Context: an optimization exercise on an open-source flow, tuned for small area, a short achievable clock period and few clock cycles per item. The choices shown serve that exercise and are no tape-out recipe. Where RTL was checked, it was by simulation tests only, not by an equivalence proof against the original. The series may have gaps, and a smaller design here may also do less where the tests do not look. Only the layout flow was run in runs 6 to 11; the RTL was not checked for function there.

==> design.v <==
`timescale 1ns / 1ps
module BlockA(
	input a,
	input b,
	input c_in,
	output s,
	output g,
	output p
	);
assign s = a ^ b ^ c_in;
assign g = a & b;
assign p = a | b;
endmodule
module BlockB(
	input c_in,
	input G_ij,
	input G_jk,
	input P_ij,
	input P_jk,
	output c_pass,
	output c_out,
	output G_out,
	output P_out
	);
assign G_out = G_jk | (P_jk & G_ij);
assign P_out = P_jk & P_ij;
assign c_pass = c_in;
assign c_out = G_ij | (P_ij & c_in);
endmodule
`timescale 1ns / 1ps
module EightBitAdder(
    input [7:0] a,
    input [7:0] b,
	 input carry_in,
    output [7:0] s,
    output carry_out
    );
		wire c [0:14];
		wire g [0:14];
		wire p [0:14];
		assign c[14] = carry_in;
		assign carry_out = g[14]|(p[14]&carry_in);
		generate
		genvar i;
			for(i = 0; i<8; i = i+1)
			begin: Block_Generator
				BlockA A(
					.a(a[i]),
					.b(b[i]),
					.s(s[i]),
					.g(g[i]),
					.p(p[i]),
					.c_in(c[i])
					);
				if	(i < 7)
					BlockB B(
						.c_in(c[i+8]),
						.c_pass(c[2*i]),
						.c_out(c[2*i+1]),
						.G_ij(g[2*i]),
						.G_jk(g[2*i+1]),
						.G_out(g[i+8]),
						.P_ij(p[2*i]),
						.P_jk(p[2*i+1]),
						.P_out(p[i+8])
						);
			end
		endgenerate
endmodule
`timescale 1ns / 1ps
module AddSubCLA129Bits(
		input [128:0] a,
		input [128:0] b,
		input add_sub,
		output [128:0] s,
		output carry_out
		);
		wire c [0:254];
		wire g [0:254];
		wire p [0:254];
		wire b_add_sub [128:0];
		wire [1:0] g_con, p_con;
		wire c_con;
		assign carry_out = (g_con[1]|(p_con[1]&add_sub))^add_sub;
		generate
		genvar i;
			for(i = 0; i<129; i = i+1)
			begin: Block_Generator
				if (i < 128)
					BlockA A(
						.a(a[i]),
						.b(b_add_sub[i]),
						.s(s[i]),
						.g(g[i]),
						.p(p[i]),
						.c_in(c[i])
						);
				if	(i < 127)
					BlockB B(
						.c_in(c[i+128]),
						.c_pass(c[2*i]),
						.c_out(c[2*i+1]),
						.G_ij(g[2*i]),
						.G_jk(g[2*i+1]),
						.G_out(g[i+128]),
						.P_ij(p[2*i]),
						.P_jk(p[2*i+1]),
						.P_out(p[i+128])
						);
				assign b_add_sub[i] = b[i]^add_sub;
			end
		endgenerate
		BlockA LastBit_A(
			.a(a[128]),
			.b(b_add_sub[128]),
			.s(s[128]),
			.g(g_con[0]),
			.p(p_con[0]),
			.c_in(c_con)
			);
		BlockB B_08(
			.c_in(add_sub),
			.c_pass(c[254]),
			.c_out(c_con),
			.G_ij(g[254]),
			.G_jk(g_con[0]),
			.G_out(g_con[1]),
			.P_ij(p[254]),
			.P_jk(p_con[0]),
			.P_out(p_con[1])
			);
endmodule
`timescale 1ns / 1ps
module SequentialNonrestoringDivider128Bit(
    input [127:0] dividend_q,
    input [127:0] divisor_m,
    input clk,
	 input reset_n,
    output [127:0] quotient,
	 output [127:0] remainder,
	 output done
    );
	parameter [2:0] 	START = 3'b000,
							SHIFT = 3'b001,
							ACCUM = 3'b010,
							FIX_REMAINDER = 3'b011,
							DONE = 3'b100;
	reg [2:0] state;
	reg [7:0] count;
	reg [127:0] q_shift;
	reg [129:0] a_shift;
	reg add_sub_control;
	wire [129:0] add_sub_out;
	wire [7:0] count_plusone;
	EightBitAdder count_inc (
		.a(count),
		.b(8'b0),
		.carry_in(1'b1),
		.s(count_plusone),
		.carry_out()
		);
	wire add_sub_carry;
	AddSubCLA129Bits add_sub (
		.a(a_shift[128:0]), 
		.b({1'b0, divisor_m}), 
		.add_sub(add_sub_control), 
		.s(add_sub_out[128:0]), 
		.carry_out(add_sub_carry)
		);
	assign add_sub_out[129] = a_shift[129] ^ add_sub_carry;
	always @(posedge clk or negedge reset_n)
	begin
		if (!reset_n) 
			state <= START;
		else
		begin
			case (state)
				START: 			begin
									q_shift <= dividend_q;
									a_shift <= 130'h0;
									add_sub_control <= 1;
									count <= 8'h00;
									state <= SHIFT;
									end
				SHIFT: 			begin
									count <= count + 1;
									{a_shift, q_shift} <= {a_shift[128:0], q_shift, 1'b0};
									state <= ACCUM;
									end
				ACCUM:			begin
									a_shift <= add_sub_out[129:0];
									if (add_sub_out[129])
										begin
										add_sub_control <= 0;
										q_shift[0] <= 0;
										end
									else
										begin
										add_sub_control <= 1;
										q_shift[0] <= 1;
										end
									state <= (count == 8'b10000000)? FIX_REMAINDER : SHIFT;
									end
				FIX_REMAINDER:	begin
									if (a_shift[129])
										begin
										add_sub_control <= 0;
										a_shift <= add_sub_out[129:0];
										state <= FIX_REMAINDER;
										end
									else
										begin
										state <= DONE;
										end
									end
				DONE:				begin
									state <= DONE;
									end
			endcase
		end
	end
	assign done = state[2];
	assign quotient = q_shift;
	assign remainder = a_shift[127:0];
endmodule
==> run.sh <==
#!/bin/bash
# synth_recipe.tcl (not shown) runs the flow's synth.tcl, then flattens the netlist and writes it again
# the make line also repeats each setting of config.mk as NAME=value (left out here)
make -C /OpenROAD-flow-scripts/flow DESIGN_CONFIG=/design/flow/config.mk WORK_HOME=/design/flow/orfs CLKGATE_MAP_FILE= SYNTH_SCRIPT=/design/flow/synth_recipe.tcl finish
==> config.mk <==
export PLATFORM = sky130hd
export DESIGN_NAME = SequentialNonrestoringDivider128Bit
export DESIGN_NICKNAME = SequentialNonrestoringDivider128Bit
export VERILOG_FILES = /design/flow/design.v
export SDC_FILE = /design/flow/constraint.sdc
export NUM_CORES = 4
export LEC_CHECK = 0
export CAP_MARGIN = 20
export CORE_MARGIN = 2
export CORE_UTILIZATION = 40
export SLEW_MARGIN = 20
==> constraint.sdc <==
create_clock -name core_clock -period 5.5 [get_ports {clk}]
set_input_delay 1.1000 -clock core_clock [delete_from_list [all_inputs] [get_ports {clk}]]
set_output_delay 1.1000 -clock core_clock [all_outputs]
set_load 0.01 [all_outputs]
==> flow_summary.yaml, run 1 <==
layout:
  seqCellArea_um2: 8090
  post-route-util_pct: 53.1
  area_growth_pct: 31.0
  multiInputGateArea_um2: 10800
  nNetsFinal: 3265
  drive_gt1_share_pct: 5.61
  fillers: 4765
synthesis:
  synthAdderAreaFrac_pct: 21.2
  async_flop_share_pct: 1.11
  synthTopCellsByCount: "nand2_1, inv_1, edfxtp_1"
  yosysSeqAreaShare_pct: 37.9
  synth.net_count: 2832
  syn_area_um2: 21400
  synth.avg_cell_area_um2: 9.49
  ys_top_cells_by_area: "edfxtp_1, ha_1, nand2_1, xor2_1, inv_1"
  synth_compound_area_share_pct: 9.00
  synth-seq-cells: 270
  yosys_warnings: 3
  yosysMostFrequentCell: "nand2_1"
  synth_top_family_by_area: "adder cells"
  synth_ff_type: "edfxtp_1"
  syn_inst: 2250
  synth_xor_area_share_pct: 8.16
  synth-simple-area-share_pct: 11.8
  synth.distinct_cells: 59
  synth_edf_count: 267
  synth_top_area_share_pct: 37.5
  synth_area_leader_cell: "edfxtp_1"
sta:
  finalCriticalPeriod_ns: 5.18
  rsz0062_at_grt: "no"
  clock.fmax_mhz: 193
  layout_setup_ws_ns: 0.323
  slew_viol_final: 0
  worst_pin_slew_ns: 1.08
  finalHoldViolations: 0
  finalSetupViolCount: 0
  finalClockSkew_ns: 0.0228
  fin_crit_sh_pct: 94.1
  slew_headroom_pct: 28.1
clock_network:
  numClockSinks: 270
  insertion_delay_ns: 0.55
  h-tree-depth: 2
  cts.clk_slew.worst_paths_ns: 0.06
  cts_buffer_depth: 3
  cts_root_buffer: "clkbuf_16"
  numCtsBuffers: 36
  cts_setup_buffers: 0
  cts_tree: "built"
critical_path:
  critPathTopFamily: "compound AO/OA/AOI/OAI gates"
  crit_buf_inv: 4
  rr_worst_depth: 18
  cp_slowest_cell: "clkdlybuf4s50_1"
  cp_max_fo: 4
  critPathMaxStageDelay_ns: 0.50
  crit_chain: "clkdlybuf4s50_1 > xor2_2 > inv_1 > ha_1 > nor4_4 > nand3_1 > a21oi_2 > nor4_2 > buf_4 > nor3_2 > o211a_1 > o211ai_2 > o31a_1 > o41ai_4 > buf_4 > o21a_1 > nor2_1 > fa_1 > xor2_1 > o22ai_1"
  path_class: "input pin to flop"
  crit_path_frequent_cell: "buf_4"
  r2r-start: "add_sub_control"
  critPathArrivalTime_ns: 5.43
  worstSetupEndpointType: "flop"
  r2r_slack_ns: 0.50
  required_ns: 5.75
  startpoint: "divisor_m[10]"
  rr_endpoint: "a_shift[127]"
route:
  drt-total-wl_mm: 62.4
  drtIter0Drc: 715
  drc_errors: 0
  vias_per_cell: 4.80
  via_count: 16300
  drtPass1Iterations: 6
  antenna_left: 0
  wire_per_inst_um: 18.3
floorplanning:
  die-area_um2: 55300
  initial_utilization_pct: 40.6
  coreArea_um2: 52700
  rows: 84
  die_y_um: 235
  die_w_um: 235
  ios: 515
global_routing:
  grt.overflow.total: 0
  grt_pass1_vias: 17100
  grtUsageTotal_pct: 22.2
  grt_max_degree: 128
  grt_pass1_wl_mm: 96.9
  antenna_found_initial: 4
place:
  numPortBuffers: 514
  place.gp.congestion: 0.879
  place_ws_ns: -0.303
  dp.final_hpwl_mm: 46.7
run_status:
  status: "no timing/DRC/antenna violations"
worst_hold_path:
  hp-start: "q_shift[122]"
  min_path_type: "flop to flop"
  holdPathStages: 2
  min_to: "q_shift[123]"
run:
  maxCapViolations: 0
Testbench counts for the RTL of run 1, summed over its fixed seeds: cycles 99,650, items 384.
run 1: flip-flops by register name (all words and copies together) (netlist names):
| register | cells |
|---|---|
| count | 8 |
| add_sub_control | 1 |
| q_shift | 128 |
| a_shift | 130 |
| state | 3 |
run 1: metal layers:
layer	global-route usage, %	wire [µm]
met5	0	41
met4	6.14	1330
met3	6.60	4900
met2	38.3	30700
met1	26.8	25400
run 1: worst max-delay path by stage:
stage	endpoint	slack, ns	cells after the start
after floorplan	count[0]	0.31	2
after global placement	a_shift[127]	-0.24	20
after detailed placement	a_shift[127]	-0.30	20
after CTS	a_shift[127]	0.27	20
after global routing	a_shift[129]	0.002	21
final	a_shift[127]	0.32	20
run 1: cell usage in the layout, fill, tap and decap left out, types with 4 or more instances in the layout:
cell,instances
nand3_1,13
nand2_1,440
edfxtp_1,267
nor3_1,4
o22ai_1,94
a21o_1,14
o21bai_1,20
buf_12,7
o31ai_1,13
buf_4,77
xnor2_1,47
clkinv_2,7
a21boi_1,5
nor2b_1,7
nand2b_1,4
clkinv_1,7
clkbuf_16,36
and2_1,4
xor2_1,151
or4_1,6
a221oi_1,8
ha_1,261
nor4_1,20
fa_1,63
nor2_1,87
o21ai_0,48
mux2i_1,4
clkbuf_1,10
o21a_1,4
clkdlybuf4s50_1,514
inv_1,339
a21oi_1,71
run 1: through the flow:
stage               cells  instance area, µm²  hold WS, ns  TNS, ns
global placement     3333               26900        0.518    -1.23
CTS                  3396               28000        0.539        0
global route         3397               28000        0.557        0
floorplan            2250               21400        0.570        0
finish               3399               28000        0.535        0
detailed placement   3333               26900        0.525    -1.74
run 1: final cells by class:
class,count,area share [%]
diodes,3,0.0268
clock buffers,46,3.35
inverters,340,4.56
multi-input cells,1437,38.6
well taps,688,3.08
repair buffers,598,21.0
clock inverters,17,0.510
flip-flops and latches,270,28.9
run 1: timing repair:
item	in CTS	in global routing
setup endpoints to repair	0	3
resized for setup	0	1
endpoints found under the hold margin	0	0
hold buffers	0	0
run 1: worst reg2reg max path: stages (launching register included):
cell and delay, ns:
edfxtp_1 0.45, buf_12 0.33, xor2_1 0.31, inv_1 0.12
ha_1 0.22, nor4_1 0.41, and2_1 0.23, nand3_1 0.14
nor2_1 0.25, o211a_1 0.24, o211ai_2 0.19, o31a_1 0.44
o41ai_4 0.40, buf_4 0.17, o21a_1 0.10, nor2_1 0.05
fa_1 0.40, xor2_1 0.18, o22ai_1 0.09
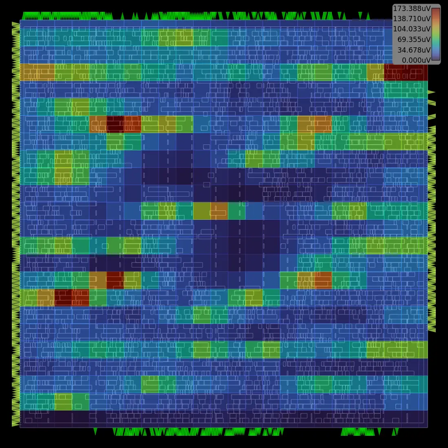
Fig. 1. Supply voltage drop heat map (run 1).

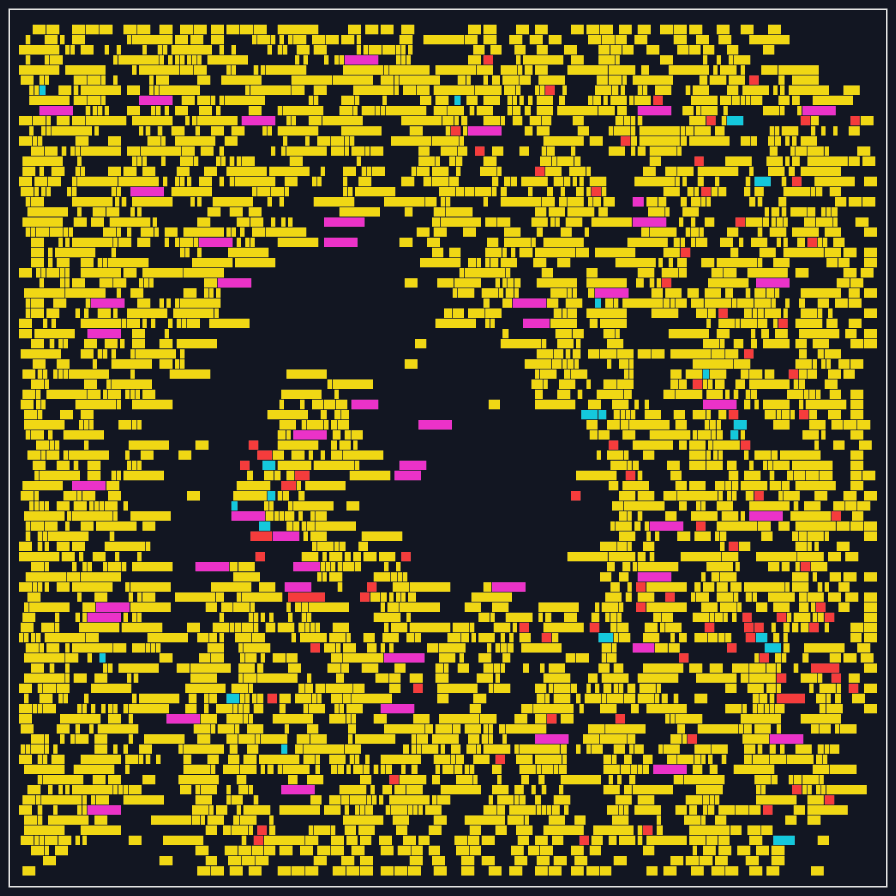
Fig. 2. Cells by drive strength (run 1).
| size | color | cells | share |
|---|---|---|---|
| x2 | cyan | 21 | 0.78% |
| x1 and smaller | yellow | 2556 | 94% |
| x3 and x4 | red | 84 | 3.1% |
| x6 and larger | magenta | 47 | 1.7% |

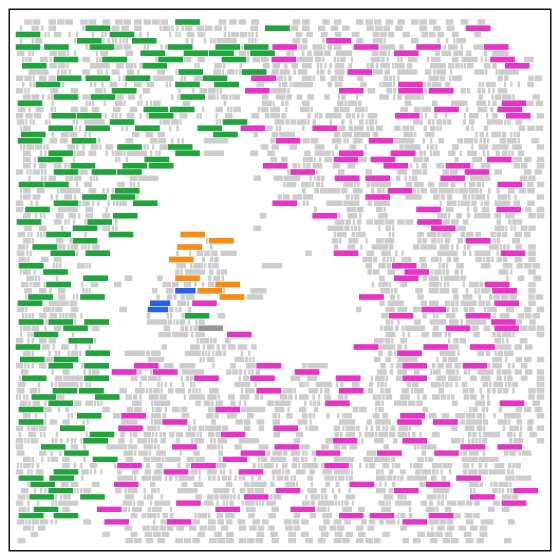
Fig. 3. Sequential cells grouped by signal name (run 1).
Other sequential cells in the stronger gray, the rest of the logic in the fainter gray.
| netlist name | color | flops |
|---|---|---|
| state | blue | 3 |
| count | orange | 8 |
| a_shift | magenta | 130 |
| q_shift | green | 128 |

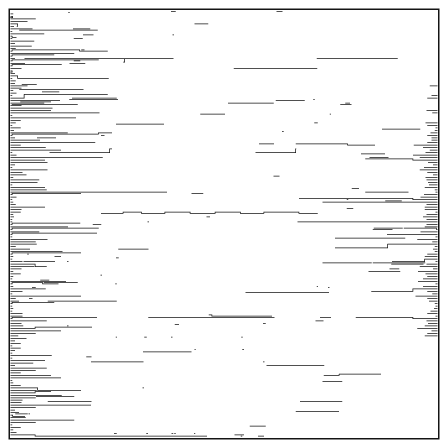
Fig. 4. Metal 3 (run 1).
wire length on this layer: 4900 µm
nets with wire on the layer: 317
main direction: horizontal
share of all routed wire: 7.9%

==> run 1 -> run 2 <==
==> design.v (replaced) <==
`timescale 1ns / 1ps
module SequentialNonrestoringDivider128Bit(
    input  [127:0] dividend_q,
    input  [127:0] divisor_m,
    input          clk,
    input          reset_n,
    output [127:0] quotient,
    output [127:0] remainder,
    output         done
    );
    reg [127:0] r;       
    reg [127:0] q;       
    reg [7:0]   cnt;     
    reg         skip;    
    wire [15:0] nz;
    wire [15:0] hi;
    genvar k;
    generate
        for (k = 0; k < 16; k = k + 1) begin : g_nz
            assign nz[k] = |divisor_m[8*k+7:8*k];
        end
        for (k = 0; k < 16; k = k + 1) begin : g_hi
            if (k == 15) begin : g_top
                assign hi[k] = 1'b0;
            end else begin : g_or
                assign hi[k] = |nz[15:k+1];
            end
        end
    endgenerate
    wire [128:0] diff = {r, q[127]} - {1'b0, divisor_m};
    wire         qbit = ~diff[128];
    always @(posedge clk or negedge reset_n) begin
        if (!reset_n)
            cnt <= 8'd0;
        else if (!cnt[7])
            cnt <= skip ? cnt + 8'd8 : cnt + 8'd1;
    end
    always @(posedge clk) begin
        if (!reset_n) begin
            r    <= 128'd0;
            q    <= dividend_q;
            skip <= hi[0];
        end else if (!cnt[7]) begin
            if (skip) begin
                {r, q} <= {r[119:0], q, 8'd0};
                skip   <= hi[cnt[6:3] + 4'd1];
            end else begin
                r    <= qbit ? diff[127:0] : {r[126:0], q[127]};
                q    <= {q[126:0], qbit};
                skip <= 1'b0;
            end
        end
    end
    assign done      = cnt[7];
    assign quotient  = q;
    assign remainder = r;
endmodule
--- a/config.mk
+++ b/config.mk
@@ -7,5 +7,7 @@
 export LEC_CHECK = 0
+export ABC_CLOCK_PERIOD_IN_PS = 2500
 export CAP_MARGIN = 20
 export CORE_MARGIN = 2
-export CORE_UTILIZATION = 40
+export CORE_UTILIZATION = 60
+export SETUP_SLACK_MARGIN = 2.5
 export SLEW_MARGIN = 20
==> run 2 against run 1 <==
Effect of this change: the run now fails in global routing (5_1_grt); synthesized cell count increased by 34%; synthesized area increased by 7.3%.
==> flow_summary.yaml, run 2 <==
global_routing:
  grt_pass1_wl_mm: 229
  grt_max_degree: 231
  grtUsageTotal_pct: 77.5
  grt_pass1_vias: 35300
  grt.overflow.total: 171
clock_network:
  numCtsBuffers: 31
  cts_root_buffer: "clkbuf_16"
  numClockSinks: 265
  cts_buffer_depth: 3
  h-tree-depth: 1
  ctsHoldBuffers: 0
synthesis:
  synth_compound_area_share_pct: 26.6
  yosysSeqAreaShare_pct: 29.0
  synth_area_leader_cell: "edfxtp_1"
  synth.net_count: 3410
  synth_ff_type: "edfxtp_1"
  synth.avg_cell_area_um2: 7.58
  syn_inst: 3021
  synth-seq-cells: 265
  synth_top_area_share_pct: 16.9
  yosys_warnings: 1
  synth_mux_area_share_pct: 7.69
  synthAdderAreaFrac_pct: 7.19
  async_flop_share_pct: 3.02
  synth_top_family_by_area: "compound AO/OA/AOI/OAI gates"
  syn_area_um2: 22900
  synth_xor_area_share_pct: 4.74
  ys_top_cells_by_area: "edfxtp_1, dfxtp_1, a21oi_1, mux2i_1, ha_1"
  synth-simple-area-share_pct: 18.5
  synth_edf_count: 129
  synth.distinct_cells: 88
  synthTopCellsByCount: "a21oi_1, nand2_1, nor2_1"
  yosysMostFrequentCell: "a21oi_1"
floorplanning:
  die_w_um: 199
  initial_utilization_pct: 60.8
  ios: 515
  die_y_um: 199
  rows: 71
run_status:
  error: "[ERROR GRT-0116] Global routing finished with congestion. Check the congestion regions in the DRC Viewer."
  lastStage: "global routing (5_1_grt)"
  status: "did not finish"
place:
  place.gp.congestion: 1.09
  numPortBuffers: 514
  dp.final_hpwl_mm: 74.9
Testbench counts for the RTL of run 2, summed over its fixed seeds: cycles 29,684, items 384.
## run 2: cell count changes after synthesis, moves of 107 or more
cell / before / now
a21oi_1: 71 / 440
buf_4: 128 / 4
dfxtp_1: 0 / 128
edfxtp_1: 267 / 129
ha_1: 261 / 130
inv_1: 339 / 166
mux2i_1: 4 / 175
nor2_1: 89 / 337
o21ai_0: 48 / 210
xor2_1: 152 / 45
## run 2: routing by layer
| layer | overflow | track usage, % |
|---|---|---|
| met1 | 2 | 78.2 |
| met2 | 93 | 94.0 |
| met5 | 1 | 43.9 |
| met4 | 70 | 70.6 |
| met3 | 5 | 63.7 |
## run 2: repair_timing
action | CTS
hold endpoints to repair | 0
endpoints found under the setup margin | 243
cloned | 12
buffers inserted | 253
pin swaps | 251
gates resized for setup | 776
## run 2: cells by family after synthesis
group,count (synthesis)
adders and majority gates,131
buffers and inverters,365
xor gates and xnor gates,124
AOI/OAI and AO/OA,999
and+or+nand+nor,961
muxes,176
DFF,265
## run 2: per-stage QoR
| step | instance area [µm²] | utilization (%) | setup slack (ns) | cells |
|---|---|---|---|---|
| floorplan | 23800 | - | 1.52 | 3021 |
| global placement | 28900 | 76.6 | 0.156 | 3880 |
| detailed placement | 28900 | 76.6 | 0.250 | 3880 |
| CTS | 35000 | 92.8 | 1.69 | 4202 |
## run 2: how the worst max path moves through the flow
stage / from / endpoint / slack [ns] / cells after the start
CTS: divisor_m[0] / r[61] / 1.69 / 17
global placement: divisor_m[42] / r[114] / 0.16 / 14
detailed placement: divisor_m[32] / r[114] / 0.25 / 16
floorplan: divisor_m[0] / r[112] / 1.52 / 16
==> run 2 -> run 3 <==
--- a/config.mk
+++ b/config.mk
@@ -11,3 +11,2 @@
 export CORE_UTILIZATION = 60
-export SETUP_SLACK_MARGIN = 2.5
 export SLEW_MARGIN = 20
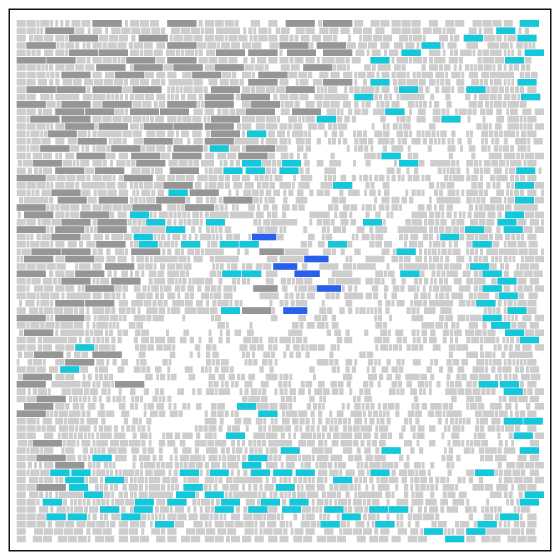
Fig. 5. Sequential cells grouped by signal name (run 3).
Other sequential cells in the stronger gray, the rest of the logic in the fainter gray.
| netlist name | color | flops | where |
|---|---|---|---|
| cnt | blue | 6 | middle |
| r | cyan | 128 | spread over the die |

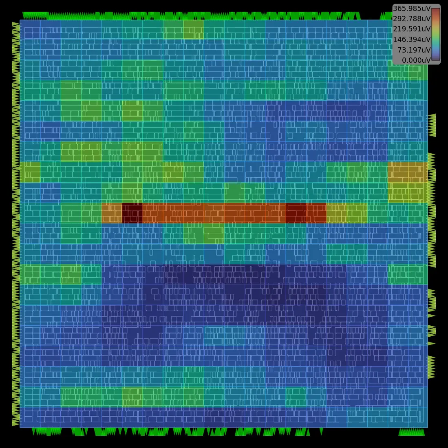
Fig. 6. Supply voltage drop heat map (run 3).

==> run 3 against run 2 <==
Effect of this change: the run now finishes clean; synthesized cell count unchanged; synthesized area did not move.
==> flow_summary.yaml, run 3 <==
run_status:
  status: "no timing/DRC/antenna violations"
place:
  numPortBuffers: 514
  placed_area_um2: 28500
critical_path:
  path_class: "input pin to flop"
  critPathTopFamily: "compound AO/OA/AOI/OAI gates"
  rr_endpoint: "r[121]"
  endpoint: "r[124]"
  r2r_slack_ns: 1.08
  cp.depth: 16
  required_ns: 6.01
  rr_worst_depth: 14
  cp_max_fo: 7
  crit_buf_inv: 3
  critPathMaxStageDelay_ns: 0.58
  worstSetupEndpointType: "flop"
  r2r-start: "r[5]"
  startpoint: "divisor_m[71]"
  cp_slowest_cell: "nor4_1"
  crit_chain: "clkdlybuf4s50_1 > inv_1 > ha_1 > nand4_1 > nor4_1 > buf_4 > nand2_1 > nor4_1 > a21o_2 > a21oi_2 > o31a_1 > o31ai_4 > a21oi_2 > o31ai_4 > xor2_1 > a22o_1"
synthesis:
  syn_area_um2: 22900
  synth_edf_count: 129
  async_flop_share_pct: 3.02
  synth_area_leader_cell: "edfxtp_1"
  yosysSeqAreaShare_pct: 29.0
  yosysMostFrequentCell: "a21oi_1"
  synth.avg_cell_area_um2: 7.58
  synth_top_area_share_pct: 16.9
  synth.net_count: 3410
  synthTopCellsByCount: "a21oi_1, nand2_1, nor2_1"
  yosys_warnings: 1
  synth-seq-cells: 265
  synth.distinct_cells: 88
  ys_top_cells_by_area: "edfxtp_1, dfxtp_1, a21oi_1, mux2i_1, ha_1"
layout:
  nNetsFinal: 3832
  final_area_um2: 29600
  drive_gt1_share_pct: 5.11
  final_cell_mix: "clkdlybuf4s50_1, a21oi_1, nand2_1"
  top_regs: "q (128), r (128), cnt (6)"
  final_common_cell: "clkdlybuf4s50_1"
global_routing:
  antenna_found_initial: 10
  grt.overflow.total: 0
  grt_pass1_wl_mm: 150
  grtUsageTotal_pct: 49.2
  grt_max_degree: 171
  grt_pass1_vias: 26300
clock_network:
  ctsHoldBuffers: 0
  cts_buffer_depth: 3
  cts_tree: "built"
  cts.clk_slew.worst_paths_ns: 0.07
  insertion_delay_ns: 0.63
  cts_resized: 0
  h-tree-depth: 1
  numClockSinks: 265
  cts_setup_buffers: 0
sta:
  finalClockSkew_ns: 0.0553
  finalHoldViolations: 0
  finalCriticalPeriod_ns: 5.08
  clock.fmax_mhz: 197
  slew_headroom_pct: 28.2
  fin_setup_tns_ns: 0
  finalSetupViolCount: 0
  whs_ns: 0.519
  rsz0062_at_grt: "no"
  worst_pin_slew_ns: 1.08
  slew_viol_final: 0
route:
  antenna_left: 0
  drtIter0Drc: 3835
  drc_errors: 0
  via_count: 27100
  vias_per_cell: 6.81
floorplanning:
  coreArea_um2: 37700
  die_y_um: 199
  die_w_um: 199
  initial_utilization_pct: 60.8
  ios: 515
  die-area_um2: 39800
  rows: 71
worst_hold_path:
  holdPathStages: 1
run:
  maxCapViolations: 0
==> run 3: cell counts after synthesis <==
Identical to the previous run, type by type.
==> run 3: layer usage <==
metal	vias to the layer above	track usage [%]	part of all wire, %
li1	11700	-	-
met1	12400	56.1	34
met2	2257	77.1	44
met3	732	14.4	12
met4	10	39.5	10
met5	-	0	0.068
==> run 3: logic make-up after synthesis <==
| logic type | synth area share, % |
|---|---|
| buf+inv | 6.30 |
| flops | 29.0 |
| fa+ha+maj | 7.19 |
| compound gates | 26.6 |
| mux | 7.69 |
| simple gates | 18.5 |
| xor+xnor | 4.74 |
==> run 3: worst min-delay path by stage <==
| stage | endpoint | start |
|---|---|---|
| detailed placement | cnt[6] | cnt[6] |
| floorplan | cnt[0] | cnt[0] |
| global placement | cnt[0] | cnt[0] |
| finish | cnt[6] | cnt[6] |
| global route | cnt[0] | cnt[0] |
| CTS | cnt[6] | cnt[6] |
==> run 3: per-stage QoR <==
stage               cells  setup WS, ns
floorplan            3021         0.851
global placement     3922       -0.0373
detailed placement   3922       -0.0273
CTS                  3978         0.544
global route         3979         0.247
finish               3984         0.416
==> run 3: layout make-up <==
class,instances,area (µm²)
Antenna cell,6,15.0
Clock buffer,51,910
Clock inverter,5,97.6
Fill cell,2498,8110
Inverter,168,633
Multi-Input combinational cell,2391,14800
Sequential cell,265,6640
Tap cell,511,639
Timing Repair Buffer,587,5780
Fig. 7: run 3, cells by drive strength
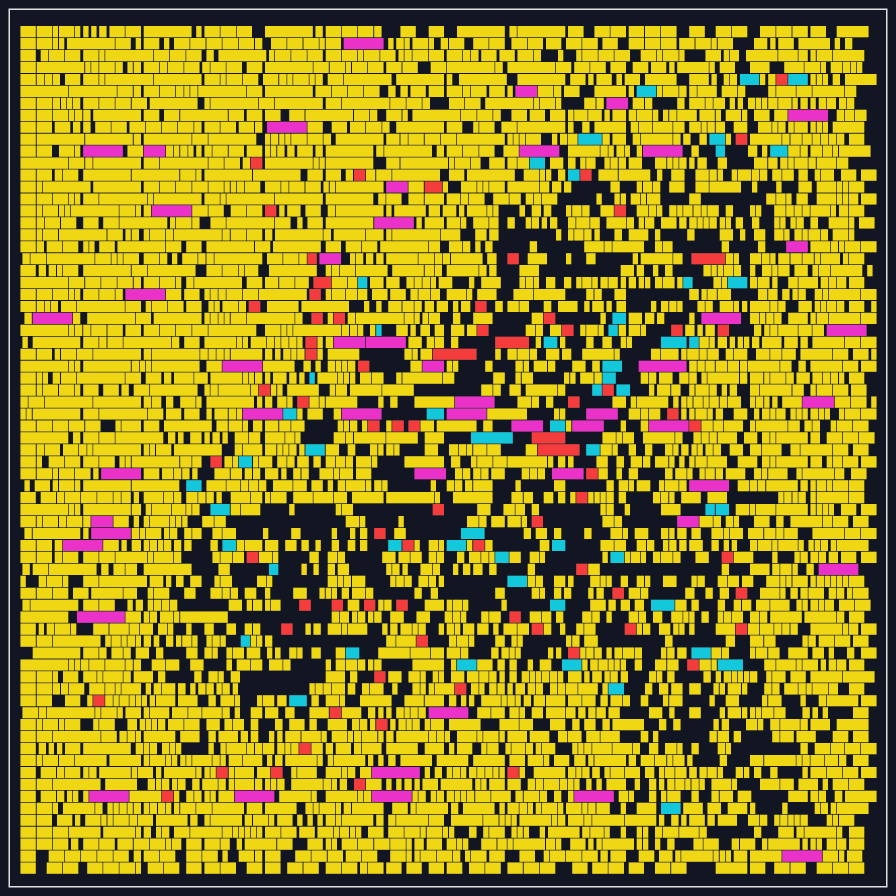

==> run 3 -> run 4 <==
--- a/config.mk
+++ b/config.mk
@@ -10,3 +10,4 @@
 export CORE_MARGIN = 2
-export CORE_UTILIZATION = 60
+export CORE_UTILIZATION = 40
+export SETUP_SLACK_MARGIN = 2.0
 export SLEW_MARGIN = 20
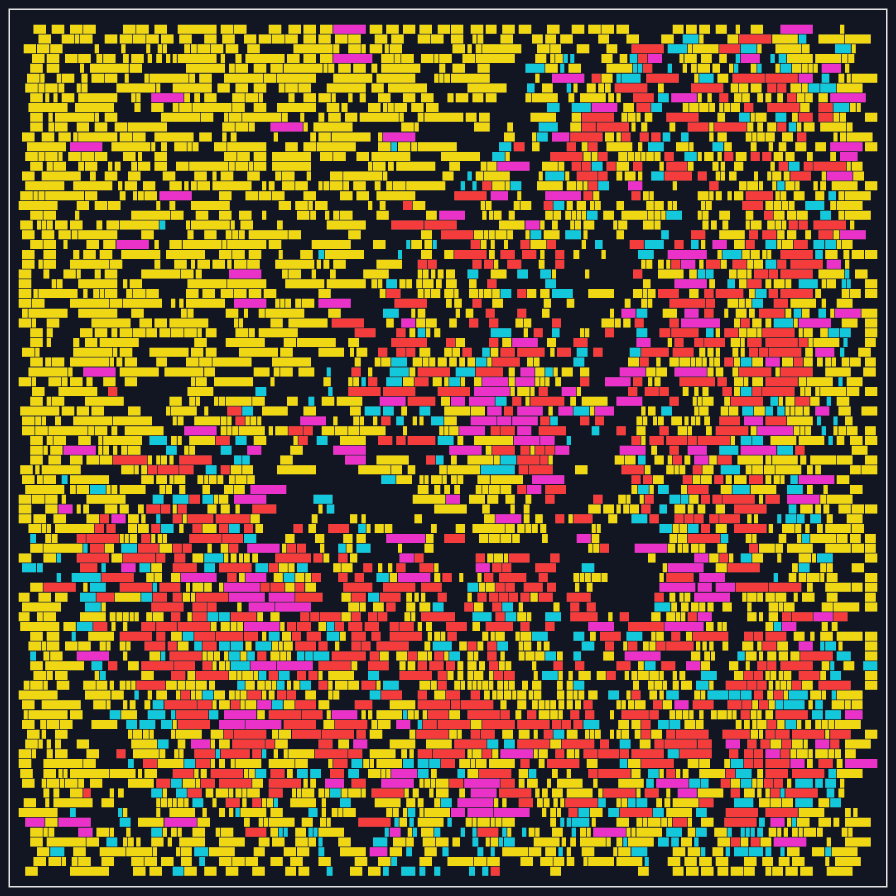
Fig. 8. Cells by drive strength (run 4).
| size | color | cells | share |
|---|---|---|---|
| x6 and larger | magenta | 165 | 4.3% |
| x1 and smaller | yellow | 2588 | 67% |
| x2 | cyan | 439 | 11% |
| x3 and x4 | red | 644 | 17% |

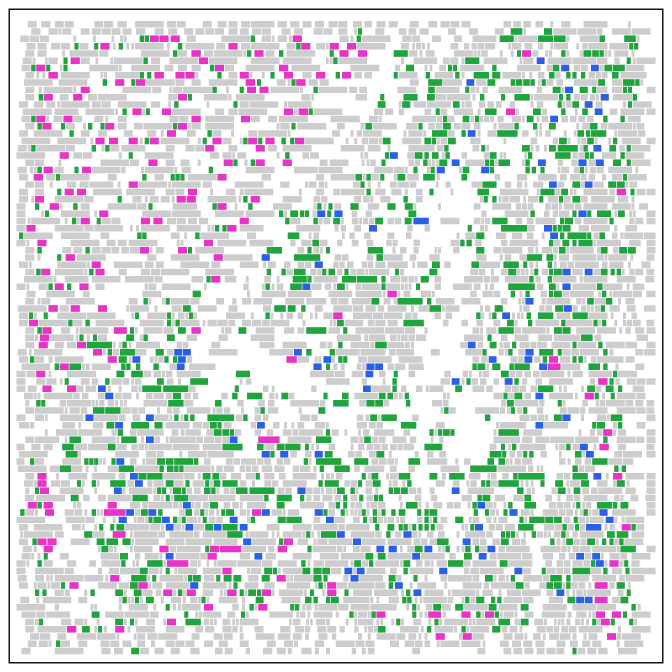
Fig. 9. Selected gate families (run 4).
| family | color | cells | where |
|---|---|---|---|
| aoi and oai cells | green | 871 | spread over the die |
| mux cells | magenta | 176 | spread over the die |
| xor and xnor cells | blue | 124 | spread over the die |

==> run 4 against run 3 <==
Effect of this change: wire length grew 14%; critical endpoint is now r[43]; non-clock buffer count up 360; die area rose by 49%; clock-buffer cell count is 4 lower; setup slack better by 1.0 ns.
==> flow_summary.yaml, run 4 <==
global_routing:
  grt_max_degree: 113
  grt_pass1_wl_mm: 170
  grt_pass1_vias: 27700
  grt.overflow.total: 0
  antenna_found_initial: 9
  grtUsageTotal_pct: 37.1
layout:
  drive_gt1_share_pct: 32.5
  seqCellArea_um2: 6640
  nNetsFinal: 4199
  final_cell_mix: "clkdlybuf4s50_1, buf_4, a21oi_1"
  area_growth_pct: 65.8
  fillers: 4593
  top_regs: "q (128), r (128), cnt (6)"
  multiInputGateArea_um2: 19200
  final_common_cell: "clkdlybuf4s50_1"
synthesis:
  synth-seq-cells: 265
  async_flop_share_pct: 3.02
  synth_ff_type: "edfxtp_1"
  syn_inst: 3021
  syn_area_um2: 22900
  synth_top_area_share_pct: 16.9
  synth.distinct_cells: 88
  synth.net_count: 3410
  yosysSeqAreaShare_pct: 29.0
  synth.avg_cell_area_um2: 7.58
  ys_top_cells_by_area: "edfxtp_1, dfxtp_1, a21oi_1, mux2i_1, ha_1"
  yosys_warnings: 1
  synth_area_leader_cell: "edfxtp_1"
  synth_edf_count: 129
  yosysMostFrequentCell: "a21oi_1"
  synthTopCellsByCount: "a21oi_1, nand2_1, nor2_1"
floorplanning:
  die_y_um: 243
  coreArea_um2: 56500
  ios: 515
  die_w_um: 243
  die-area_um2: 59200
  rows: 87
  initial_utilization_pct: 40.6
critical_path:
  critPathLaunchType: "input pin"
  path_class: "input pin to flop"
  required_ns: 5.95
  rr_worst_depth: 21
  worstSetupEndpointType: "flop"
  cp_max_fo: 8
  critPathArrivalTime_ns: 4.53
clock_network:
  ctsHoldBuffers: 0
  cts.clk_slew.worst_paths_ns: 0.06
  numCtsBuffers: 36
  insertion_delay_ns: 0.58
  numClockSinks: 265
  cts_root_buffer: "clkbuf_16"
  cts_buffer_depth: 3
  h-tree-depth: 2
  cts_tree: "built"
run_status:
  status: "no timing/DRC/antenna violations"
route:
  vias_per_cell: 6.02
  drtIter0Drc: 2480
  antenna_left: 0
  drt-total-wl_mm: 117
  via_count: 27700
  drtPass1Iterations: 6
  drc_errors: 0
  wire_per_inst_um: 25.4
sta:
  worst_pin_slew_ns: 1.10
  clock.fmax_mhz: 245
  fin_setup_tns_ns: 0
  fin_crit_sh_pct: 74.1
  finalCriticalPeriod_ns: 4.07
  finalSetupViolCount: 0
  rsz0062_at_grt: "yes"
  slew_headroom_pct: 26.5
  slew_viol_final: 0
  finalHoldViolations: 0
  finalClockSkew_ns: 0.0247
run:
  maxCapViolations: 0
worst_hold_path:
  min_path_type: "flop to flop"
  holdPathStages: 1
place:
  place.gp.congestion: 1.00
  numPortBuffers: 514
  dp.final_hpwl_mm: 81.8
[run 4: final cells by class]
type                       instances  area share [%]
inverter                         168            1.74
timing repair buffer             947            24.6
clock buffer                      47            2.59
antenna                            3          0.0198
sequential                       265            17.5
tap                              756            2.49
multi-input combinational       2392            50.5
clock inverter                    17           0.583
[run 4: worst paths after layout]
path,end,startpoint,slack (ns)
worst min register to register,cnt[0],cnt[0],0.50
worst max-delay path,r[43],divisor_m[0],1.43
worst max register to register,r[43],q[127],1.45
max in group asynchronous,cnt[7],reset_n,4.52
min in group asynchronous,asynchronous set/reset pin,reset_n,0.54
worst min-delay path,cnt[0],cnt[0],0.50
[run 4: cell families (layout without fill, tap and decap cells)]
| logic type | after synthesis | after routing | synth area share, % |
|---|---|---|---|
| compound gates | 999 | 1000 | 26.6 |
| xor+xnor | 124 | 124 | 4.74 |
| fa+ha+maj | 131 | 131 | 7.19 |
| buf+inv | 365 | 1179 | 6.30 |
| flops | 265 | 265 | 29.0 |
| mux | 176 | 176 | 7.69 |
| other cells | 0 | 3 | 0 |
| simple gates | 961 | 961 | 18.5 |
[run 4: metal layers]
layer,GRT usage (%),share of wire (%),up-vias
met1,43.4,38,13300
li1,-,-,12500
met5,0,0.060,-
met4,19.3,5.9,10
met3,8.43,8.3,426
met2,63.2,48,1473
[run 4: timing repair]
| item | 4_1_cts | 5_1_grt |
|---|---|---|
| gates resized for setup | 846 | 310 |
| endpoints found under the setup margin | 130 | 130 |
| setup buffers | 202 | 63 |
| gates cloned | 20 | 2 |
| pin swaps | 232 | 208 |
[run 4: metrics by stage]
step	util [%]	setup WS, ns	area (µm²)	instances	hold WS, ns
6_report	67.2	1.43	38000	4595	0.500
5_1_grt	67.2	1.35	38000	4594	0.523
4_1_cts	64.2	1.49	36300	4526	0.501
3_5_place_dp	53.2	0.0973	30000	4240	0.490
3_3_place_gp	53.2	0.0888	30000	4240	0.486
2_1_floorplan	-	1.52	23800	3021	0.469
[run 4: worst max-delay path: stages]
cell,delay [ns]
buf_8,0.08
ha_4,0.13
fa_2,0.21
nand2b_4,0.14
a21o_1,0.15
a31oi_2,0.11
o41a_1,0.44
a21o_2,0.27
buf_6,0.12
a21o_4,0.24
a221oi_4,0.29
buf_4,0.18
o31ai_4,0.07
buf_6,0.19
buf_12,0.16
buf_12,0.13
buf_16,0.13
nand2_1,0.06
a21oi_1,0.06
a21oi_1,0.15
o21ai_0,0.09
Fig. 10: run 4, track usage over the die
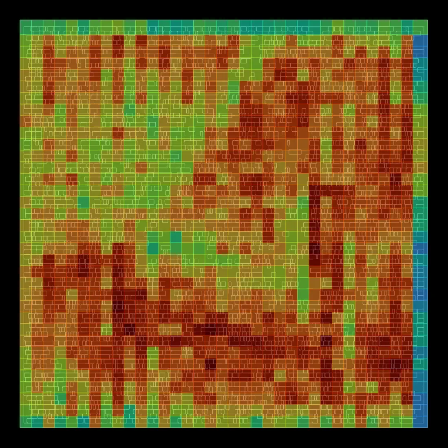

==> run 4 -> run 5 <==
--- a/config.mk
+++ b/config.mk
@@ -7,3 +7,2 @@
 export LEC_CHECK = 0
-export ABC_CLOCK_PERIOD_IN_PS = 2500
 export CAP_MARGIN = 20
@@ -11,3 +10,2 @@
 export CORE_UTILIZATION = 40
-export SETUP_SLACK_MARGIN = 2.0
 export SLEW_MARGIN = 20
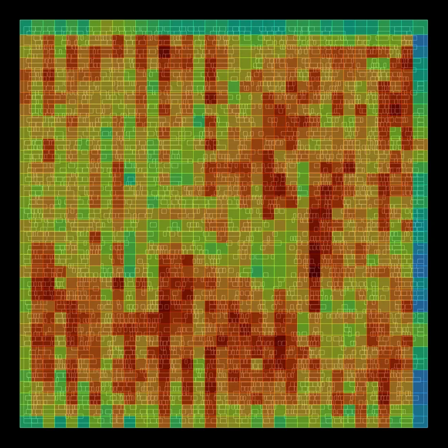
Fig. 11. Track usage over the die (run 5).
Layout Utilization: 53.4%
M3 GR Usage: 7.11%

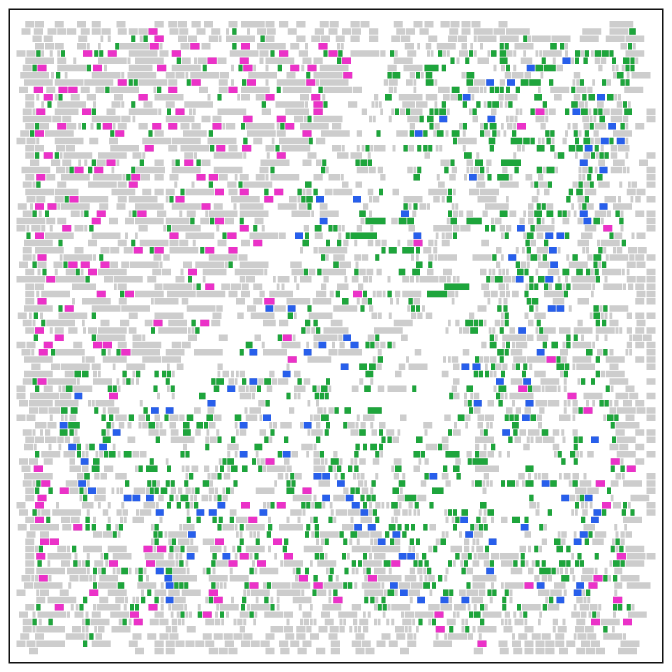
Fig. 12. Selected gate families (run 5).
| family | color | cells | where |
|---|---|---|---|
| xor and xnor cells | blue | 124 | spread over the die |
| mux cells | magenta | 176 | spread over the die |
| aoi and oai cells | green | 871 | spread over the die |

==> run 5 against run 4 <==
Effect of this change: still clean on timing, DRC and antenna; synthesized area stayed put; global-route usage is 2.9 points lower; sequential share of layout area is 4.5 points higher; final cell count is 7.6% lower; via count is 9.0% lower; core utilization is 14 points lower; die area stayed put; clock skew is 0.0083 ns lower; synthesized cell count stayed put; critical path depth is 3 lower; wire length is 10% lower; clock-buffer cell count is 3 higher.
==> flow_summary.yaml, run 5 <==
critical_path:
  required_ns: 5.99
  startpoint: "divisor_m[33]"
  cp_max_fo: 15
  crit_buf_inv: 5
  cp_slowest_cell: "clkdlybuf4s50_1"
  rr_worst_depth: 18
  critPathLaunchType: "input pin"
  crit_chain: "clkdlybuf4s50_1 > inv_1 > ha_1 > a21oi_1 > o21ai_1 > a221oi_2 > a21oi_1 > or4_1 > a21oi_1 > nor3_1 > buf_4 > o31ai_4 > buf_4 > a21oi_1 > o21ai_0 > buf_4 > nand2_1 > a21oi_1"
  path_class: "input pin to flop"
  critPathArrivalTime_ns: 5.61
  cp.depth: 18
  crit_path_frequent_cell: "a21oi_1"
  r2r-start: "q[127]"
  critPathMaxStageDelay_ns: 0.52
  worstSetupEndpointType: "flop"
  critPathTopFamily: "compound AO/OA/AOI/OAI gates"
clock_network:
  numCtsBuffers: 35
  cts_root_buffer: "clkbuf_16"
  numClockSinks: 265
  cts_setup_buffers: 0
  cts_buffer_depth: 3
  cts.clk_slew.worst_paths_ns: 0.06
  insertion_delay_ns: 0.58
  cts_tree: "built"
  cts_resized: 0
  ctsHoldBuffers: 0
  h-tree-depth: 2
layout:
  drive_gt1_share_pct: 5.77
  fillers: 5470
  final_common_cell: "clkdlybuf4s50_1"
  area_growth_pct: 31.6
  final_cell_mix: "clkdlybuf4s50_1, a21oi_1, nand2_1"
  nNetsFinal: 3849
  top_regs: "q (128), r (128), cnt (6)"
sta:
  finalHoldViolations: 0
  whs_ns: 0.510
  fin_crit_sh_pct: 93.2
  slew_headroom_pct: 24.1
  worst_pin_slew_ns: 1.14
  rsz0062_at_grt: "no"
  finalClockSkew_ns: 0.0164
  finalSetupViolCount: 0
  fin_setup_tns_ns: 0
  slew_viol_final: 0
  clock.fmax_mhz: 195
  finalCriticalPeriod_ns: 5.12
synthesis:
  yosys_warnings: 1
  yosysSeqAreaShare_pct: 29.0
  ys_top_cells_by_area: "edfxtp_1, dfxtp_1, a21oi_1, mux2i_1, ha_1"
  syn_area_um2: 22900
  yosysMostFrequentCell: "a21oi_1"
  async_flop_share_pct: 3.02
  synth_edf_count: 129
  synth_compound_area_share_pct: 26.6
  synth_xor_area_share_pct: 4.74
  synth-simple-area-share_pct: 18.5
  synth-seq-cells: 265
  synth.distinct_cells: 88
  synth_mux_area_share_pct: 7.69
  synth.avg_cell_area_um2: 7.58
  synth_ff_type: "edfxtp_1"
  synthAdderAreaFrac_pct: 7.19
  synth_area_leader_cell: "edfxtp_1"
  synthTopCellsByCount: "a21oi_1, nand2_1, nor2_1"
  synth_top_family_by_area: "compound AO/OA/AOI/OAI gates"
  syn_inst: 3021
  synth_top_area_share_pct: 16.9
  synth.net_count: 3410
route:
  vias_per_cell: 5.93
  via_count: 25200
  drc_errors: 0
  drtIter0Drc: 1983
  drt-total-wl_mm: 105
  wire_per_inst_um: 24.8
  drtPass1Iterations: 5
  antenna_left: 0
run_status:
  status: "no timing/DRC/antenna violations"
place:
  dp.final_hpwl_mm: 82.0
  place.gp.congestion: 0.978
  numPortBuffers: 514
worst_hold_path:
  hp-start: "cnt[0]"
  min_path_type: "flop to flop"
  holdPathStages: 1
global_routing:
  grt_max_degree: 102
  grt.overflow.total: 0
  grt_pass1_vias: 24900
  grtUsageTotal_pct: 34.2
  grt_pass1_wl_mm: 156
  antenna_found_initial: 4
floorplanning:
  rows: 87
  ios: 515
  die_w_um: 243
  coreArea_um2: 56500
  die_y_um: 243
  die-area_um2: 59200
  initial_utilization_pct: 40.6
run:
  maxCapViolations: 0
-- run 5: worst register-to-register path: cells and delay by family (launching register included) --
family                     cells  cell delay (ns)
AOI/OAI and AO/OA              9             2.42
and+or+nand+nor                3             0.30
buffers and inverters          4             0.77
DFF                            1             0.50
adders and majority gates      2             0.40
-- run 5: layout make-up --
type / count / area [µm²] / share of cell area, %
Clock buffer: 50 / 1020 / 3.39
Clock inverter: 13 / 195 / 0.647
Sequential cell: 265 / 6640 / 22.0
Multi-Input combinational cell: 2391 / 14800 / 49.2
Timing Repair Buffer: 599 / 5870 / 19.5
Antenna cell: 3 / 7.51 / 0.0249
Tap cell: 756 / 946 / 3.14
Inverter: 168 / 633 / 2.10
-- run 5: layer usage --
layer	wire length [µm]	part of all wire (%)	track usage [%]	up-vias
met5	44	0.042	0	-
met4	4980	4.7	14.6	8
met1	41600	40	41.5	12000
li1	-	-	-	11800
met2	50100	48	58.5	1144
met3	8390	8.0	7.11	250
-- run 5: through the flow --
| step | cells | worst slack, ns | area (µm²) |
|---|---|---|---|
| after floorplan | 3021 | 0.851 | 22900 |
| after global placement | 4179 | -0.0888 | 28900 |
| after detailed placement | 4179 | -0.123 | 28900 |
| after CTS | 4242 | 0.438 | 30200 |
| after global routing | 4242 | 0.177 | 30200 |
| final | 4245 | 0.376 | 30200 |
-- run 5: path summary, 6_finish.rpt --
| check | slack (ns) | endpoint |
|---|---|---|
| worst max register to register | 1.03 | r[9] |
| worst min-delay path | 0.51 | cnt[0] |
| min in group asynchronous | 0.59 | cnt[5] |
| worst min register to register | 0.51 | cnt[0] |
| max in group asynchronous | 3.46 | asynchronous set/reset pin |
| worst max-delay path | 0.38 | r[9] |
-- run 5: cells by family after synthesis --
| logic type | Yosys count |
|---|---|
| simple gates | 961 |
| flops | 265 |
| fa+ha+maj | 131 |
| compound gates | 999 |
| mux | 176 |
| xor+xnor | 124 |
| buf+inv | 365 |
Fig. 13: run 5, cells by drive strength
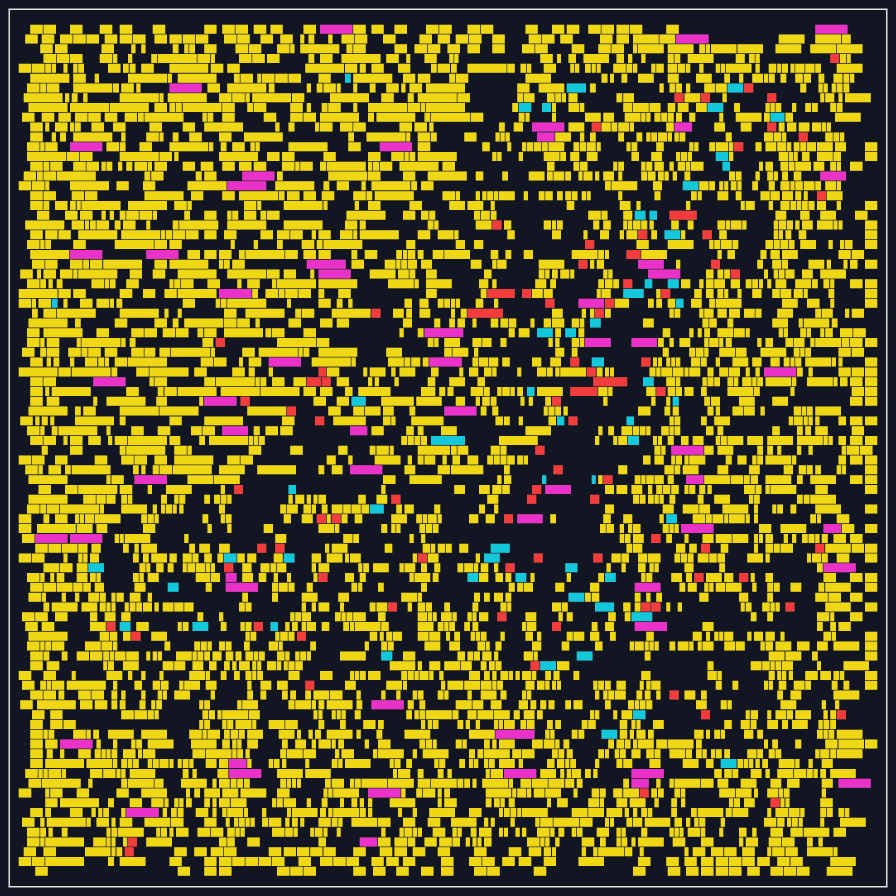

==> run 5 -> run 6 <==
--- a/design.v
+++ b/design.v
@@ -14,2 +14,3 @@
     reg         skip;    
+    reg [127:0] d;       
     wire [15:0] nz;
@@ -19,3 +20,3 @@
         for (k = 0; k < 16; k = k + 1) begin : g_nz
-            assign nz[k] = |divisor_m[8*k+7:8*k];
+            assign nz[k] = |d[8*k+7:8*k];
         end
@@ -29,3 +30,3 @@
     endgenerate
-    wire [128:0] diff = {r, q[127]} - {1'b0, divisor_m};
+    wire [128:0] diff = {r, q[127]} - {1'b0, d};
     wire         qbit = ~diff[128];
@@ -37,2 +38,4 @@
     end
+    always @(posedge clk)
+        d <= divisor_m;
     always @(posedge clk) begin
@@ -41,3 +44,3 @@
             q    <= dividend_q;
-            skip <= hi[0];
+            skip <= |divisor_m[127:8];
         end else if (!cnt[7]) begin
--- a/config.mk
+++ b/config.mk
@@ -7,2 +7,3 @@
 export LEC_CHECK = 0
+export ABC_CLOCK_PERIOD_IN_PS = 2500
 export CAP_MARGIN = 20
@@ -10,2 +11,3 @@
 export CORE_UTILIZATION = 40
+export SETUP_SLACK_MARGIN = 2.0
 export SLEW_MARGIN = 20
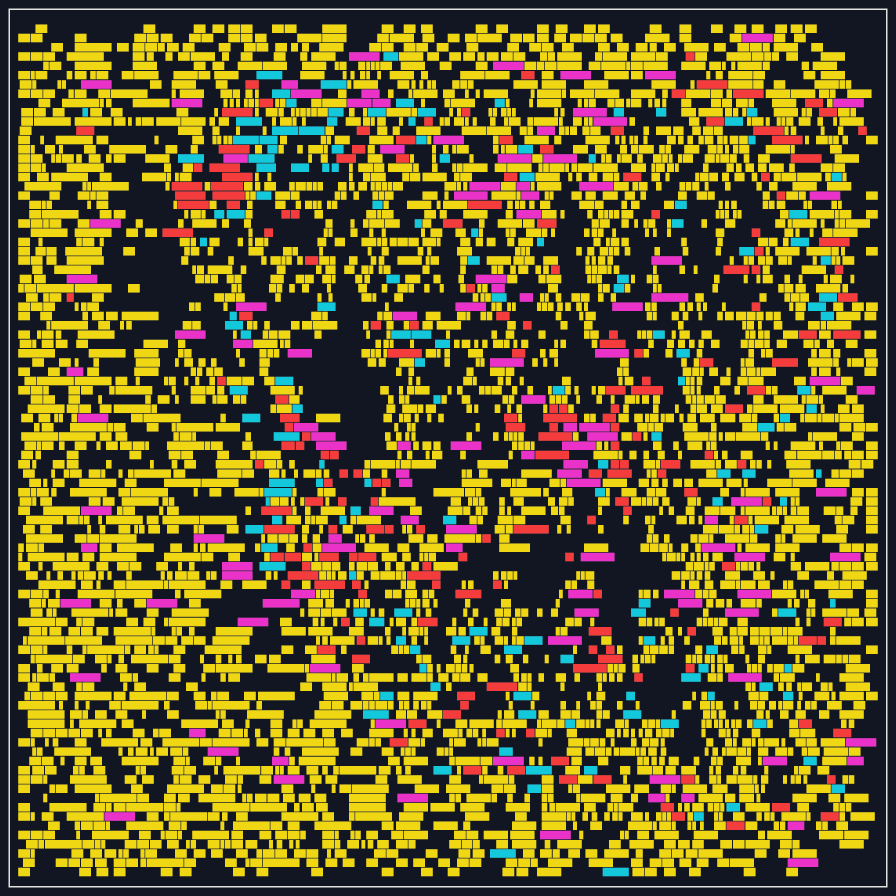
Fig. 14. Cells by drive strength (run 6).
| size | color | cells | share |
|---|---|---|---|
| x1 and smaller | yellow | 3184 | 88% |
| x2 | cyan | 148 | 4.1% |
| x6 and larger | magenta | 114 | 3.1% |
| x3 and x4 | red | 192 | 5.3% |

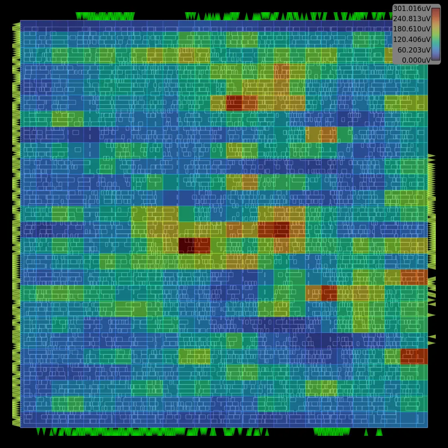
Fig. 15. Supply voltage drop heat map (run 6).

==> run 6 against run 5 <==
Effect of this change: clock-buffer cell count grew 24; final area up 18%; critical path depth decreased by 4; fmax increased by 24%; largest cell class unchanged.
==> flow_summary.yaml, run 6 <==
synthesis:
  yosysMostFrequentCell: "a21oi_1"
  synth_edf_count: 129
  synthAdderAreaFrac_pct: 6.42
  synthTopCellsByCount: "a21oi_1, nor2_1, nand2_1"
  synth_xor_area_share_pct: 4.27
  ys_top_cells_by_area: "dfxtp_1, edfxtp_1, a21oi_1, mux2i_1, ha_1"
  synth_ff_type: "dfxtp_1"
  synth.distinct_cells: 77
  yosysSeqAreaShare_pct: 35.9
  synth_top_family_by_area: "compound AO/OA/AOI/OAI gates"
  syn_area_um2: 25600
  syn_inst: 3113
layout:
  final_common_cell: "clkdlybuf4s50_1"
  fillers: 5794
  final_area_um2: 35600
  nNetsFinal: 3991
  top_regs: "d (128), q (128), r (128)"
  drive_gt1_share_pct: 12.5
sta:
  worst_pin_slew_ns: 1.13
  whs_ns: 0.499
  finalCriticalPeriod_ns: 4.14
  finalClockSkew_ns: 0.0260
  rsz0062_at_grt: "yes"
  layout_setup_ws_ns: 1.36
  slew_headroom_pct: 24.5
  fin_crit_sh_pct: 75.2
  slew_viol_final: 0
  clock.fmax_mhz: 242
worst_hold_path:
  min_path_type: "flop to flop"
clock_network:
  cts_root_buffer: "clkbuf_16"
  h-tree-depth: 2
  numClockSinks: 393
  insertion_delay_ns: 0.62
  ctsHoldBuffers: 0
  cts_tree: "built"
  cts.clk_slew.worst_paths_ns: 0.07
global_routing:
  grtUsageTotal_pct: 33.4
  grt_pass1_wl_mm: 169
  grt_max_degree: 238
  grt.overflow.total: 0
  antenna_found_initial: 6
  grt_pass1_vias: 26500
critical_path:
  required_ns: 5.98
  cp_slowest_cell: "or4_4"
  critPathTopFamily: "simple AND/OR/NAND/NOR gates"
  critPathMaxStageDelay_ns: 0.53
  critPathArrivalTime_ns: 4.62
  crit_chain: "ha_4 > nand2_1 > or3_4 > or4_4 > or4_4 > o41ai_4 > buf_4 > xor2_4 > buf_12 > buf_12 > clkbuf_16 > mux2_4 > mux2i_1 > o21ai_1"
  critPathLaunchType: "flop"
  cp_max_fo: 6
  path_class: "flop to flop"
run_status:
  status: "no timing/DRC/antenna violations"
floorplanning:
  die_y_um: 257
  ios: 515
  rows: 92
  die-area_um2: 66100
place:
  place.gp.congestion: 1.03
  dp.final_hpwl_mm: 85.0
  dp.cells: 4330
route:
  via_count: 26600
  vias_per_cell: 5.93
  drtPass1Iterations: 5
  wire_per_inst_um: 26.0
  antenna_left: 0
-- run 6: cell types whose count changed after synthesis, sizes merged, moves of 17 or more --
| cell | before | now |
|---|---|---|
| buf | 55 | 34 |
| clkbuf | 142 | 169 |
| a311o | 2 | 22 |
| nand3 | 30 | 76 |
| a211oi | 31 | 14 |
| o21ai | 236 | 217 |
| a21oi | 446 | 389 |
| nand2 | 357 | 288 |
| nor2 | 339 | 292 |
| mux2 | 1 | 41 |
| dfxtp | 128 | 256 |
-- run 6: what timing repair did --
action	4_1_cts	5_1_grt
buffers inserted	34	19
resized for setup	174	151
endpoints found under the setup margin	130	130
gates cloned	14	4
pin swaps	52	77
-- run 6: metal layers --
layer / GRT usage, % / up-vias / share of wire [%]
li1: - / 12300 / -
met1: 39.2 / 12800 / 39
met2: 58.4 / 1187 / 49
met3: 6.52 / 270 / 7.2
met4: 15.9 / 2 / 5.4
met5: 0 / - / 0.010
-- run 6: final timing paths --
path                       cells past startpoint      to  slack [ns]    start
max                                           14   r[47]        1.36   r[122]
min                                            1  cnt[0]        0.50   cnt[0]
max reg2reg                                   14   r[47]        1.36   r[122]
min reg2reg                                    1  cnt[0]        0.50   cnt[0]
max in group asynchronous                      2  cnt[7]        3.66  reset_n
min in group asynchronous                      2  cnt[4]        1.11  reset_n
-- run 6: cells by family after synthesis --
kind of cell | count (synthesis)
AOI/OAI and AO/OA | 947
and+or+nand+nor | 924
DFF | 393
buffers and inverters | 378
muxes | 216
adders and majority gates | 131
xor gates and xnor gates | 124
-- run 6: cell type report --
| cell class | count | area [µm²] | area share [%] |
|---|---|---|---|
| diodes | 3 | 7.51 | 0.0211 |
| clock buffers | 74 | 1370 | 3.84 |
| flip-flops and latches | 393 | 9220 | 25.9 |
| repair buffers | 645 | 6820 | 19.2 |
| well taps | 846 | 1060 | 2.97 |
| inverters | 175 | 689 | 1.94 |
| clock inverters | 9 | 100 | 0.281 |
| multi-input cells | 2342 | 16300 | 45.9 |
Fig. 16: run 6, selected gate families
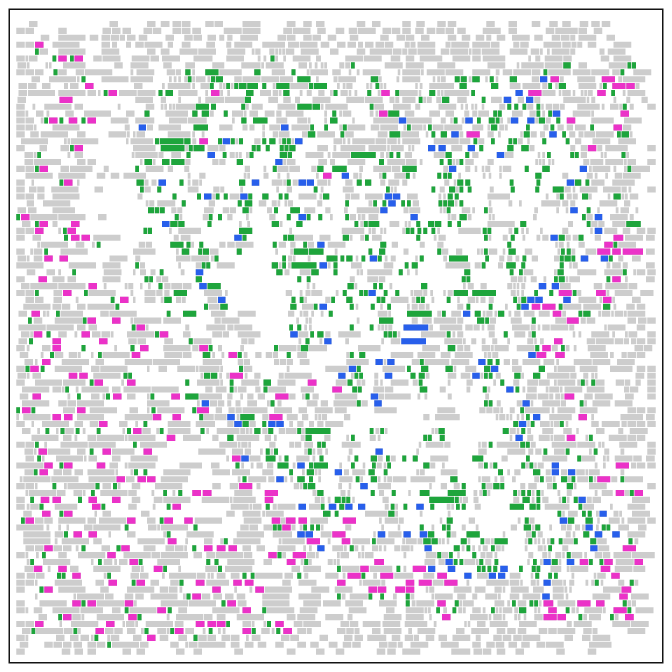

==> run 6 -> run 7 <==
==> flow/run.sh (new file) <==
#!/bin/bash
# The standard layout, except that the input and output ports are buffered with
# buf_1 cells (resizable later) instead of the delay buffer buffer_ports picks.
set -euo pipefail
export BUFFER_PORTS_ARGS="-buffer_cell sky130_fd_sc_hd__buf_1"
bash standard.sh > standard_flow.log 2>&1
==> standard.sh (new file) <==
#!/bin/bash
# synth_recipe.tcl (not shown) runs the flow's synth.tcl, then flattens the netlist and writes it again
# the make line also repeats each setting of config.mk as NAME=value (left out here)
make -C /OpenROAD-flow-scripts/flow DESIGN_CONFIG=/design/flow/config.mk WORK_HOME=/design/flow/orfs CLKGATE_MAP_FILE= SYNTH_SCRIPT=/design/flow/synth_recipe.tcl "${@:-finish}"
removed: run.sh
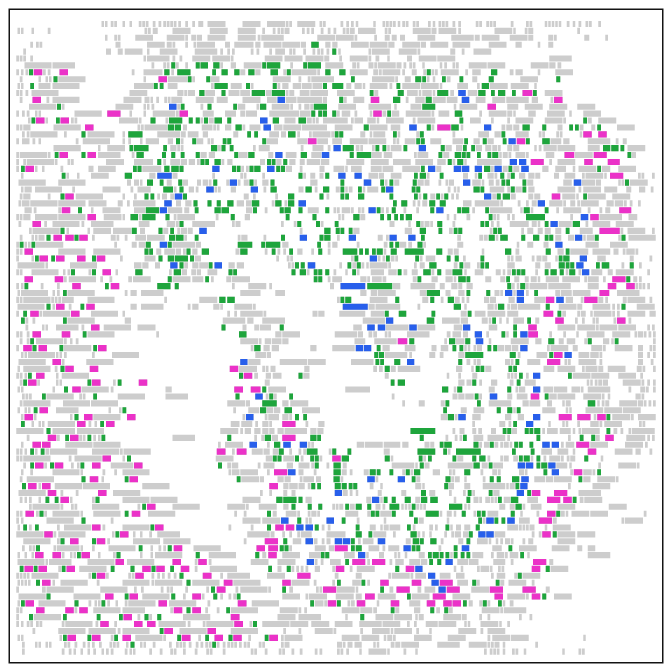
Fig. 17. Selected gate families (run 7).
| family | color | cells |
|---|---|---|
| xor and xnor cells | blue | 124 |
| mux cells | magenta | 216 |
| aoi and oai cells | green | 787 |

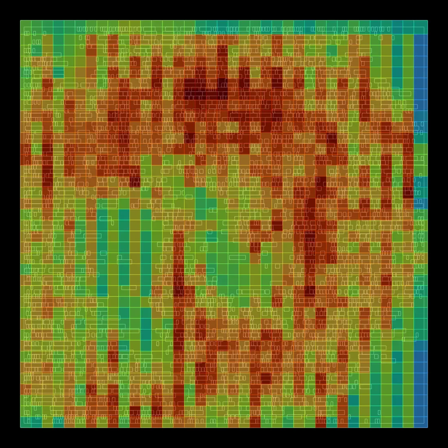
Fig. 18. Track usage over the die (run 7).
Layout Utilization: 50.0%
GRT busiest layer: met2
M3 GR Usage: 4.50%
routed len/inst: 23.8 µm

==> run 7 against run 6 <==
Effect of this change: critical endpoint is now r[76]; still clean; critical path depth down 1; core utilization down 6.3 points.
==> flow_summary.yaml, run 7 <==
synthesis:
  yosysMostFrequentCell: "a21oi_1"
  ys_top_cells_by_area: "dfxtp_1, edfxtp_1, a21oi_1, mux2i_1, ha_1"
  synthTopCellsByCount: "a21oi_1, nor2_1, nand2_1"
  synth.net_count: 3502
  syn_area_um2: 25600
  synth.avg_cell_area_um2: 8.23
  yosys_warnings: 1
  synth-seq-cells: 393
  synth.distinct_cells: 77
  synth_edf_count: 129
  synth_area_leader_cell: "dfxtp_1"
  synth_top_area_share_pct: 20.0
  syn_inst: 3113
  async_flop_share_pct: 2.04
  synth_ff_type: "dfxtp_1"
  yosysSeqAreaShare_pct: 35.9
clock_network:
  ctsHoldBuffers: 0
  insertion_delay_ns: 0.60
  h-tree-depth: 2
  numClockSinks: 393
  cts_buffer_depth: 3
  numCtsBuffers: 45
  cts_root_buffer: "clkbuf_16"
  cts.clk_slew.worst_paths_ns: 0.06
  cts_tree: "built"
layout:
  final_area_um2: 31600
  area_growth_pct: 23.3
  layout.cells.non_filler: 4461
  final_cell_mix: "buf_1, a21oi_1, nor2_1"
  final_common_cell: "buf_1"
  top_regs: "d (128), q (128), r (128)"
  nNetsFinal: 3968
  fillers: 6280
  drive_gt1_share_pct: 10.7
global_routing:
  antenna_found_initial: 3
  grt_max_degree: 194
  grt_pass1_vias: 25000
  grt_pass1_wl_mm: 155
  grt.overflow.total: 0
  grtUsageTotal_pct: 30.4
route:
  antenna_left: 0
  drtIter0Drc: 2123
  drt-total-wl_mm: 106
  drtPass1Iterations: 6
  drc_errors: 0
  vias_per_cell: 5.84
  via_count: 26100
floorplanning:
  ios: 515
  initial_utilization_pct: 40.6
  die-area_um2: 66100
  coreArea_um2: 63200
  die_w_um: 257
  rows: 92
  die_y_um: 257
critical_path:
  worstSetupEndpointType: "flop"
  critPathMaxStageDelay_ns: 0.52
  crit_chain: "ha_1 > nand2_1 > or3_1 > or4_4 > or4_4 > o41ai_4 > buf_4 > xor2_4 > buf_6 > buf_12 > mux2_4 > mux2i_2 > o21ai_1"
  critPathTopFamily: "simple AND/OR/NAND/NOR gates"
  path_class: "flop to flop"
  critPathLaunchType: "flop"
  cp_slowest_cell: "or4_4"
  cp_max_fo: 12
  required_ns: 5.94
  critPathArrivalTime_ns: 4.63
  crit_path_frequent_cell: "or4_4"
  crit_buf_inv: 3
place:
  place_ws_ns: 0.721
  dp.final_hpwl_mm: 78.4
  numPortBuffers: 514
  placed_area_um2: 28500
  dp.cells: 4313
  place.gp.congestion: 0.957
sta:
  fin_setup_tns_ns: 0
  finalCriticalPeriod_ns: 4.19
  slew_headroom_pct: 11.3
  slew_viol_final: 0
  fin_crit_sh_pct: 76.2
  layout_setup_ws_ns: 1.31
  finalHoldViolations: 0
  finalSetupViolCount: 0
  finalClockSkew_ns: 0.0277
  rsz0062_at_grt: "yes"
  whs_ns: 0.511
  worst_pin_slew_ns: 1.33
  clock.fmax_mhz: 238
worst_hold_path:
  min_path_type: "flop to flop"
run_status:
  status: "no timing/DRC/antenna violations"
run:
  maxCapViolations: 0
-- run 7: final cells by class --
cell class / instances / area (µm²) / area share [%]
diodes: 1 / 2.50 / 0.00792
clock buffers: 66 / 1330 / 4.21
clock inverters: 16 / 119 / 0.376
inverters: 175 / 689 / 2.18
multi-input cells: 2343 / 15900 / 50.4
flip-flops and latches: 393 / 9210 / 29.2
well taps: 846 / 1060 / 3.35
repair buffers: 621 / 3270 / 10.3
-- run 7: what timing repair did --
| action | CTS | global route |
|---|---|---|
| buffers inserted | 32 | 17 |
| cloned | 10 | 6 |
| resized for setup | 121 | 107 |
| setup endpoints to repair | 129 | 129 |
| pin swaps | 53 | 53 |
-- run 7: logic make-up (layout without fill, tap and decap cells) --
kind of cell	count (synthesis)	in the layout	share of synthesized area (%)
mux	216	216	8.64
flops	393	393	35.9
buf+inv	378	878	5.64
compound gates	947	947	22.7
fa+ha+maj	131	131	6.42
other cells	0	1	0
simple gates	924	925	16.5
xor+xnor	124	124	4.27
-- run 7: path summary, 6_finish.rpt --
| path | from | endpoint | slack, ns | cells after the start |
|---|---|---|---|---|
| setup / recovery | r[122] | r[76] | 1.31 | 13 |
| hold / removal | cnt[0] | cnt[0] | 0.51 | 1 |
| setup reg to reg | r[122] | r[76] | 1.31 | 13 |
| hold reg to reg | cnt[0] | cnt[0] | 0.51 | 1 |
| max in group asynchronous | reset_n | cnt[5] | 3.88 | 2 |
| min in group asynchronous | reset_n | cnt[0] | 1.01 | 2 |
-- run 7: per-layer routing --
| layer | track usage, % | part of all wire, % | wire [µm] |
|---|---|---|---|
| met3 | 4.50 | 7.0 | 7480 |
| met1 | 37.7 | 40 | 42800 |
| met5 | 0 | 0.012 | 13 |
| met2 | 52.2 | 48 | 50800 |
| met4 | 13.1 | 4.7 | 4990 |
Fig. 19: run 7, supply voltage drop heat map
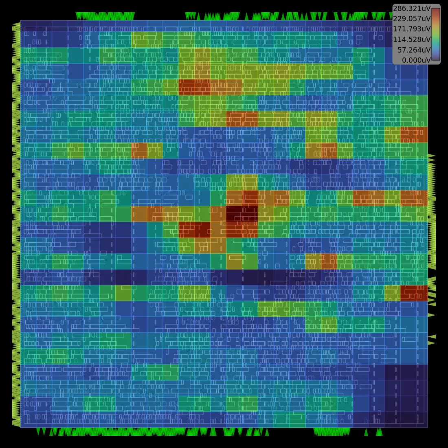

==> run 7 -> run 8 <==
--- a/design.v
+++ b/design.v
@@ -30,4 +30,26 @@
     endgenerate
-    wire [128:0] diff = {r, q[127]} - {1'b0, d};
-    wire         qbit = ~diff[128];
+    wire [127:0] a  = {r[126:0], q[127]};
+    wire [127:0] g0 = a & ~d;
+    wire [127:0] p0 = a | ~d;
+    wire [127:0] x0 = a ^ ~d;
+    wire [127:0] gl [0:7];
+    wire [127:0] pl [0:7];
+    assign gl[0] = {g0[127:1], g0[0] | p0[0]};   
+    assign pl[0] = p0;
+    genvar l, i;
+    generate
+        for (l = 0; l < 7; l = l + 1) begin : g_lvl
+            for (i = 0; i < 128; i = i + 1) begin : g_bit
+                if ((i >> l) & 1) begin : g_node
+                    assign gl[l+1][i] = gl[l][i] | (pl[l][i] & gl[l][((i >> l) << l) - 1]);
+                    assign pl[l+1][i] = pl[l][i] & pl[l][((i >> l) << l) - 1];
+                end else begin : g_pass
+                    assign gl[l+1][i] = gl[l][i];
+                    assign pl[l+1][i] = pl[l][i];
+                end
+            end
+        end
+    endgenerate
+    wire [127:0] diff = x0 ^ {gl[7][126:0], 1'b1};
+    wire         qbit = r[127] | gl[7][127];
     always @(posedge clk or negedge reset_n) begin
@@ -50,3 +72,3 @@
             end else begin
-                r    <= qbit ? diff[127:0] : {r[126:0], q[127]};
+                r    <= qbit ? diff : {r[126:0], q[127]};
                 q    <= {q[126:0], qbit};
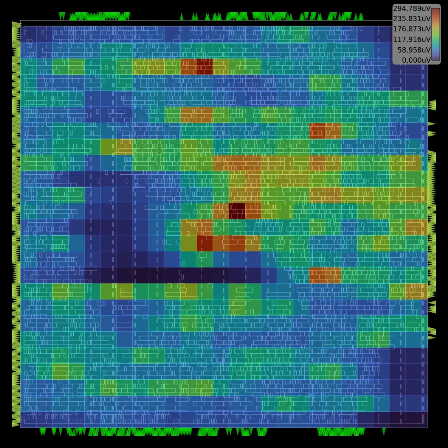
Fig. 20. Supply voltage drop heat map (run 8).

==> run 8 against run 7 <==
Effect of this change: via count fell by 5.6%; clock skew barely moved; critical path depth rose by 3; hold slack got worse by 0.0098 ns; fmax rose by 12%; register-to-register slack improved by 0.44 ns; critical endpoint is now r[46]; highest routed layer unchanged.
==> flow_summary.yaml, run 8 <==
sta:
  slew_viol_final: 0
  fin_crit_sh_pct: 68.3
  finalHoldViolations: 0
  layout_setup_ws_ns: 1.74
  whs_ns: 0.501
  finalClockSkew_ns: 0.0282
  finalCriticalPeriod_ns: 3.76
  fin_setup_tns_ns: 0
  clock.fmax_mhz: 266
  rsz0062_at_grt: "yes"
  worst_pin_slew_ns: 1.15
  finalSetupViolCount: 0
  slew_headroom_pct: 23.2
synthesis:
  syn_inst: 2784
  synth-seq-cells: 393
  yosysMostFrequentCell: "inv_1"
  synth.avg_cell_area_um2: 8.97
  synthTopCellsByCount: "inv_1, a21oi_1, dfxtp_1"
  synth.distinct_cells: 86
  yosysSeqAreaShare_pct: 36.8
  synth_top_area_share_pct: 20.5
  syn_area_um2: 25000
  synth_edf_count: 129
  synth_area_leader_cell: "dfxtp_1"
  ys_top_cells_by_area: "dfxtp_1, edfxtp_1, ha_1, a21oi_1, mux2i_1"
  synth.net_count: 3304
  yosys_warnings: 1
  synth_ff_type: "dfxtp_1"
route:
  drtIter0Drc: 2180
  drtPass1Iterations: 6
  vias_per_cell: 5.78
  drc_errors: 0
  antenna_left: 0
  drt-total-wl_mm: 102
  via_count: 24600
run:
  maxCapViolations: 0
floorplanning:
  die-area_um2: 64400
  die_w_um: 254
  die_y_um: 254
  initial_utilization_pct: 40.5
  rows: 91
  ios: 515
  coreArea_um2: 61700
global_routing:
  grt_pass1_vias: 23500
  antenna_found_initial: 8
  grt.overflow.total: 0
  grt_max_degree: 160
place:
  placed_area_um2: 27800
  dp.cells: 4033
  numPortBuffers: 514
  place.gp.congestion: 0.941
  place_ws_ns: 0.768
  dp.final_hpwl_mm: 69.2
layout:
  layout.cells.non_filler: 4255
  top_regs: "d (128), q (128), r (128)"
  final_common_cell: "buf_1"
  nNetsFinal: 3897
  area_growth_pct: 30.6
  drive_gt1_share_pct: 16.0
  final_area_um2: 32600
  final_cell_mix: "buf_1, inv_1, a21oi_1"
critical_path:
  required_ns: 6.01
  worstSetupEndpointType: "flop"
  rr_worst_depth: 16
  critPathLaunchType: "flop"
  cp_max_fo: 6
run_status:
  status: "no timing/DRC/antenna violations"
clock_network:
  cts_tree: "built"
  numClockSinks: 393
  cts_root_buffer: "clkbuf_16"
  cts.clk_slew.worst_paths_ns: 0.06
  h-tree-depth: 2
  cts_buffer_depth: 3
  insertion_delay_ns: 0.60
  numCtsBuffers: 48
worst_hold_path:
  min_path_type: "flop to flop"
  holdPathStages: 1
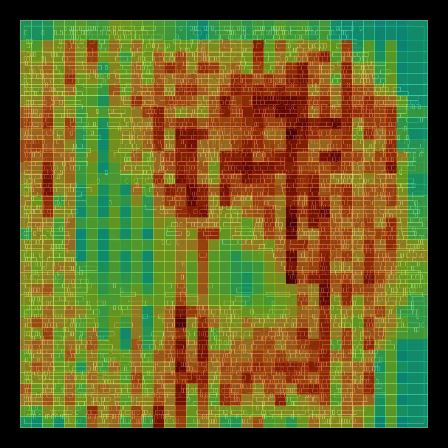
Fig. 21. Track usage over the die (run 8).
routed len/inst: 23.9 µm
GR Util met2: 49.9%
Layout Utilization: 52.9%
Overall Global Routing Usage: 30.0%
met1 Use GR: 37.1%

[run 8: worst max-delay path, cell delays in order, from the launching register on]
cell and delay [ns]:
dfxtp_2 0.36, inv_1 0.08, ha_1 0.26, inv_1 0.13, a21oi_1 0.08, o31ai_1 0.43, a221oi_2 0.14, o221ai_1 0.36
o21a_1 0.24, buf_6 0.11, nor3_4 0.04, o21ai_4 0.39, nand2_8 0.20, buf_12 0.21, buf_16 0.14, a221o_1 0.36
o22ai_1 0.13
[run 8: final timing paths]
path,start,endpoint,slack [ns]
setup / recovery,r[80],r[46],1.74
hold / removal,cnt[0],cnt[0],0.50
setup reg to reg,r[80],r[46],1.74
hold reg to reg,cnt[0],cnt[0],0.50
max in group asynchronous,reset_n,cnt[7],3.37
min in group asynchronous,reset_n,asynchronous set/reset pin,0.76
[run 8: final cells by class]
type | count | area, µm²
Inverter | 339 | 1280
Antenna cell | 3 | 7.51
Fill cell | 5800 | 29100
Timing Repair Buffer | 681 | 3810
Clock buffer | 56 | 1270
Multi-Input combinational cell | 1914 | 15400
Sequential cell | 393 | 9340
Tap cell | 837 | 1050
Clock inverter | 32 | 467
[run 8: layer usage]
layer  global-route usage (%)  vias to the layer above  wire length, µm
met1                     37.1                    11700            39400
li1                         -                    11300                -
met3                     6.66                      287             9480
met4                     12.9                        8             5130
met2                     49.9                     1314            47500
met5                        0                        -               55
[run 8: cells by family (layout without fill, tap and decap cells)]
logic type | count (synthesis) | after routing | synth area share (%)
flops | 393 | 393 | 36.8
buf+inv | 478 | 1108 | 7.30
compound gates | 820 | 820 | 21.7
other cells | 0 | 3 | 0
simple gates | 586 | 587 | 11.6
fa+ha+maj | 262 | 262 | 13.3
mux | 140 | 140 | 5.63
xor+xnor | 105 | 105 | 3.68
[run 8: timing repair]
item	4_1_cts	5_1_grt
buffers inserted	75	42
hold buffers	0	0
resized for setup	262	200
cloned	12	2
endpoints found under the setup margin	129	131
pin swaps	79	103
Fig. 22: run 8, selected gate families
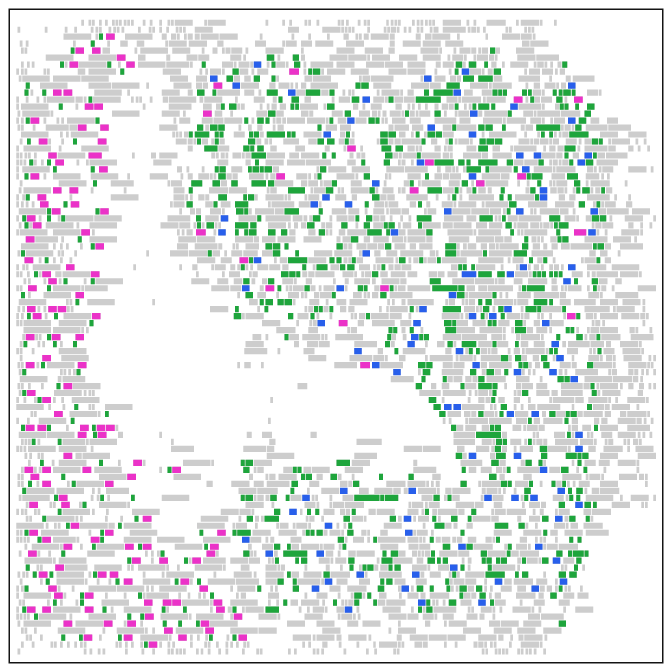

==> run 8 -> run 9 <==
--- a/config.mk
+++ b/config.mk
@@ -7,3 +7,3 @@
 export LEC_CHECK = 0
-export ABC_CLOCK_PERIOD_IN_PS = 2500
+export ABC_CLOCK_PERIOD_IN_PS = 2000
 export CAP_MARGIN = 20
@@ -11,3 +11,3 @@
 export CORE_UTILIZATION = 40
-export SETUP_SLACK_MARGIN = 2.0
+export SETUP_SLACK_MARGIN = 3.0
 export SLEW_MARGIN = 20
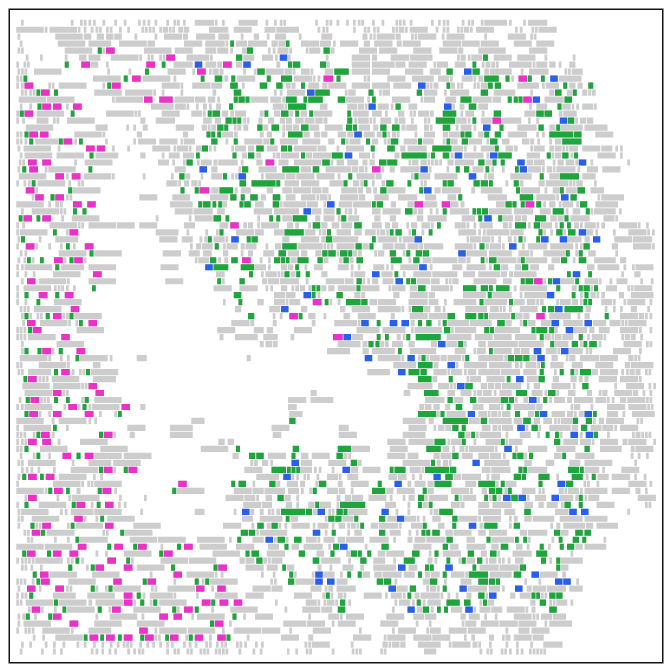
Fig. 23. Selected gate families (run 9).
| family | color | cells |
|---|---|---|
| mux cells | magenta | 140 |
| xor and xnor cells | blue | 105 |
| aoi and oai cells | green | 698 |

==> run 9 against run 8 <==
Effect of this change: still clean on timing, DRC and antenna; synthesized cell count stayed put; clock skew is 0.0053 ns lower; clock-buffer cell count is 10 higher; first-iteration DRC count is 1.3% lower; global-route usage hardly changed; sequential share of layout area is 0.44 points lower; die area stayed put; highest routed layer unchanged.
==> flow_summary.yaml, run 9 <==
run_status:
  status: "no timing/DRC/antenna violations"
floorplanning:
  coreArea_um2: 61700
  ios: 515
  die-area_um2: 64400
  initial_utilization_pct: 40.5
  die_w_um: 254
  rows: 91
  die_y_um: 254
synthesis:
  yosysMostFrequentCell: "inv_1"
  synth.net_count: 3304
  async_flop_share_pct: 2.04
  yosys_warnings: 1
  synth_area_leader_cell: "dfxtp_1"
  synth_top_area_share_pct: 20.5
  synth_ff_type: "dfxtp_1"
  synth.avg_cell_area_um2: 8.97
  syn_inst: 2784
  synth-seq-cells: 393
  syn_area_um2: 25000
  synthTopCellsByCount: "inv_1, a21oi_1, dfxtp_1"
  synth.distinct_cells: 86
  synth_edf_count: 129
  ys_top_cells_by_area: "dfxtp_1, edfxtp_1, ha_1, a21oi_1, mux2i_1"
  yosysSeqAreaShare_pct: 36.8
sta:
  clock.fmax_mhz: 265
  finalCriticalPeriod_ns: 3.78
  worst_pin_slew_ns: 1.17
  whs_ns: 0.490
  rsz0062_at_grt: "yes"
  fin_crit_sh_pct: 68.7
  finalSetupViolCount: 0
  finalClockSkew_ns: 0.0228
  finalHoldViolations: 0
  slew_headroom_pct: 21.8
  slew_viol_final: 0
  fin_setup_tns_ns: 0
critical_path:
  worstSetupEndpointType: "flop"
  required_ns: 5.99
  rr_endpoint: "r[99]"
  critPathArrivalTime_ns: 4.27
  rr_worst_depth: 17
  r2r-start: "q[127]"
  r2r_slack_ns: 1.72
  path_class: "flop to flop"
  cp_max_fo: 6
  critPathLaunchType: "flop"
  startpoint: "q[127]"
layout:
  nNetsFinal: 3925
  area_growth_pct: 33.3
  fillers: 5726
  top_regs: "d (128), q (128), r (128)"
  drive_gt1_share_pct: 18.1
  multiInputGateArea_um2: 15600
  seqCellArea_um2: 9380
  final_common_cell: "buf_1"
  final_cell_mix: "buf_1, inv_1, a21oi_1"
global_routing:
  met3_usage_pct: 5.77
  antenna_found_initial: 7
  grt_use_met1_pct: 37.1
  top_usage_layer: "met2"
  grt.overflow.total: 0
  grt_pass1_vias: 23300
  grtUsageTotal_pct: 29.9
  grt_pass1_wl_mm: 146
  grt_max_degree: 139
  met2_usage_pct: 50.2
worst_hold_path:
  min_path_type: "flop to flop"
  min_to: "cnt[0]"
  holdPathStages: 1
  hp-start: "cnt[0]"
route:
  drt-total-wl_mm: 102
  vias_per_cell: 5.79
  drc_errors: 0
  antenna_left: 0
  wire_per_inst_um: 23.8
  drtIter0Drc: 2152
  drtPass1Iterations: 6
  via_count: 24800
place:
  place.gp.congestion: 0.929
  dp.final_hpwl_mm: 69.0
  numPortBuffers: 514
clock_network:
  cts_root_buffer: "clkbuf_16"
  ctsHoldBuffers: 0
  cts_tree: "built"
  cts_buffer_depth: 3
  numCtsBuffers: 48
  numClockSinks: 393
  cts.clk_slew.worst_paths_ns: 0.06
  h-tree-depth: 2
  insertion_delay_ns: 0.61
run:
  maxCapViolations: 0
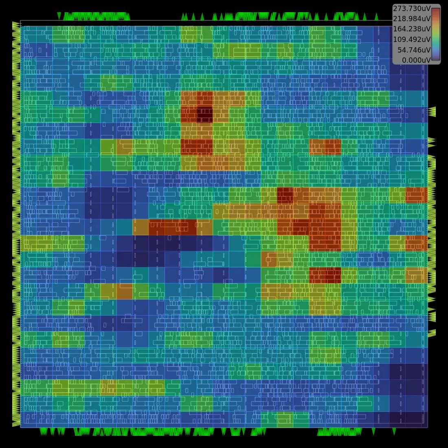
Fig. 24. Supply voltage drop heat map (run 9).

[run 9: critical path, stage by stage, from the launching register on]
cell and delay [ns]:
edfxtp_1 0.40, inv_2 0.10, ha_4 0.13, fa_2 0.23
nor2_4 0.06, o21ai_4 0.17, o2111ai_4 0.16, a2111oi_4 0.37
buf_4 0.19, o22ai_4 0.10, o21a_1 0.21, or3_4 0.43
a21boi_4 0.22, buf_12 0.17, buf_16 0.16, buf_12 0.16
nor3_4 0.05, a221o_1 0.35
[run 9: repair_timing]
action,CTS,global route
resized for setup,269,244
gates cloned,11,5
pin swaps,79,133
endpoints found under the setup margin,338,254
buffers inserted,85,61
[run 9: area by class of cell]
class	instances	area share, %
well taps	837	3.15
clock inverters	23	0.880
repair buffers	709	12.9
inverters	339	3.87
flip-flops and latches	393	28.2
diodes	2	0.0150
multi-input cells	1914	46.8
clock buffers	66	4.22
[run 9: cells by family after synthesis]
family	after synthesis	synth area share [%]
multiplexers	140	5.63
flip-flops	393	36.8
adder cells (fa/ha/maj)	262	13.3
XOR/XNOR	105	3.68
AO/OA/AOI/OAI	820	21.7
AND/OR/NAND/NOR	586	11.6
buffers and inverters	478	7.30
[run 9: routing by layer]
metal / vias up / routed length, µm
met3: 271 / 9000
met2: 1250 / 48000
li1: 11300 / -
met4: 10 / 4930
met5: - / 67
met1: 11900 / 40000
[run 9: worst max path at each step]
stage	slack [ns]	cells past startpoint	end
global placement	0.86	16	r[33]
finish	1.72	17	r[99]
global route	1.59	19	r[63]
floorplan	1.91	17	r[87]
CTS	1.84	18	r[61]
detailed placement	0.79	16	r[17]
[run 9: metrics by stage]
step / instance area, µm² / cells / utilization (%) / setup slack [ns]
6_report: 33300 / 4283 / 53.9 / 1.72
5_1_grt: 33300 / 4282 / 53.9 / 1.59
4_1_cts: 31700 / 4215 / 51.4 / 1.84
3_5_place_dp: 27900 / 4030 / 45.3 / 0.789
3_3_place_gp: 27900 / 4030 / 45.3 / 0.860
2_1_floorplan: 25200 / 2784 / - / 1.91
Fig. 25: run 9, sequential cells grouped by signal name
Other sequential cells in the stronger gray, the rest of the logic in the fainter gray.
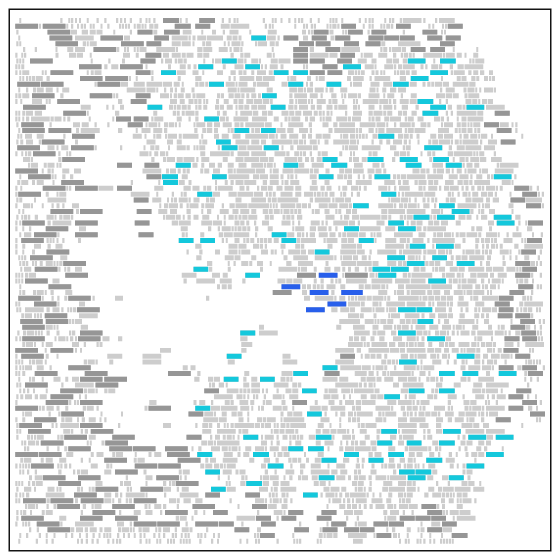

==> run 9 -> run 10 <==
==> run.sh (new file) <==
#!/bin/bash
# synth_recipe.tcl (not shown) runs the flow's synth.tcl, then flattens the netlist and writes it again
# the make line also repeats each setting of config.mk as NAME=value (left out here)
make -C /OpenROAD-flow-scripts/flow DESIGN_CONFIG=/design/flow/config.mk WORK_HOME=/design/flow/orfs CLKGATE_MAP_FILE= SYNTH_SCRIPT=/design/flow/synth_recipe.tcl finish
--- a/config.mk
+++ b/config.mk
@@ -7,3 +7,3 @@
 export LEC_CHECK = 0
-export ABC_CLOCK_PERIOD_IN_PS = 2000
+export ABC_CLOCK_PERIOD_IN_PS = 2500
 export CAP_MARGIN = 20
@@ -11,3 +11,3 @@
 export CORE_UTILIZATION = 40
-export SETUP_SLACK_MARGIN = 3.0
+export SETUP_SLACK_MARGIN = 2.0
 export SLEW_MARGIN = 20
removed: flow/run.sh
removed: standard.sh
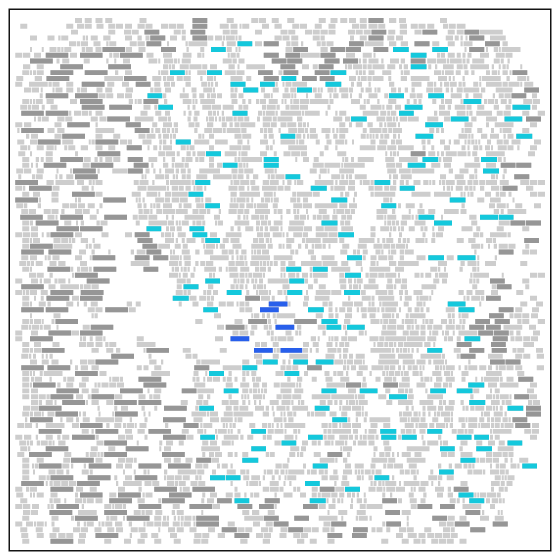
Fig. 26. Sequential cells grouped by signal name (run 10).
Other sequential cells in the stronger gray, the rest of the logic in the fainter gray.
| netlist name | color | flops |
|---|---|---|
| r | cyan | 128 |
| cnt | blue | 6 |

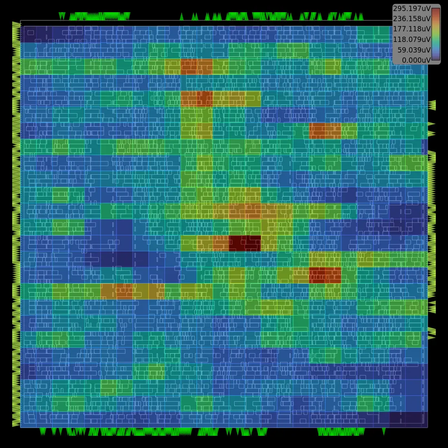
Fig. 27. Supply voltage drop heat map (run 10).

==> run 10 against run 9 <==
Effect of this change: clock skew grew 0.0044 ns; still clean; flip-flop and latch count is the same; sequential share of layout area shrank 2.1 points.
==> flow_summary.yaml, run 10 <==
floorplanning:
  die-area_um2: 64400
  coreArea_um2: 61700
  die_w_um: 254
  ios: 515
  rows: 91
  initial_utilization_pct: 40.5
  die_y_um: 254
run_status:
  status: "no timing/DRC/antenna violations"
layout:
  area_growth_pct: 42.6
  top_regs: "d (128), q (128), r (128)"
  nNetsFinal: 3891
  final_area_um2: 35600
  final_cell_mix: "clkdlybuf4s50_1, inv_1, a21oi_1"
  fillers: 5501
  drive_gt1_share_pct: 14.5
  final_common_cell: "clkdlybuf4s50_1"
synthesis:
  synth_ff_type: "dfxtp_1"
  synthTopCellsByCount: "inv_1, a21oi_1, dfxtp_1"
  synth_top_area_share_pct: 20.5
  synth.avg_cell_area_um2: 8.97
  yosysSeqAreaShare_pct: 36.8
  synth-seq-cells: 393
  yosysMostFrequentCell: "inv_1"
  synth.distinct_cells: 86
  syn_area_um2: 25000
  synth_area_leader_cell: "dfxtp_1"
  async_flop_share_pct: 2.04
  synth.net_count: 3304
  yosys_warnings: 1
  ys_top_cells_by_area: "dfxtp_1, edfxtp_1, ha_1, a21oi_1, mux2i_1"
  synth_edf_count: 129
  syn_inst: 2784
sta:
  finalClockSkew_ns: 0.0272
  layout_setup_ws_ns: 1.61
  fin_crit_sh_pct: 70.7
  fin_setup_tns_ns: 0
  finalHoldViolations: 0
  slew_headroom_pct: 25.6
  whs_ns: 0.327
  rsz0062_at_grt: "yes"
  slew_viol_final: 0
  finalCriticalPeriod_ns: 3.89
  worst_pin_slew_ns: 1.12
  clock.fmax_mhz: 257
  finalSetupViolCount: 0
place:
  placed_area_um2: 31100
  place_ws_ns: 0.851
  place.gp.congestion: 0.924
  dp.final_hpwl_mm: 74.6
  numPortBuffers: 514
global_routing:
  grtUsageTotal_pct: 32.1
  grt.overflow.total: 0
  grt_max_degree: 157
  antenna_found_initial: 12
  grt_pass1_vias: 24800
  grt_pass1_wl_mm: 157
route:
  drt-total-wl_mm: 108
  vias_per_cell: 5.86
  drc_errors: 0
  drtIter0Drc: 1802
  via_count: 24900
  antenna_left: 0
  drtPass1Iterations: 5
  wire_per_inst_um: 25.5
clock_network:
  cts.clk_slew.worst_paths_ns: 0.06
  h-tree-depth: 2
  cts_tree: "built"
  insertion_delay_ns: 0.61
  numCtsBuffers: 49
  cts_root_buffer: "clkbuf_16"
  numClockSinks: 393
  cts_buffer_depth: 3
critical_path:
  rr_worst_depth: 18
  critPathTopFamily: "compound AO/OA/AOI/OAI gates"
  required_ns: 5.94
  crit_chain: "inv_2 > ha_4 > fa_2 > nor2_4 > o21ai_4 > o2111ai_4 > a2111oi_4 > buf_6 > o22ai_4 > o21a_1 > or3_4 > a21boi_4 > buf_12 > nor2_4 > buf_12 > buf_16 > a211oi_2 > o22ai_1"
  worstSetupEndpointType: "flop"
  critPathLaunchType: "flop"
  startpoint: "q[127]"
  critPathMaxStageDelay_ns: 0.46
  cp_slowest_cell: "edfxtp_1"
  r2r_slack_ns: 1.61
  cp_max_fo: 7
  rr_endpoint: "r[71]"
  path_class: "flop to flop"
  crit_buf_inv: 5
  critPathArrivalTime_ns: 4.33
  r2r-start: "q[127]"
  cp.depth: 18
run:
  maxCapViolations: 0
worst_hold_path:
  min_path_type: "input pin to asynchronous set/reset pin"
[run 10: cell count changes in the layout (fill, tap and decap cells not counted), moves of 26 or more]
cell,change
buf_1,-504
buf_4,-36
clkdlybuf4s50_1,+513
dfxtp_1,+26
ha_1,+26
[run 10: cells by family after synthesis]
kind of cell	count (synthesis)	synth area share, %
AOI/OAI and AO/OA	820	21.7
and+or+nand+nor	586	11.6
buffers and inverters	478	7.30
DFF	393	36.8
adders and majority gates	262	13.3
muxes	140	5.63
xor gates and xnor gates	105	3.68
[run 10: worst max-delay path by stage]
stage | endpoint | slack, ns
2_1_floorplan | r[87] | 1.95
3_3_place_gp | r[23] | 0.92
3_5_place_dp | r[70] | 0.85
4_1_cts | r[65] | 1.59
5_1_grt | r[71] | 1.48
6_report | r[71] | 1.61
[run 10: area by class of cell]
| class | instances | area (µm²) | area share [%] |
|---|---|---|---|
| multi-input cells | 1913 | 15200 | 42.7 |
| flip-flops and latches | 393 | 9310 | 26.1 |
| repair buffers | 675 | 7150 | 20.1 |
| clock buffers | 62 | 1320 | 3.69 |
| inverters | 339 | 1280 | 3.60 |
| well taps | 837 | 1050 | 2.94 |
| clock inverters | 29 | 298 | 0.836 |
| diodes | 4 | 10.0 | 0.0281 |
[run 10: timing repair]
action	in CTS	in global routing
endpoints found under the hold margin	0	0
endpoints found under the setup margin	130	130
pin swaps	77	102
resized for setup	223	166
hold buffers	0	0
cloned	9	7
buffers inserted	59	43
[run 10: stage by stage]
step	util [%]	cells
floorplan	-	2784
global placement	50.3	4038
detailed placement	50.3	4039
CTS	55.7	4198
global route	57.7	4251
finish	57.7	4252
[run 10: per-layer routing]
| layer | part of all wire [%] | vias up | GRT usage [%] |
|---|---|---|---|
| li1 | - | 11300 | - |
| met1 | 40 | 12200 | 39.7 |
| met2 | 47 | 1123 | 54.1 |
| met3 | 8.6 | 281 | 6.90 |
| met4 | 4.7 | 14 | 13.2 |
| met5 | 0.086 | - | 0 |
Fig. 28: run 10, cells by drive strength
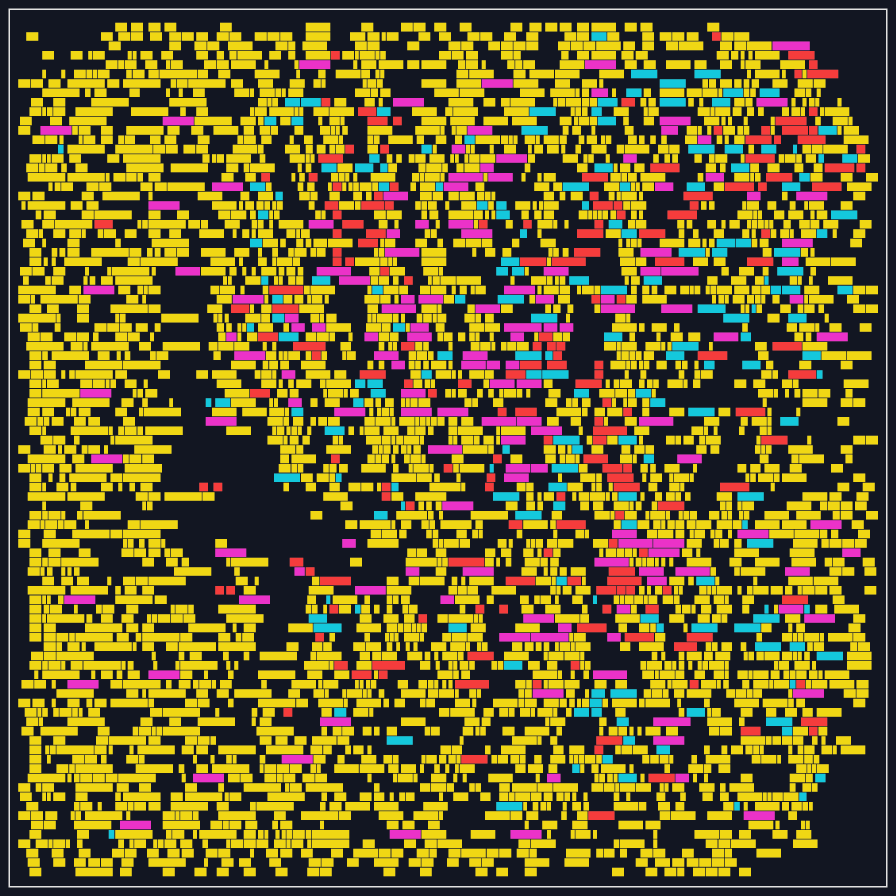

==> run 10 -> run 11 <==
--- a/design.v
+++ b/design.v
@@ -62,5 +62,12 @@
         d <= divisor_m;
+    wire         step  = reset_n & ~cnt[7] & ~skip;
+    wire         take  = step & qbit;
+    wire [127:0] r_alt = step      ? {r[126:0], q[127]} :
+                         ~reset_n  ? 128'd0 :
+                         cnt[7]    ? r : {r[119:0], q[127:120]};
+    wire [127:0] r_nxt = take ? diff : r_alt;
+    always @(posedge clk)
+        r <= r_nxt;
     always @(posedge clk) begin
         if (!reset_n) begin
-            r    <= 128'd0;
             q    <= dividend_q;
@@ -69,6 +76,5 @@
             if (skip) begin
-                {r, q} <= {r[119:0], q, 8'd0};
-                skip   <= hi[cnt[6:3] + 4'd1];
+                q    <= {q[119:0], 8'd0};
+                skip <= hi[cnt[6:3] + 4'd1];
             end else begin
-                r    <= qbit ? diff : {r[126:0], q[127]};
                 q    <= {q[126:0], qbit};
==> flow/run.sh (new file) <==
#!/bin/bash
# The standard layout, except that the input and output ports are buffered with
# buf_1 cells (resizable later) instead of the delay buffer buffer_ports picks.
set -euo pipefail
export BUFFER_PORTS_ARGS="-buffer_cell sky130_fd_sc_hd__buf_1"
bash standard.sh > standard_flow.log 2>&1
==> standard.sh (new file) <==
#!/bin/bash
# synth_recipe.tcl (not shown) runs the flow's synth.tcl, then flattens the netlist and writes it again
# the make line also repeats each setting of config.mk as NAME=value (left out here)
make -C /OpenROAD-flow-scripts/flow DESIGN_CONFIG=/design/flow/config.mk WORK_HOME=/design/flow/orfs CLKGATE_MAP_FILE= SYNTH_SCRIPT=/design/flow/synth_recipe.tcl "${@:-finish}"
removed: run.sh
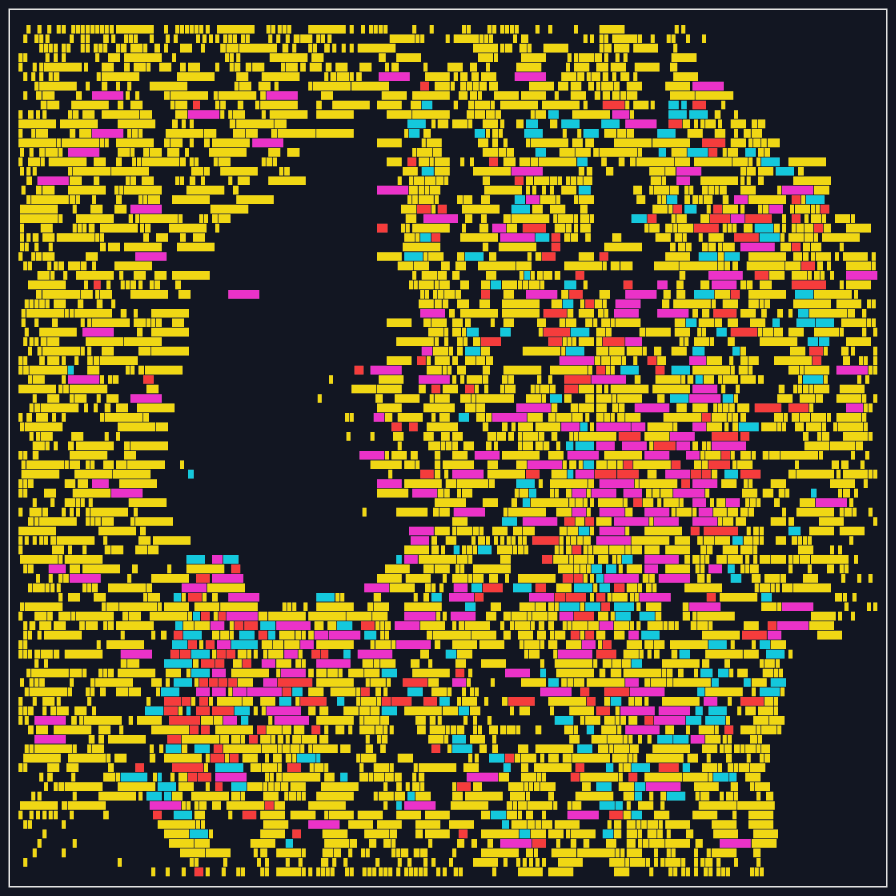
Fig. 29. Cells by drive strength (run 11).
| size | color | cells | share |
|---|---|---|---|
| x1 and smaller | yellow | 2697 | 83% |
| x3 and x4 | red | 186 | 5.7% |
| x6 and larger | magenta | 174 | 5.3% |
| x2 | cyan | 200 | 6.1% |

==> run 11 against run 10 <==
Effect of this change: wire length decreased by 10%; flip-flop and latch count unchanged; sequential share of layout area increased by 5.7 points; register-to-register slack got worse by 0.13 ns; synthesized cell count decreased by 7.9%; highest routed layer unchanged.
==> flow_summary.yaml, run 11 <==
run_status:
  status: "no timing/DRC/antenna violations"
route:
  drtPass1Iterations: 6
  wire_per_inst_um: 24.1
  antenna_left: 0
  vias_per_cell: 5.73
  drc_errors: 0
  drt-total-wl_mm: 97.3
  via_count: 23100
  drtIter0Drc: 1714
layout:
  area_growth_pct: 34.2
  layout.cells.non_filler: 4041
  post-route-util_pct: 54.5
  fillers: 5323
  final_cell_mix: "buf_1, inv_1, edfxtp_1"
  final_common_cell: "buf_1"
  nNetsFinal: 3737
  drive_gt1_share_pct: 17.2
  top_regs: "d (128), q (128), r (128)"
  final_area_um2: 32900
critical_path:
  critPathMaxStageDelay_ns: 0.39
  critPathTopFamily: "compound AO/OA/AOI/OAI gates"
  worstSetupEndpointType: "flop"
  cp_max_fo: 7
  critPathArrivalTime_ns: 4.41
  crit_path_frequent_cell: "buf_6"
  critPathLaunchType: "flop"
  crit_buf_inv: 6
  required_ns: 5.89
  crit_chain: "inv_2 > ha_4 > fa_2 > nor2_4 > o211a_1 > o211a_4 > a2111oi_4 > buf_4 > o211ai_4 > nand4_1 > nand3_4 > nand3_4 > buf_6 > and2_4 > buf_6 > buf_6 > buf_16 > nor2_4 > a211oi_2 > a211oi_1"
  path_class: "flop to flop"
  r2r_slack_ns: 1.48
  cp_slowest_cell: "fa_2"
synthesis:
  synth-seq-cells: 393
  ys_top_cells_by_area: "edfxtp_1, ha_1, dfxtp_1, a21oi_1, mux2i_1"
  yosysSeqAreaShare_pct: 42.7
  synthTopCellsByCount: "inv_1, a21oi_1, edfxtp_1"
  synth_area_leader_cell: "edfxtp_1"
  syn_area_um2: 24500
  synth_ff_type: "edfxtp_1"
  synth.distinct_cells: 76
  synth.net_count: 3085
  async_flop_share_pct: 2.04
  yosys_warnings: 1
  syn_inst: 2565
  synth.avg_cell_area_um2: 9.57
  yosysMostFrequentCell: "inv_1"
  synth_top_area_share_pct: 31.4
  synth_edf_count: 257
place:
  placed_area_um2: 27400
  numPortBuffers: 514
  place.gp.congestion: 0.958
  dp.cells: 3767
  dp.final_hpwl_mm: 64.4
sta:
  fin_crit_sh_pct: 73.1
  clock.fmax_mhz: 249
  rsz0062_at_grt: "yes"
  finalCriticalPeriod_ns: 4.02
  finalSetupViolCount: 0
  finalClockSkew_ns: 0.0212
  slew_viol_final: 0
  finalHoldViolations: 0
  slew_headroom_pct: 23.2
  fin_setup_tns_ns: 0
  worst_pin_slew_ns: 1.15
clock_network:
  cts_tree: "built"
  h-tree-depth: 2
  numClockSinks: 393
  cts_root_buffer: "clkbuf_16"
  cts_buffer_depth: 3
  numCtsBuffers: 48
  cts.clk_slew.worst_paths_ns: 0.06
  insertion_delay_ns: 0.59
floorplanning:
  initial_utilization_pct: 40.6
  ios: 515
  rows: 90
  die-area_um2: 63400
  coreArea_um2: 60500
  die_y_um: 252
  die_w_um: 252
global_routing:
  grtUsageTotal_pct: 29.0
  antenna_found_initial: 4
  met3_usage_pct: 6.13
  met2_usage_pct: 48.0
  grt.overflow.total: 0
  grt_pass1_wl_mm: 140
  grt_use_met1_pct: 36.0
  grt_max_degree: 211
  top_usage_layer: "met2"
  grt_pass1_vias: 22700
run:
  maxCapViolations: 0
worst_hold_path:
  min_path_type: "flop to flop"
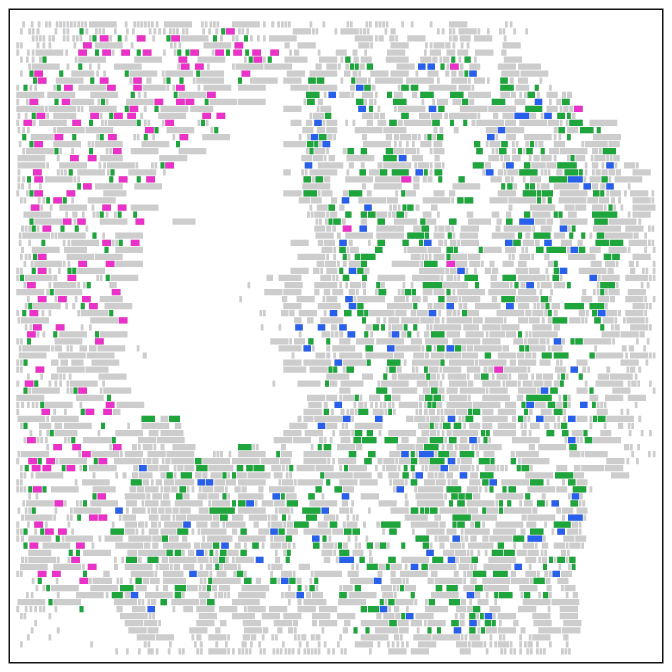
Fig. 30. Selected gate families (run 11).
| family | color | cells |
|---|---|---|
| aoi and oai cells | green | 574 |
| xor and xnor cells | blue | 115 |
| mux cells | magenta | 126 |

## run 11: changes by cell type in the layout (fill, tap and decap cells not counted), moves of 30 or more
cell / delta
a21oi_1: -56
edfxtp_1: +128
clkdlybuf4s50_1: -513
xnor2_1: -30
xor2_1: +37
o211ai_1: -53
buf_1: +513
a22o_1: -33
dfxtp_1: -78
dfxtp_2: -34
o21ai_0: -58
## run 11: logic make-up after synthesis
family / share of synthesized area (%)
mux: 5.14
xor+xnor: 4.10
compound gates: 15.9
flops: 42.7
buf+inv: 6.88
fa+ha+maj: 13.6
simple gates: 11.7
## run 11: metal layers
| metal | up-vias | share of wire (%) |
|---|---|---|
| met2 | 1148 | 47 |
| li1 | 10500 | - |
| met5 | - | 0.021 |
| met1 | 11300 | 39 |
| met4 | 4 | 5.4 |
| met3 | 251 | 8.8 |
## run 11: path summary, 6_finish.rpt
check / from / end / cells past startpoint
setup / recovery: q[127] / r[7] / 20
hold / removal: cnt[0] / cnt[0] / 1
setup reg to reg: q[127] / r[7] / 20
hold reg to reg: cnt[0] / cnt[0] / 1
max in group asynchronous: reset_n / cnt[0] / 2
min in group asynchronous: reset_n / cnt[6] / 2
## run 11: cell type report
class	count	area (µm²)	area share [%]
Sequential cell	393	10500	31.8
Timing Repair Buffer	712	4560	13.8
Inverter	331	1250	3.78
Clock buffer	69	1550	4.71
Tap cell	782	978	2.97
Multi-Input combinational cell	1731	14000	42.4
Antenna cell	2	5.00	0.0152
Clock inverter	21	139	0.422
## run 11: stage by stage
stage	hold WS, ns	setup WS, ns
after global routing	0.533	1.33
after global placement	0.491	1.14
after detailed placement	0.510	1.06
after CTS	0.522	1.64
final	0.513	1.48
after floorplan	0.473	1.57
## run 11: what timing repair did
action | CTS | global route
endpoints found under the hold margin | 0 | 0
gates resized for setup | 265 | 140
buffers inserted | 98 | 48
pin swaps | 155 | 92
cloned | 32 | 3
endpoints found under the setup margin | 129 | 129
hold buffers | 0 | 0
Fig. 31: run 11, sequential cells grouped by signal name
Other sequential cells in the stronger gray, the rest of the logic in the fainter gray.
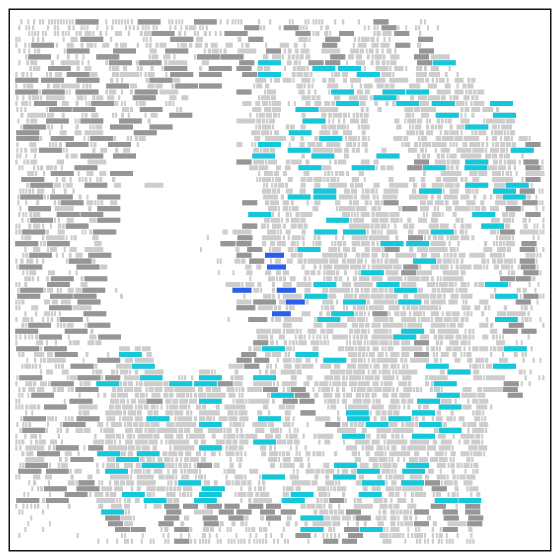

==> run 11 -> run 12 <==
--- a/design.v
+++ b/design.v
@@ -14,3 +14,2 @@
     reg         skip;    
-    reg [127:0] d;       
     wire [15:0] nz;
@@ -20,3 +19,3 @@
         for (k = 0; k < 16; k = k + 1) begin : g_nz
-            assign nz[k] = |d[8*k+7:8*k];
+            assign nz[k] = |divisor_m[8*k+7:8*k];
         end
@@ -31,5 +30,5 @@
     wire [127:0] a  = {r[126:0], q[127]};
-    wire [127:0] g0 = a & ~d;
-    wire [127:0] p0 = a | ~d;
-    wire [127:0] x0 = a ^ ~d;
+    wire [127:0] g0 = a & ~divisor_m;
+    wire [127:0] p0 = a | ~divisor_m;
+    wire [127:0] x0 = a ^ ~divisor_m;
     wire [127:0] gl [0:7];
@@ -60,4 +59,2 @@
     end
-    always @(posedge clk)
-        d <= divisor_m;
     wire         step  = reset_n & ~cnt[7] & ~skip;
--- a/config.mk
+++ b/config.mk
@@ -7,3 +7,2 @@
 export LEC_CHECK = 0
-export ABC_CLOCK_PERIOD_IN_PS = 2500
 export CAP_MARGIN = 20
@@ -11,3 +10,2 @@
 export CORE_UTILIZATION = 40
-export SETUP_SLACK_MARGIN = 2.0
 export SLEW_MARGIN = 20
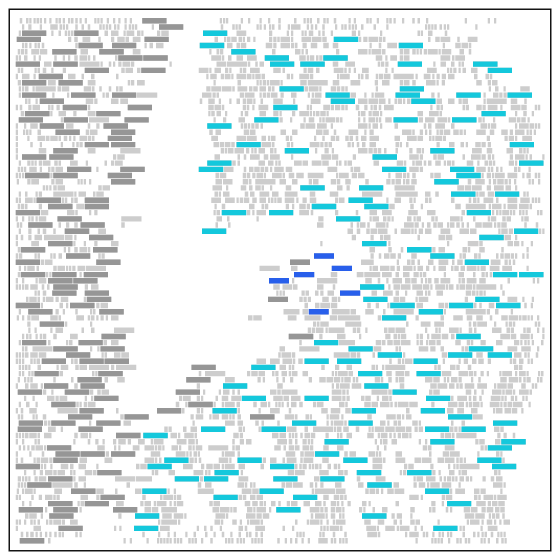
Fig. 32. Sequential cells grouped by signal name (run 12).
Other sequential cells in the stronger gray, the rest of the logic in the fainter gray.
| netlist name | color | flops |
|---|---|---|
| cnt | blue | 6 |
| r | cyan | 128 |
not colored: 131

==> run 12 against run 11 <==
Effect of this change: clock-buffer cell count shrank 19; first-iteration DRC count shrank 17%; global-route usage shrank 2.8 points; die area shrank 11%; critical endpoint is now r[25].
==> flow_summary.yaml, run 12 <==
global_routing:
  grt_pass1_wl_mm: 114
  grt_pass1_vias: 19500
  antenna_found_initial: 3
  grt_max_degree: 238
  grtUsageTotal_pct: 26.2
sta:
  rsz0062_at_grt: "no"
  fin_setup_tns_ns: 0
  fin_crit_sh_pct: 88.4
  finalSetupViolCount: 0
  slew_viol_final: 0
  worst_pin_slew_ns: 1.03
  whs_ns: 0.497
  slew_headroom_pct: 31.2
critical_path:
  critPathTopFamily: "compound AO/OA/AOI/OAI gates"
  crit_buf_inv: 3
  path_class: "input pin to flop"
  required_ns: 5.85
  worstSetupEndpointType: "flop"
  cp_max_fo: 24
  critPathLaunchType: "input pin"
  cp_slowest_cell: "a211oi_1"
  critPathMaxStageDelay_ns: 0.55
synthesis:
  synth_top_family_by_area: "compound AO/OA/AOI/OAI gates"
  synth.avg_cell_area_um2: 8.95
  synth.distinct_cells: 69
  synth-simple-area-share_pct: 10.8
  synth_top_area_share_pct: 35.4
  yosysSeqAreaShare_pct: 36.4
  ys_top_cells_by_area: "edfxtp_1, ha_1, inv_1, mux2i_1, a21oi_1"
  synth_mux_area_share_pct: 5.90
  synthAdderAreaFrac_pct: 15.3
  yosys_warnings: 1
  async_flop_share_pct: 3.02
  synth.net_count: 2952
  synth-seq-cells: 265
  syn_inst: 2432
  synth_edf_count: 257
clock_network:
  cts_resized: 0
  cts.clk_slew.worst_paths_ns: 0.06
  h-tree-depth: 2
  ctsHoldBuffers: 0
  insertion_delay_ns: 0.55
  cts_root_buffer: "clkbuf_16"
  cts_setup_buffers: 0
  cts_buffer_depth: 3
place:
  dp.final_hpwl_mm: 57.1
  dp.cells: 3559
  numPortBuffers: 514
route:
  drc_errors: 0
  wire_per_inst_um: 21.0
  via_count: 19900
  antenna_left: 0
  drtPass1Iterations: 5
  drt-total-wl_mm: 76.2
  drtIter0Drc: 1419
run_status:
  status: "no timing/DRC/antenna violations"
floorplanning:
  rows: 85
  initial_utilization_pct: 40.5
  ios: 515
layout:
  fillers: 5264
  nNetsFinal: 3423
  area_growth_pct: 17.7
  post-route-util_pct: 47.6
worst_hold_path:
  min_path_type: "flop to flop"
Testbench counts for the RTL of run 12, summed over its fixed seeds: cycles 29,684, items 384.
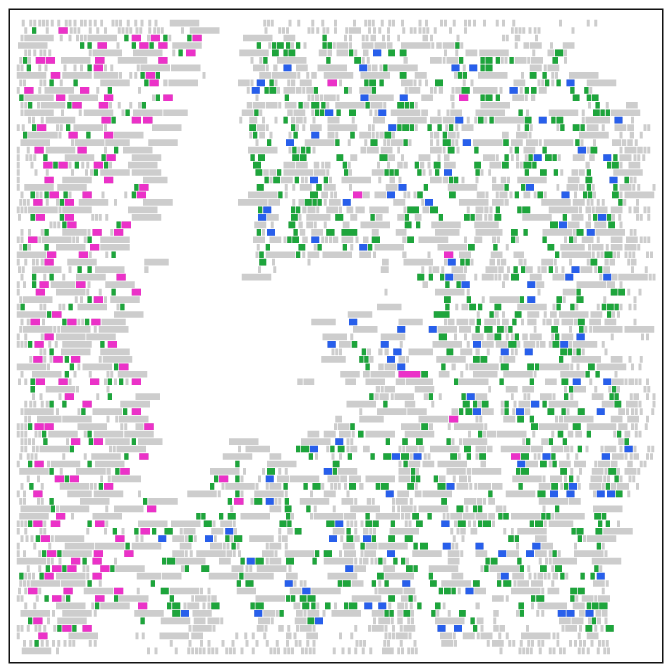
Fig. 33. Selected gate families (run 12).
| family | color | cells |
|---|---|---|
| aoi and oai cells | green | 660 |
| mux cells | magenta | 127 |
| xor and xnor cells | blue | 117 |

run 12: cell count changes after synthesis, sizes merged, moves of 25 or more:
cell    delta
nand4     -25
dfxtp    -128
o211ai    +54
a211oi    -51
nand3     -40
nand2     +26
nor2      -36
nor4      -37
a21oi     -64
o21ai    +184
run 12: layout make-up:
| type | instances | area, µm² | share of cell area [%] |
|---|---|---|---|
| Sequential cell | 265 | 7920 | 30.9 |
| Tap cell | 696 | 871 | 3.40 |
| Inverter | 345 | 1290 | 5.05 |
| Timing Repair Buffer | 549 | 2330 | 9.08 |
| Antenna cell | 1 | 2.50 | 0.00977 |
| Clock inverter | 17 | 87.6 | 0.342 |
| Clock buffer | 50 | 985 | 3.84 |
| Multi-Input combinational cell | 1705 | 12100 | 47.4 |
run 12: final timing paths:
check | startpoint | end | slack, ns | depth (start not counted)
worst max-delay path | divisor_m[0] | r[25] | 0.64 | 17
worst min register to register | cnt[0] | cnt[0] | 0.50 | 1
min in group asynchronous | reset_n | cnt[6] | 0.55 | 1
worst min-delay path | cnt[0] | cnt[0] | 0.50 | 1
worst max register to register | q[127] | r[25] | 0.67 | 17
max in group asynchronous | reset_n | cnt[5] | 4.60 | 1
run 12: layer usage:
layer | global-route usage, % | share of wire, % | vias to the layer above | wire length, µm
li1 | - | - | 9540 | -
met1 | 31.3 | 39 | 9444 | 29700
met2 | 45.4 | 49 | 791 | 37000
met3 | 5.28 | 7.8 | 159 | 5940
met4 | 11.9 | 4.6 | 4 | 3510
met5 | 0 | 0.021 | - | 16
run 12: logic make-up after synthesis:
family / count (synthesis)
AO/OA/AOI/OAI: 681
XOR/XNOR: 117
adder cells (fa/ha/maj): 262
buffers and inverters: 462
flip-flops: 265
multiplexers: 127
AND/OR/NAND/NOR: 518
run 12: per-stage QoR:
stage | instance area (µm²) | worst slack (ns)
after floorplan | 21800 | 0.322
after detailed placement | 24500 | 0.0548
after global routing | 25600 | 0.325
final | 25600 | 0.637
after global placement | 24500 | 0.0902
after CTS | 25600 | 0.600
Fig. 34: run 12, cells by drive strength
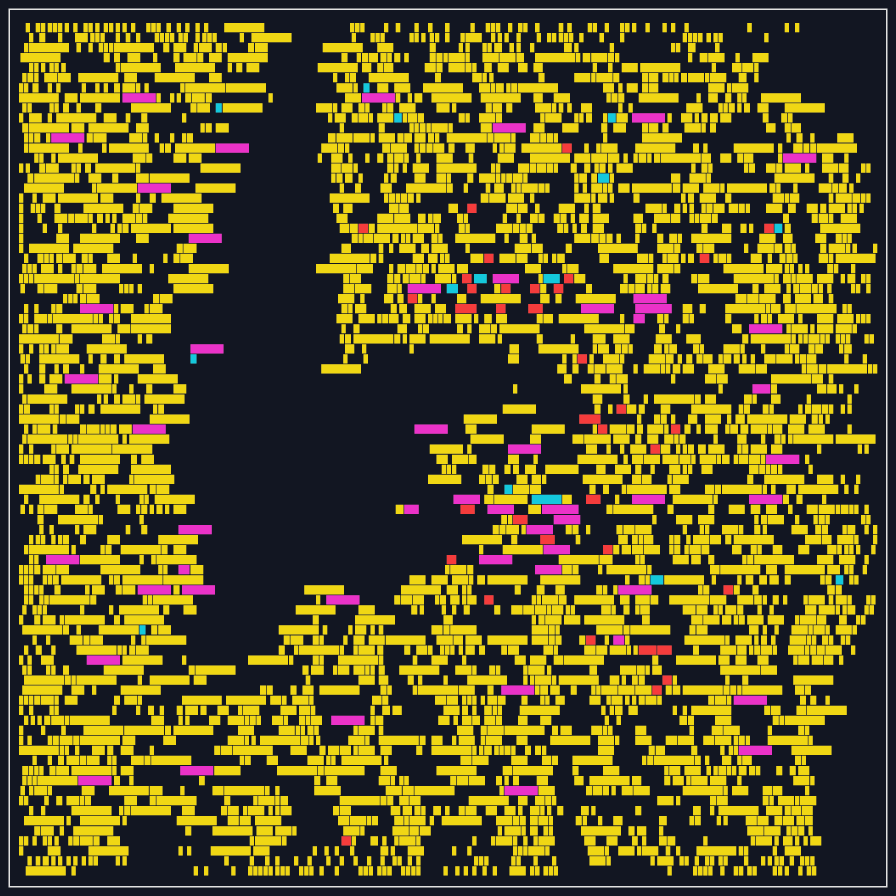

==> run 12 -> run 13 <==
--- a/config.mk
+++ b/config.mk
@@ -10,2 +10,4 @@
 export CORE_UTILIZATION = 40
+export CTS_BUF_LIST = sky130_fd_sc_hd__clkbuf_4
+export SETUP_SLACK_MARGIN = 2.0
 export SLEW_MARGIN = 20
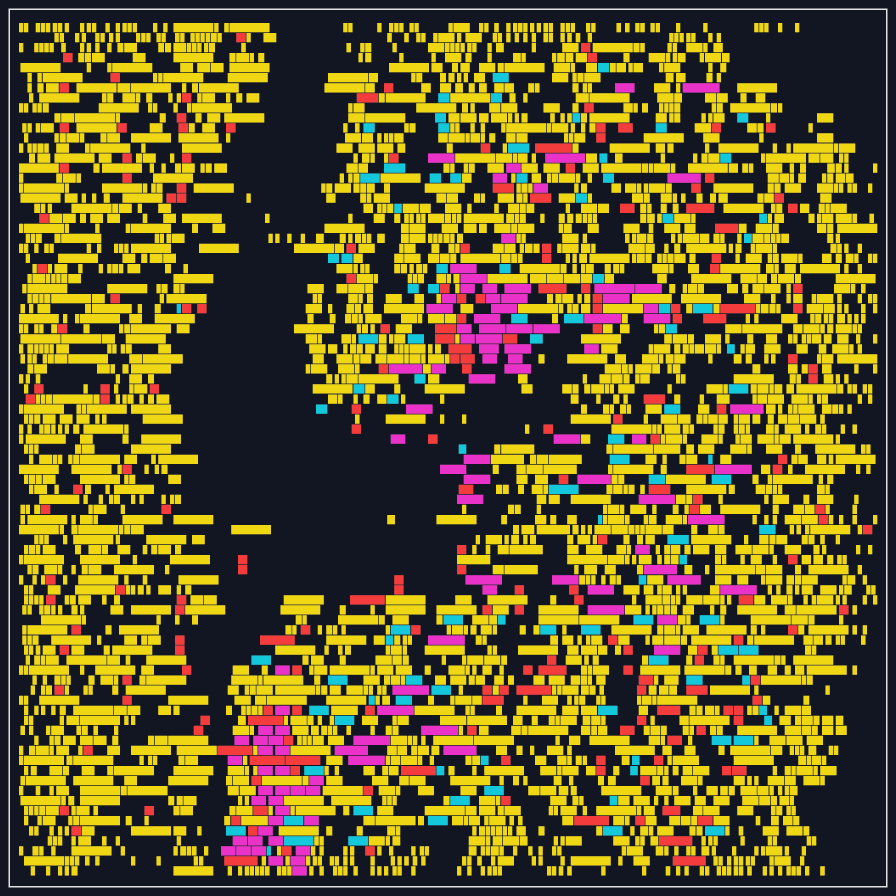
Fig. 35. Cells by drive strength (run 13).
| size | color | cells | share |
|---|---|---|---|
| x3 and x4 | red | 207 | 6.6% |
| x2 | cyan | 102 | 3.3% |
| x1 and smaller | yellow | 2699 | 87% |
| x6 and larger | magenta | 106 | 3.4% |

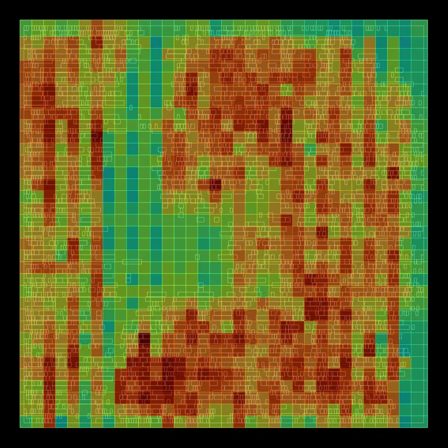
Fig. 36. Track usage over the die (run 13).
Layout Utilization: 52.2%
met1 Use GR: 33.6%
M3 GR Usage: 6.05%

==> run 13 against run 12 <==
Effect of this change: still clean on timing, DRC and antenna; clock skew up 0.014 ns; via count up 6.8%; critical path type is now flop to flop.
==> flow_summary.yaml, run 13 <==
synthesis:
  syn_inst: 2432
  synth.net_count: 2952
  synth-seq-cells: 265
  synth.avg_cell_area_um2: 8.95
  synth.distinct_cells: 69
layout:
  buf_share_pct: 13.9
  final_area_um2: 28100
  multi_input_gates: 1709
  area_growth_pct: 29.1
  inv_count: 345
  drive_gt1_share_pct: 13.3
  seqCellArea_um2: 7920
  multiInputGateArea_um2: 13000
  fillers: 5042
  n_clock_buffer: 127
  sh_seq_area_pct: 28.2
  nNetsFinal: 3576
sta:
  finalSetupViolCount: 0
  slew_viol_final: 0
  rsz0062_at_grt: "yes"
  fin_setup_tns_ns: 0
  fin_crit_sh_pct: 79.7
  finalCriticalPeriod_ns: 4.38
  finalHoldViolations: 0
  slew_headroom_pct: 11.4
  worst_pin_slew_ns: 1.32
floorplanning:
  taps: 696
  initial_utilization_pct: 40.5
  coreArea_um2: 53800
  ios: 515
  die_y_um: 237
place:
  place_ws_ns: 0.247
  dp.final_hpwl_mm: 57.9
  dp.cells: 3549
route:
  drt-total-wl_mm: 85.5
  drtIter0Drc: 1515
  antenna_left: 0
global_routing:
  grt_pass1_vias: 20900
  grt_max_degree: 214
  grt.overflow.total: 0
critical_path:
  r2r-start: "q[127]"
  critPathMaxStageDelay_ns: 0.41
  critPathLaunchType: "flop"
  r2r_slack_ns: 1.12
  path_class: "flop to flop"
clock_network:
  cts_root_buffer: "clkbuf_4"
  numCtsBuffers: 84
  numClockSinks: 265
  cts_buffer_depth: 3
  cts_tree: "built"
  insertion_delay_ns: 0.80
run_status:
  status: "no timing/DRC/antenna violations"
worst_hold_path:
  min_path_type: "input pin to asynchronous set/reset pin"
[run 13: cell counts after synthesis]
No cell type changed its count.
[run 13: repair_timing]
item | in CTS | in global routing
endpoints found under the hold margin | 0 | 0
setup endpoints to repair | 129 | 129
resized for setup | 135 | 139
pin swaps | 49 | 91
cloned | 15 | 10
buffers inserted | 60 | 31
[run 13: worst max-delay path by stage]
| stage | slack, ns | depth (start not counted) | endpoint | start |
|---|---|---|---|---|
| 5_1_grt | 1.09 | 35 | r[0] | q[127] |
| 3_5_place_dp | 0.25 | 17 | r[66] | divisor_m[0] |
| 4_1_cts | 1.36 | 18 | r[60] | q[127] |
| 3_3_place_gp | 0.27 | 15 | r[5] | divisor_m[32] |
| 6_report | 1.12 | 35 | r[0] | q[127] |
| 2_1_floorplan | 1.03 | 15 | r[118] | divisor_m[36] |
[run 13: worst max-delay path, delay by kind of cell, from the launching register on]
| kind | cells | cell delay, ns |
|---|---|---|
| compound gates | 1 | 0.22 |
| flops | 1 | 0.41 |
| buf+inv | 34 | 3.55 |
[run 13: cells by family after synthesis]
logic type	Yosys count	share of synthesized area, %
buffers and inverters	462	8.09
multiplexers	127	5.90
AND/OR/NAND/NOR	518	10.8
AO/OA/AOI/OAI	681	18.8
XOR/XNOR	117	4.71
adder cells (fa/ha/maj)	262	15.3
flip-flops	265	36.4
[run 13: per-layer routing]
metal | vias up | track usage, % | wire [µm] | part of all wire, %
met3 | 229 | 6.05 | 6520 | 7.6
met4 | 2 | 13.4 | 4110 | 4.8
met5 | - | 0 | 16 | 0.019
met1 | 10200 | 33.6 | 32900 | 38
met2 | 946 | 50.3 | 42000 | 49
li1 | 9916 | - | - | -

-- re-timing with driven ports --
The results above use ideal ports. As a check the final layouts listed here were re-extracted and re-timed, cells and wires unchanged.
Step 1 assumes that a clkbuf_16 drives the clock port and a buf_2 every other input.
Step 2 moves the port delays by t, midway between the first and last clock arrival at a register: inputs arrive t later, outputs are due t later. That takes back most of the time a late clock gives input paths.
Slacks: ideal / step 1 / step 2; pairs: ideal / step 1.
run | shift t [ns] | setup slack, ns | worst register clock-pin slew, ns | worst data-port slew with drivers (ns)
run 1 | 0.593 | 0.323 / 0.357 / -0.235 | 0.06 / 0.06 | 0.12
run 3 | 0.664 | 0.416 / 0.448 / -0.216 | 0.07 / 0.07 | 0.13
run 4 | 0.629 | 1.426 / 1.430 / 0.802 | 0.06 / 0.06 | 0.19
run 5 | 0.631 | 0.376 / 0.413 / -0.218 | 0.07 / 0.07 | 0.16
run 6 | 0.681 | 1.364 / 1.364 / 1.364 | 0.07 / 0.07 | 0.12
run 7 | 0.652 | 1.307 / 1.307 / 1.307 | 0.07 / 0.07 | 0.12
run 8 | 0.650 | 1.744 / 1.744 / 1.450 | 0.07 / 0.07 | 0.14
run 9 | 0.662 | 1.721 / 1.721 / 1.721 | 0.07 / 0.07 | 0.10
run 10 | 0.658 | 1.612 / 1.612 / 1.435 | 0.06 / 0.06 | 0.12
run 11 | 0.645 | 1.479 / 1.479 / 1.479 | 0.07 / 0.07 | 0.19
run 12 | 0.595 | 0.637 / 0.670 / 0.074 | 0.06 / 0.06 | 0.11
run 13 | 0.839 | 1.119 / 1.119 / 0.508 | 0.07 / 0.07 | 0.14
With both steps, setup timing fails in run 1, run 3 and run 5, where it was met with ideal ports. The setup slack of run 3, which loses most, moves by +0.032 ns with the drivers and by -0.632 ns with both steps.
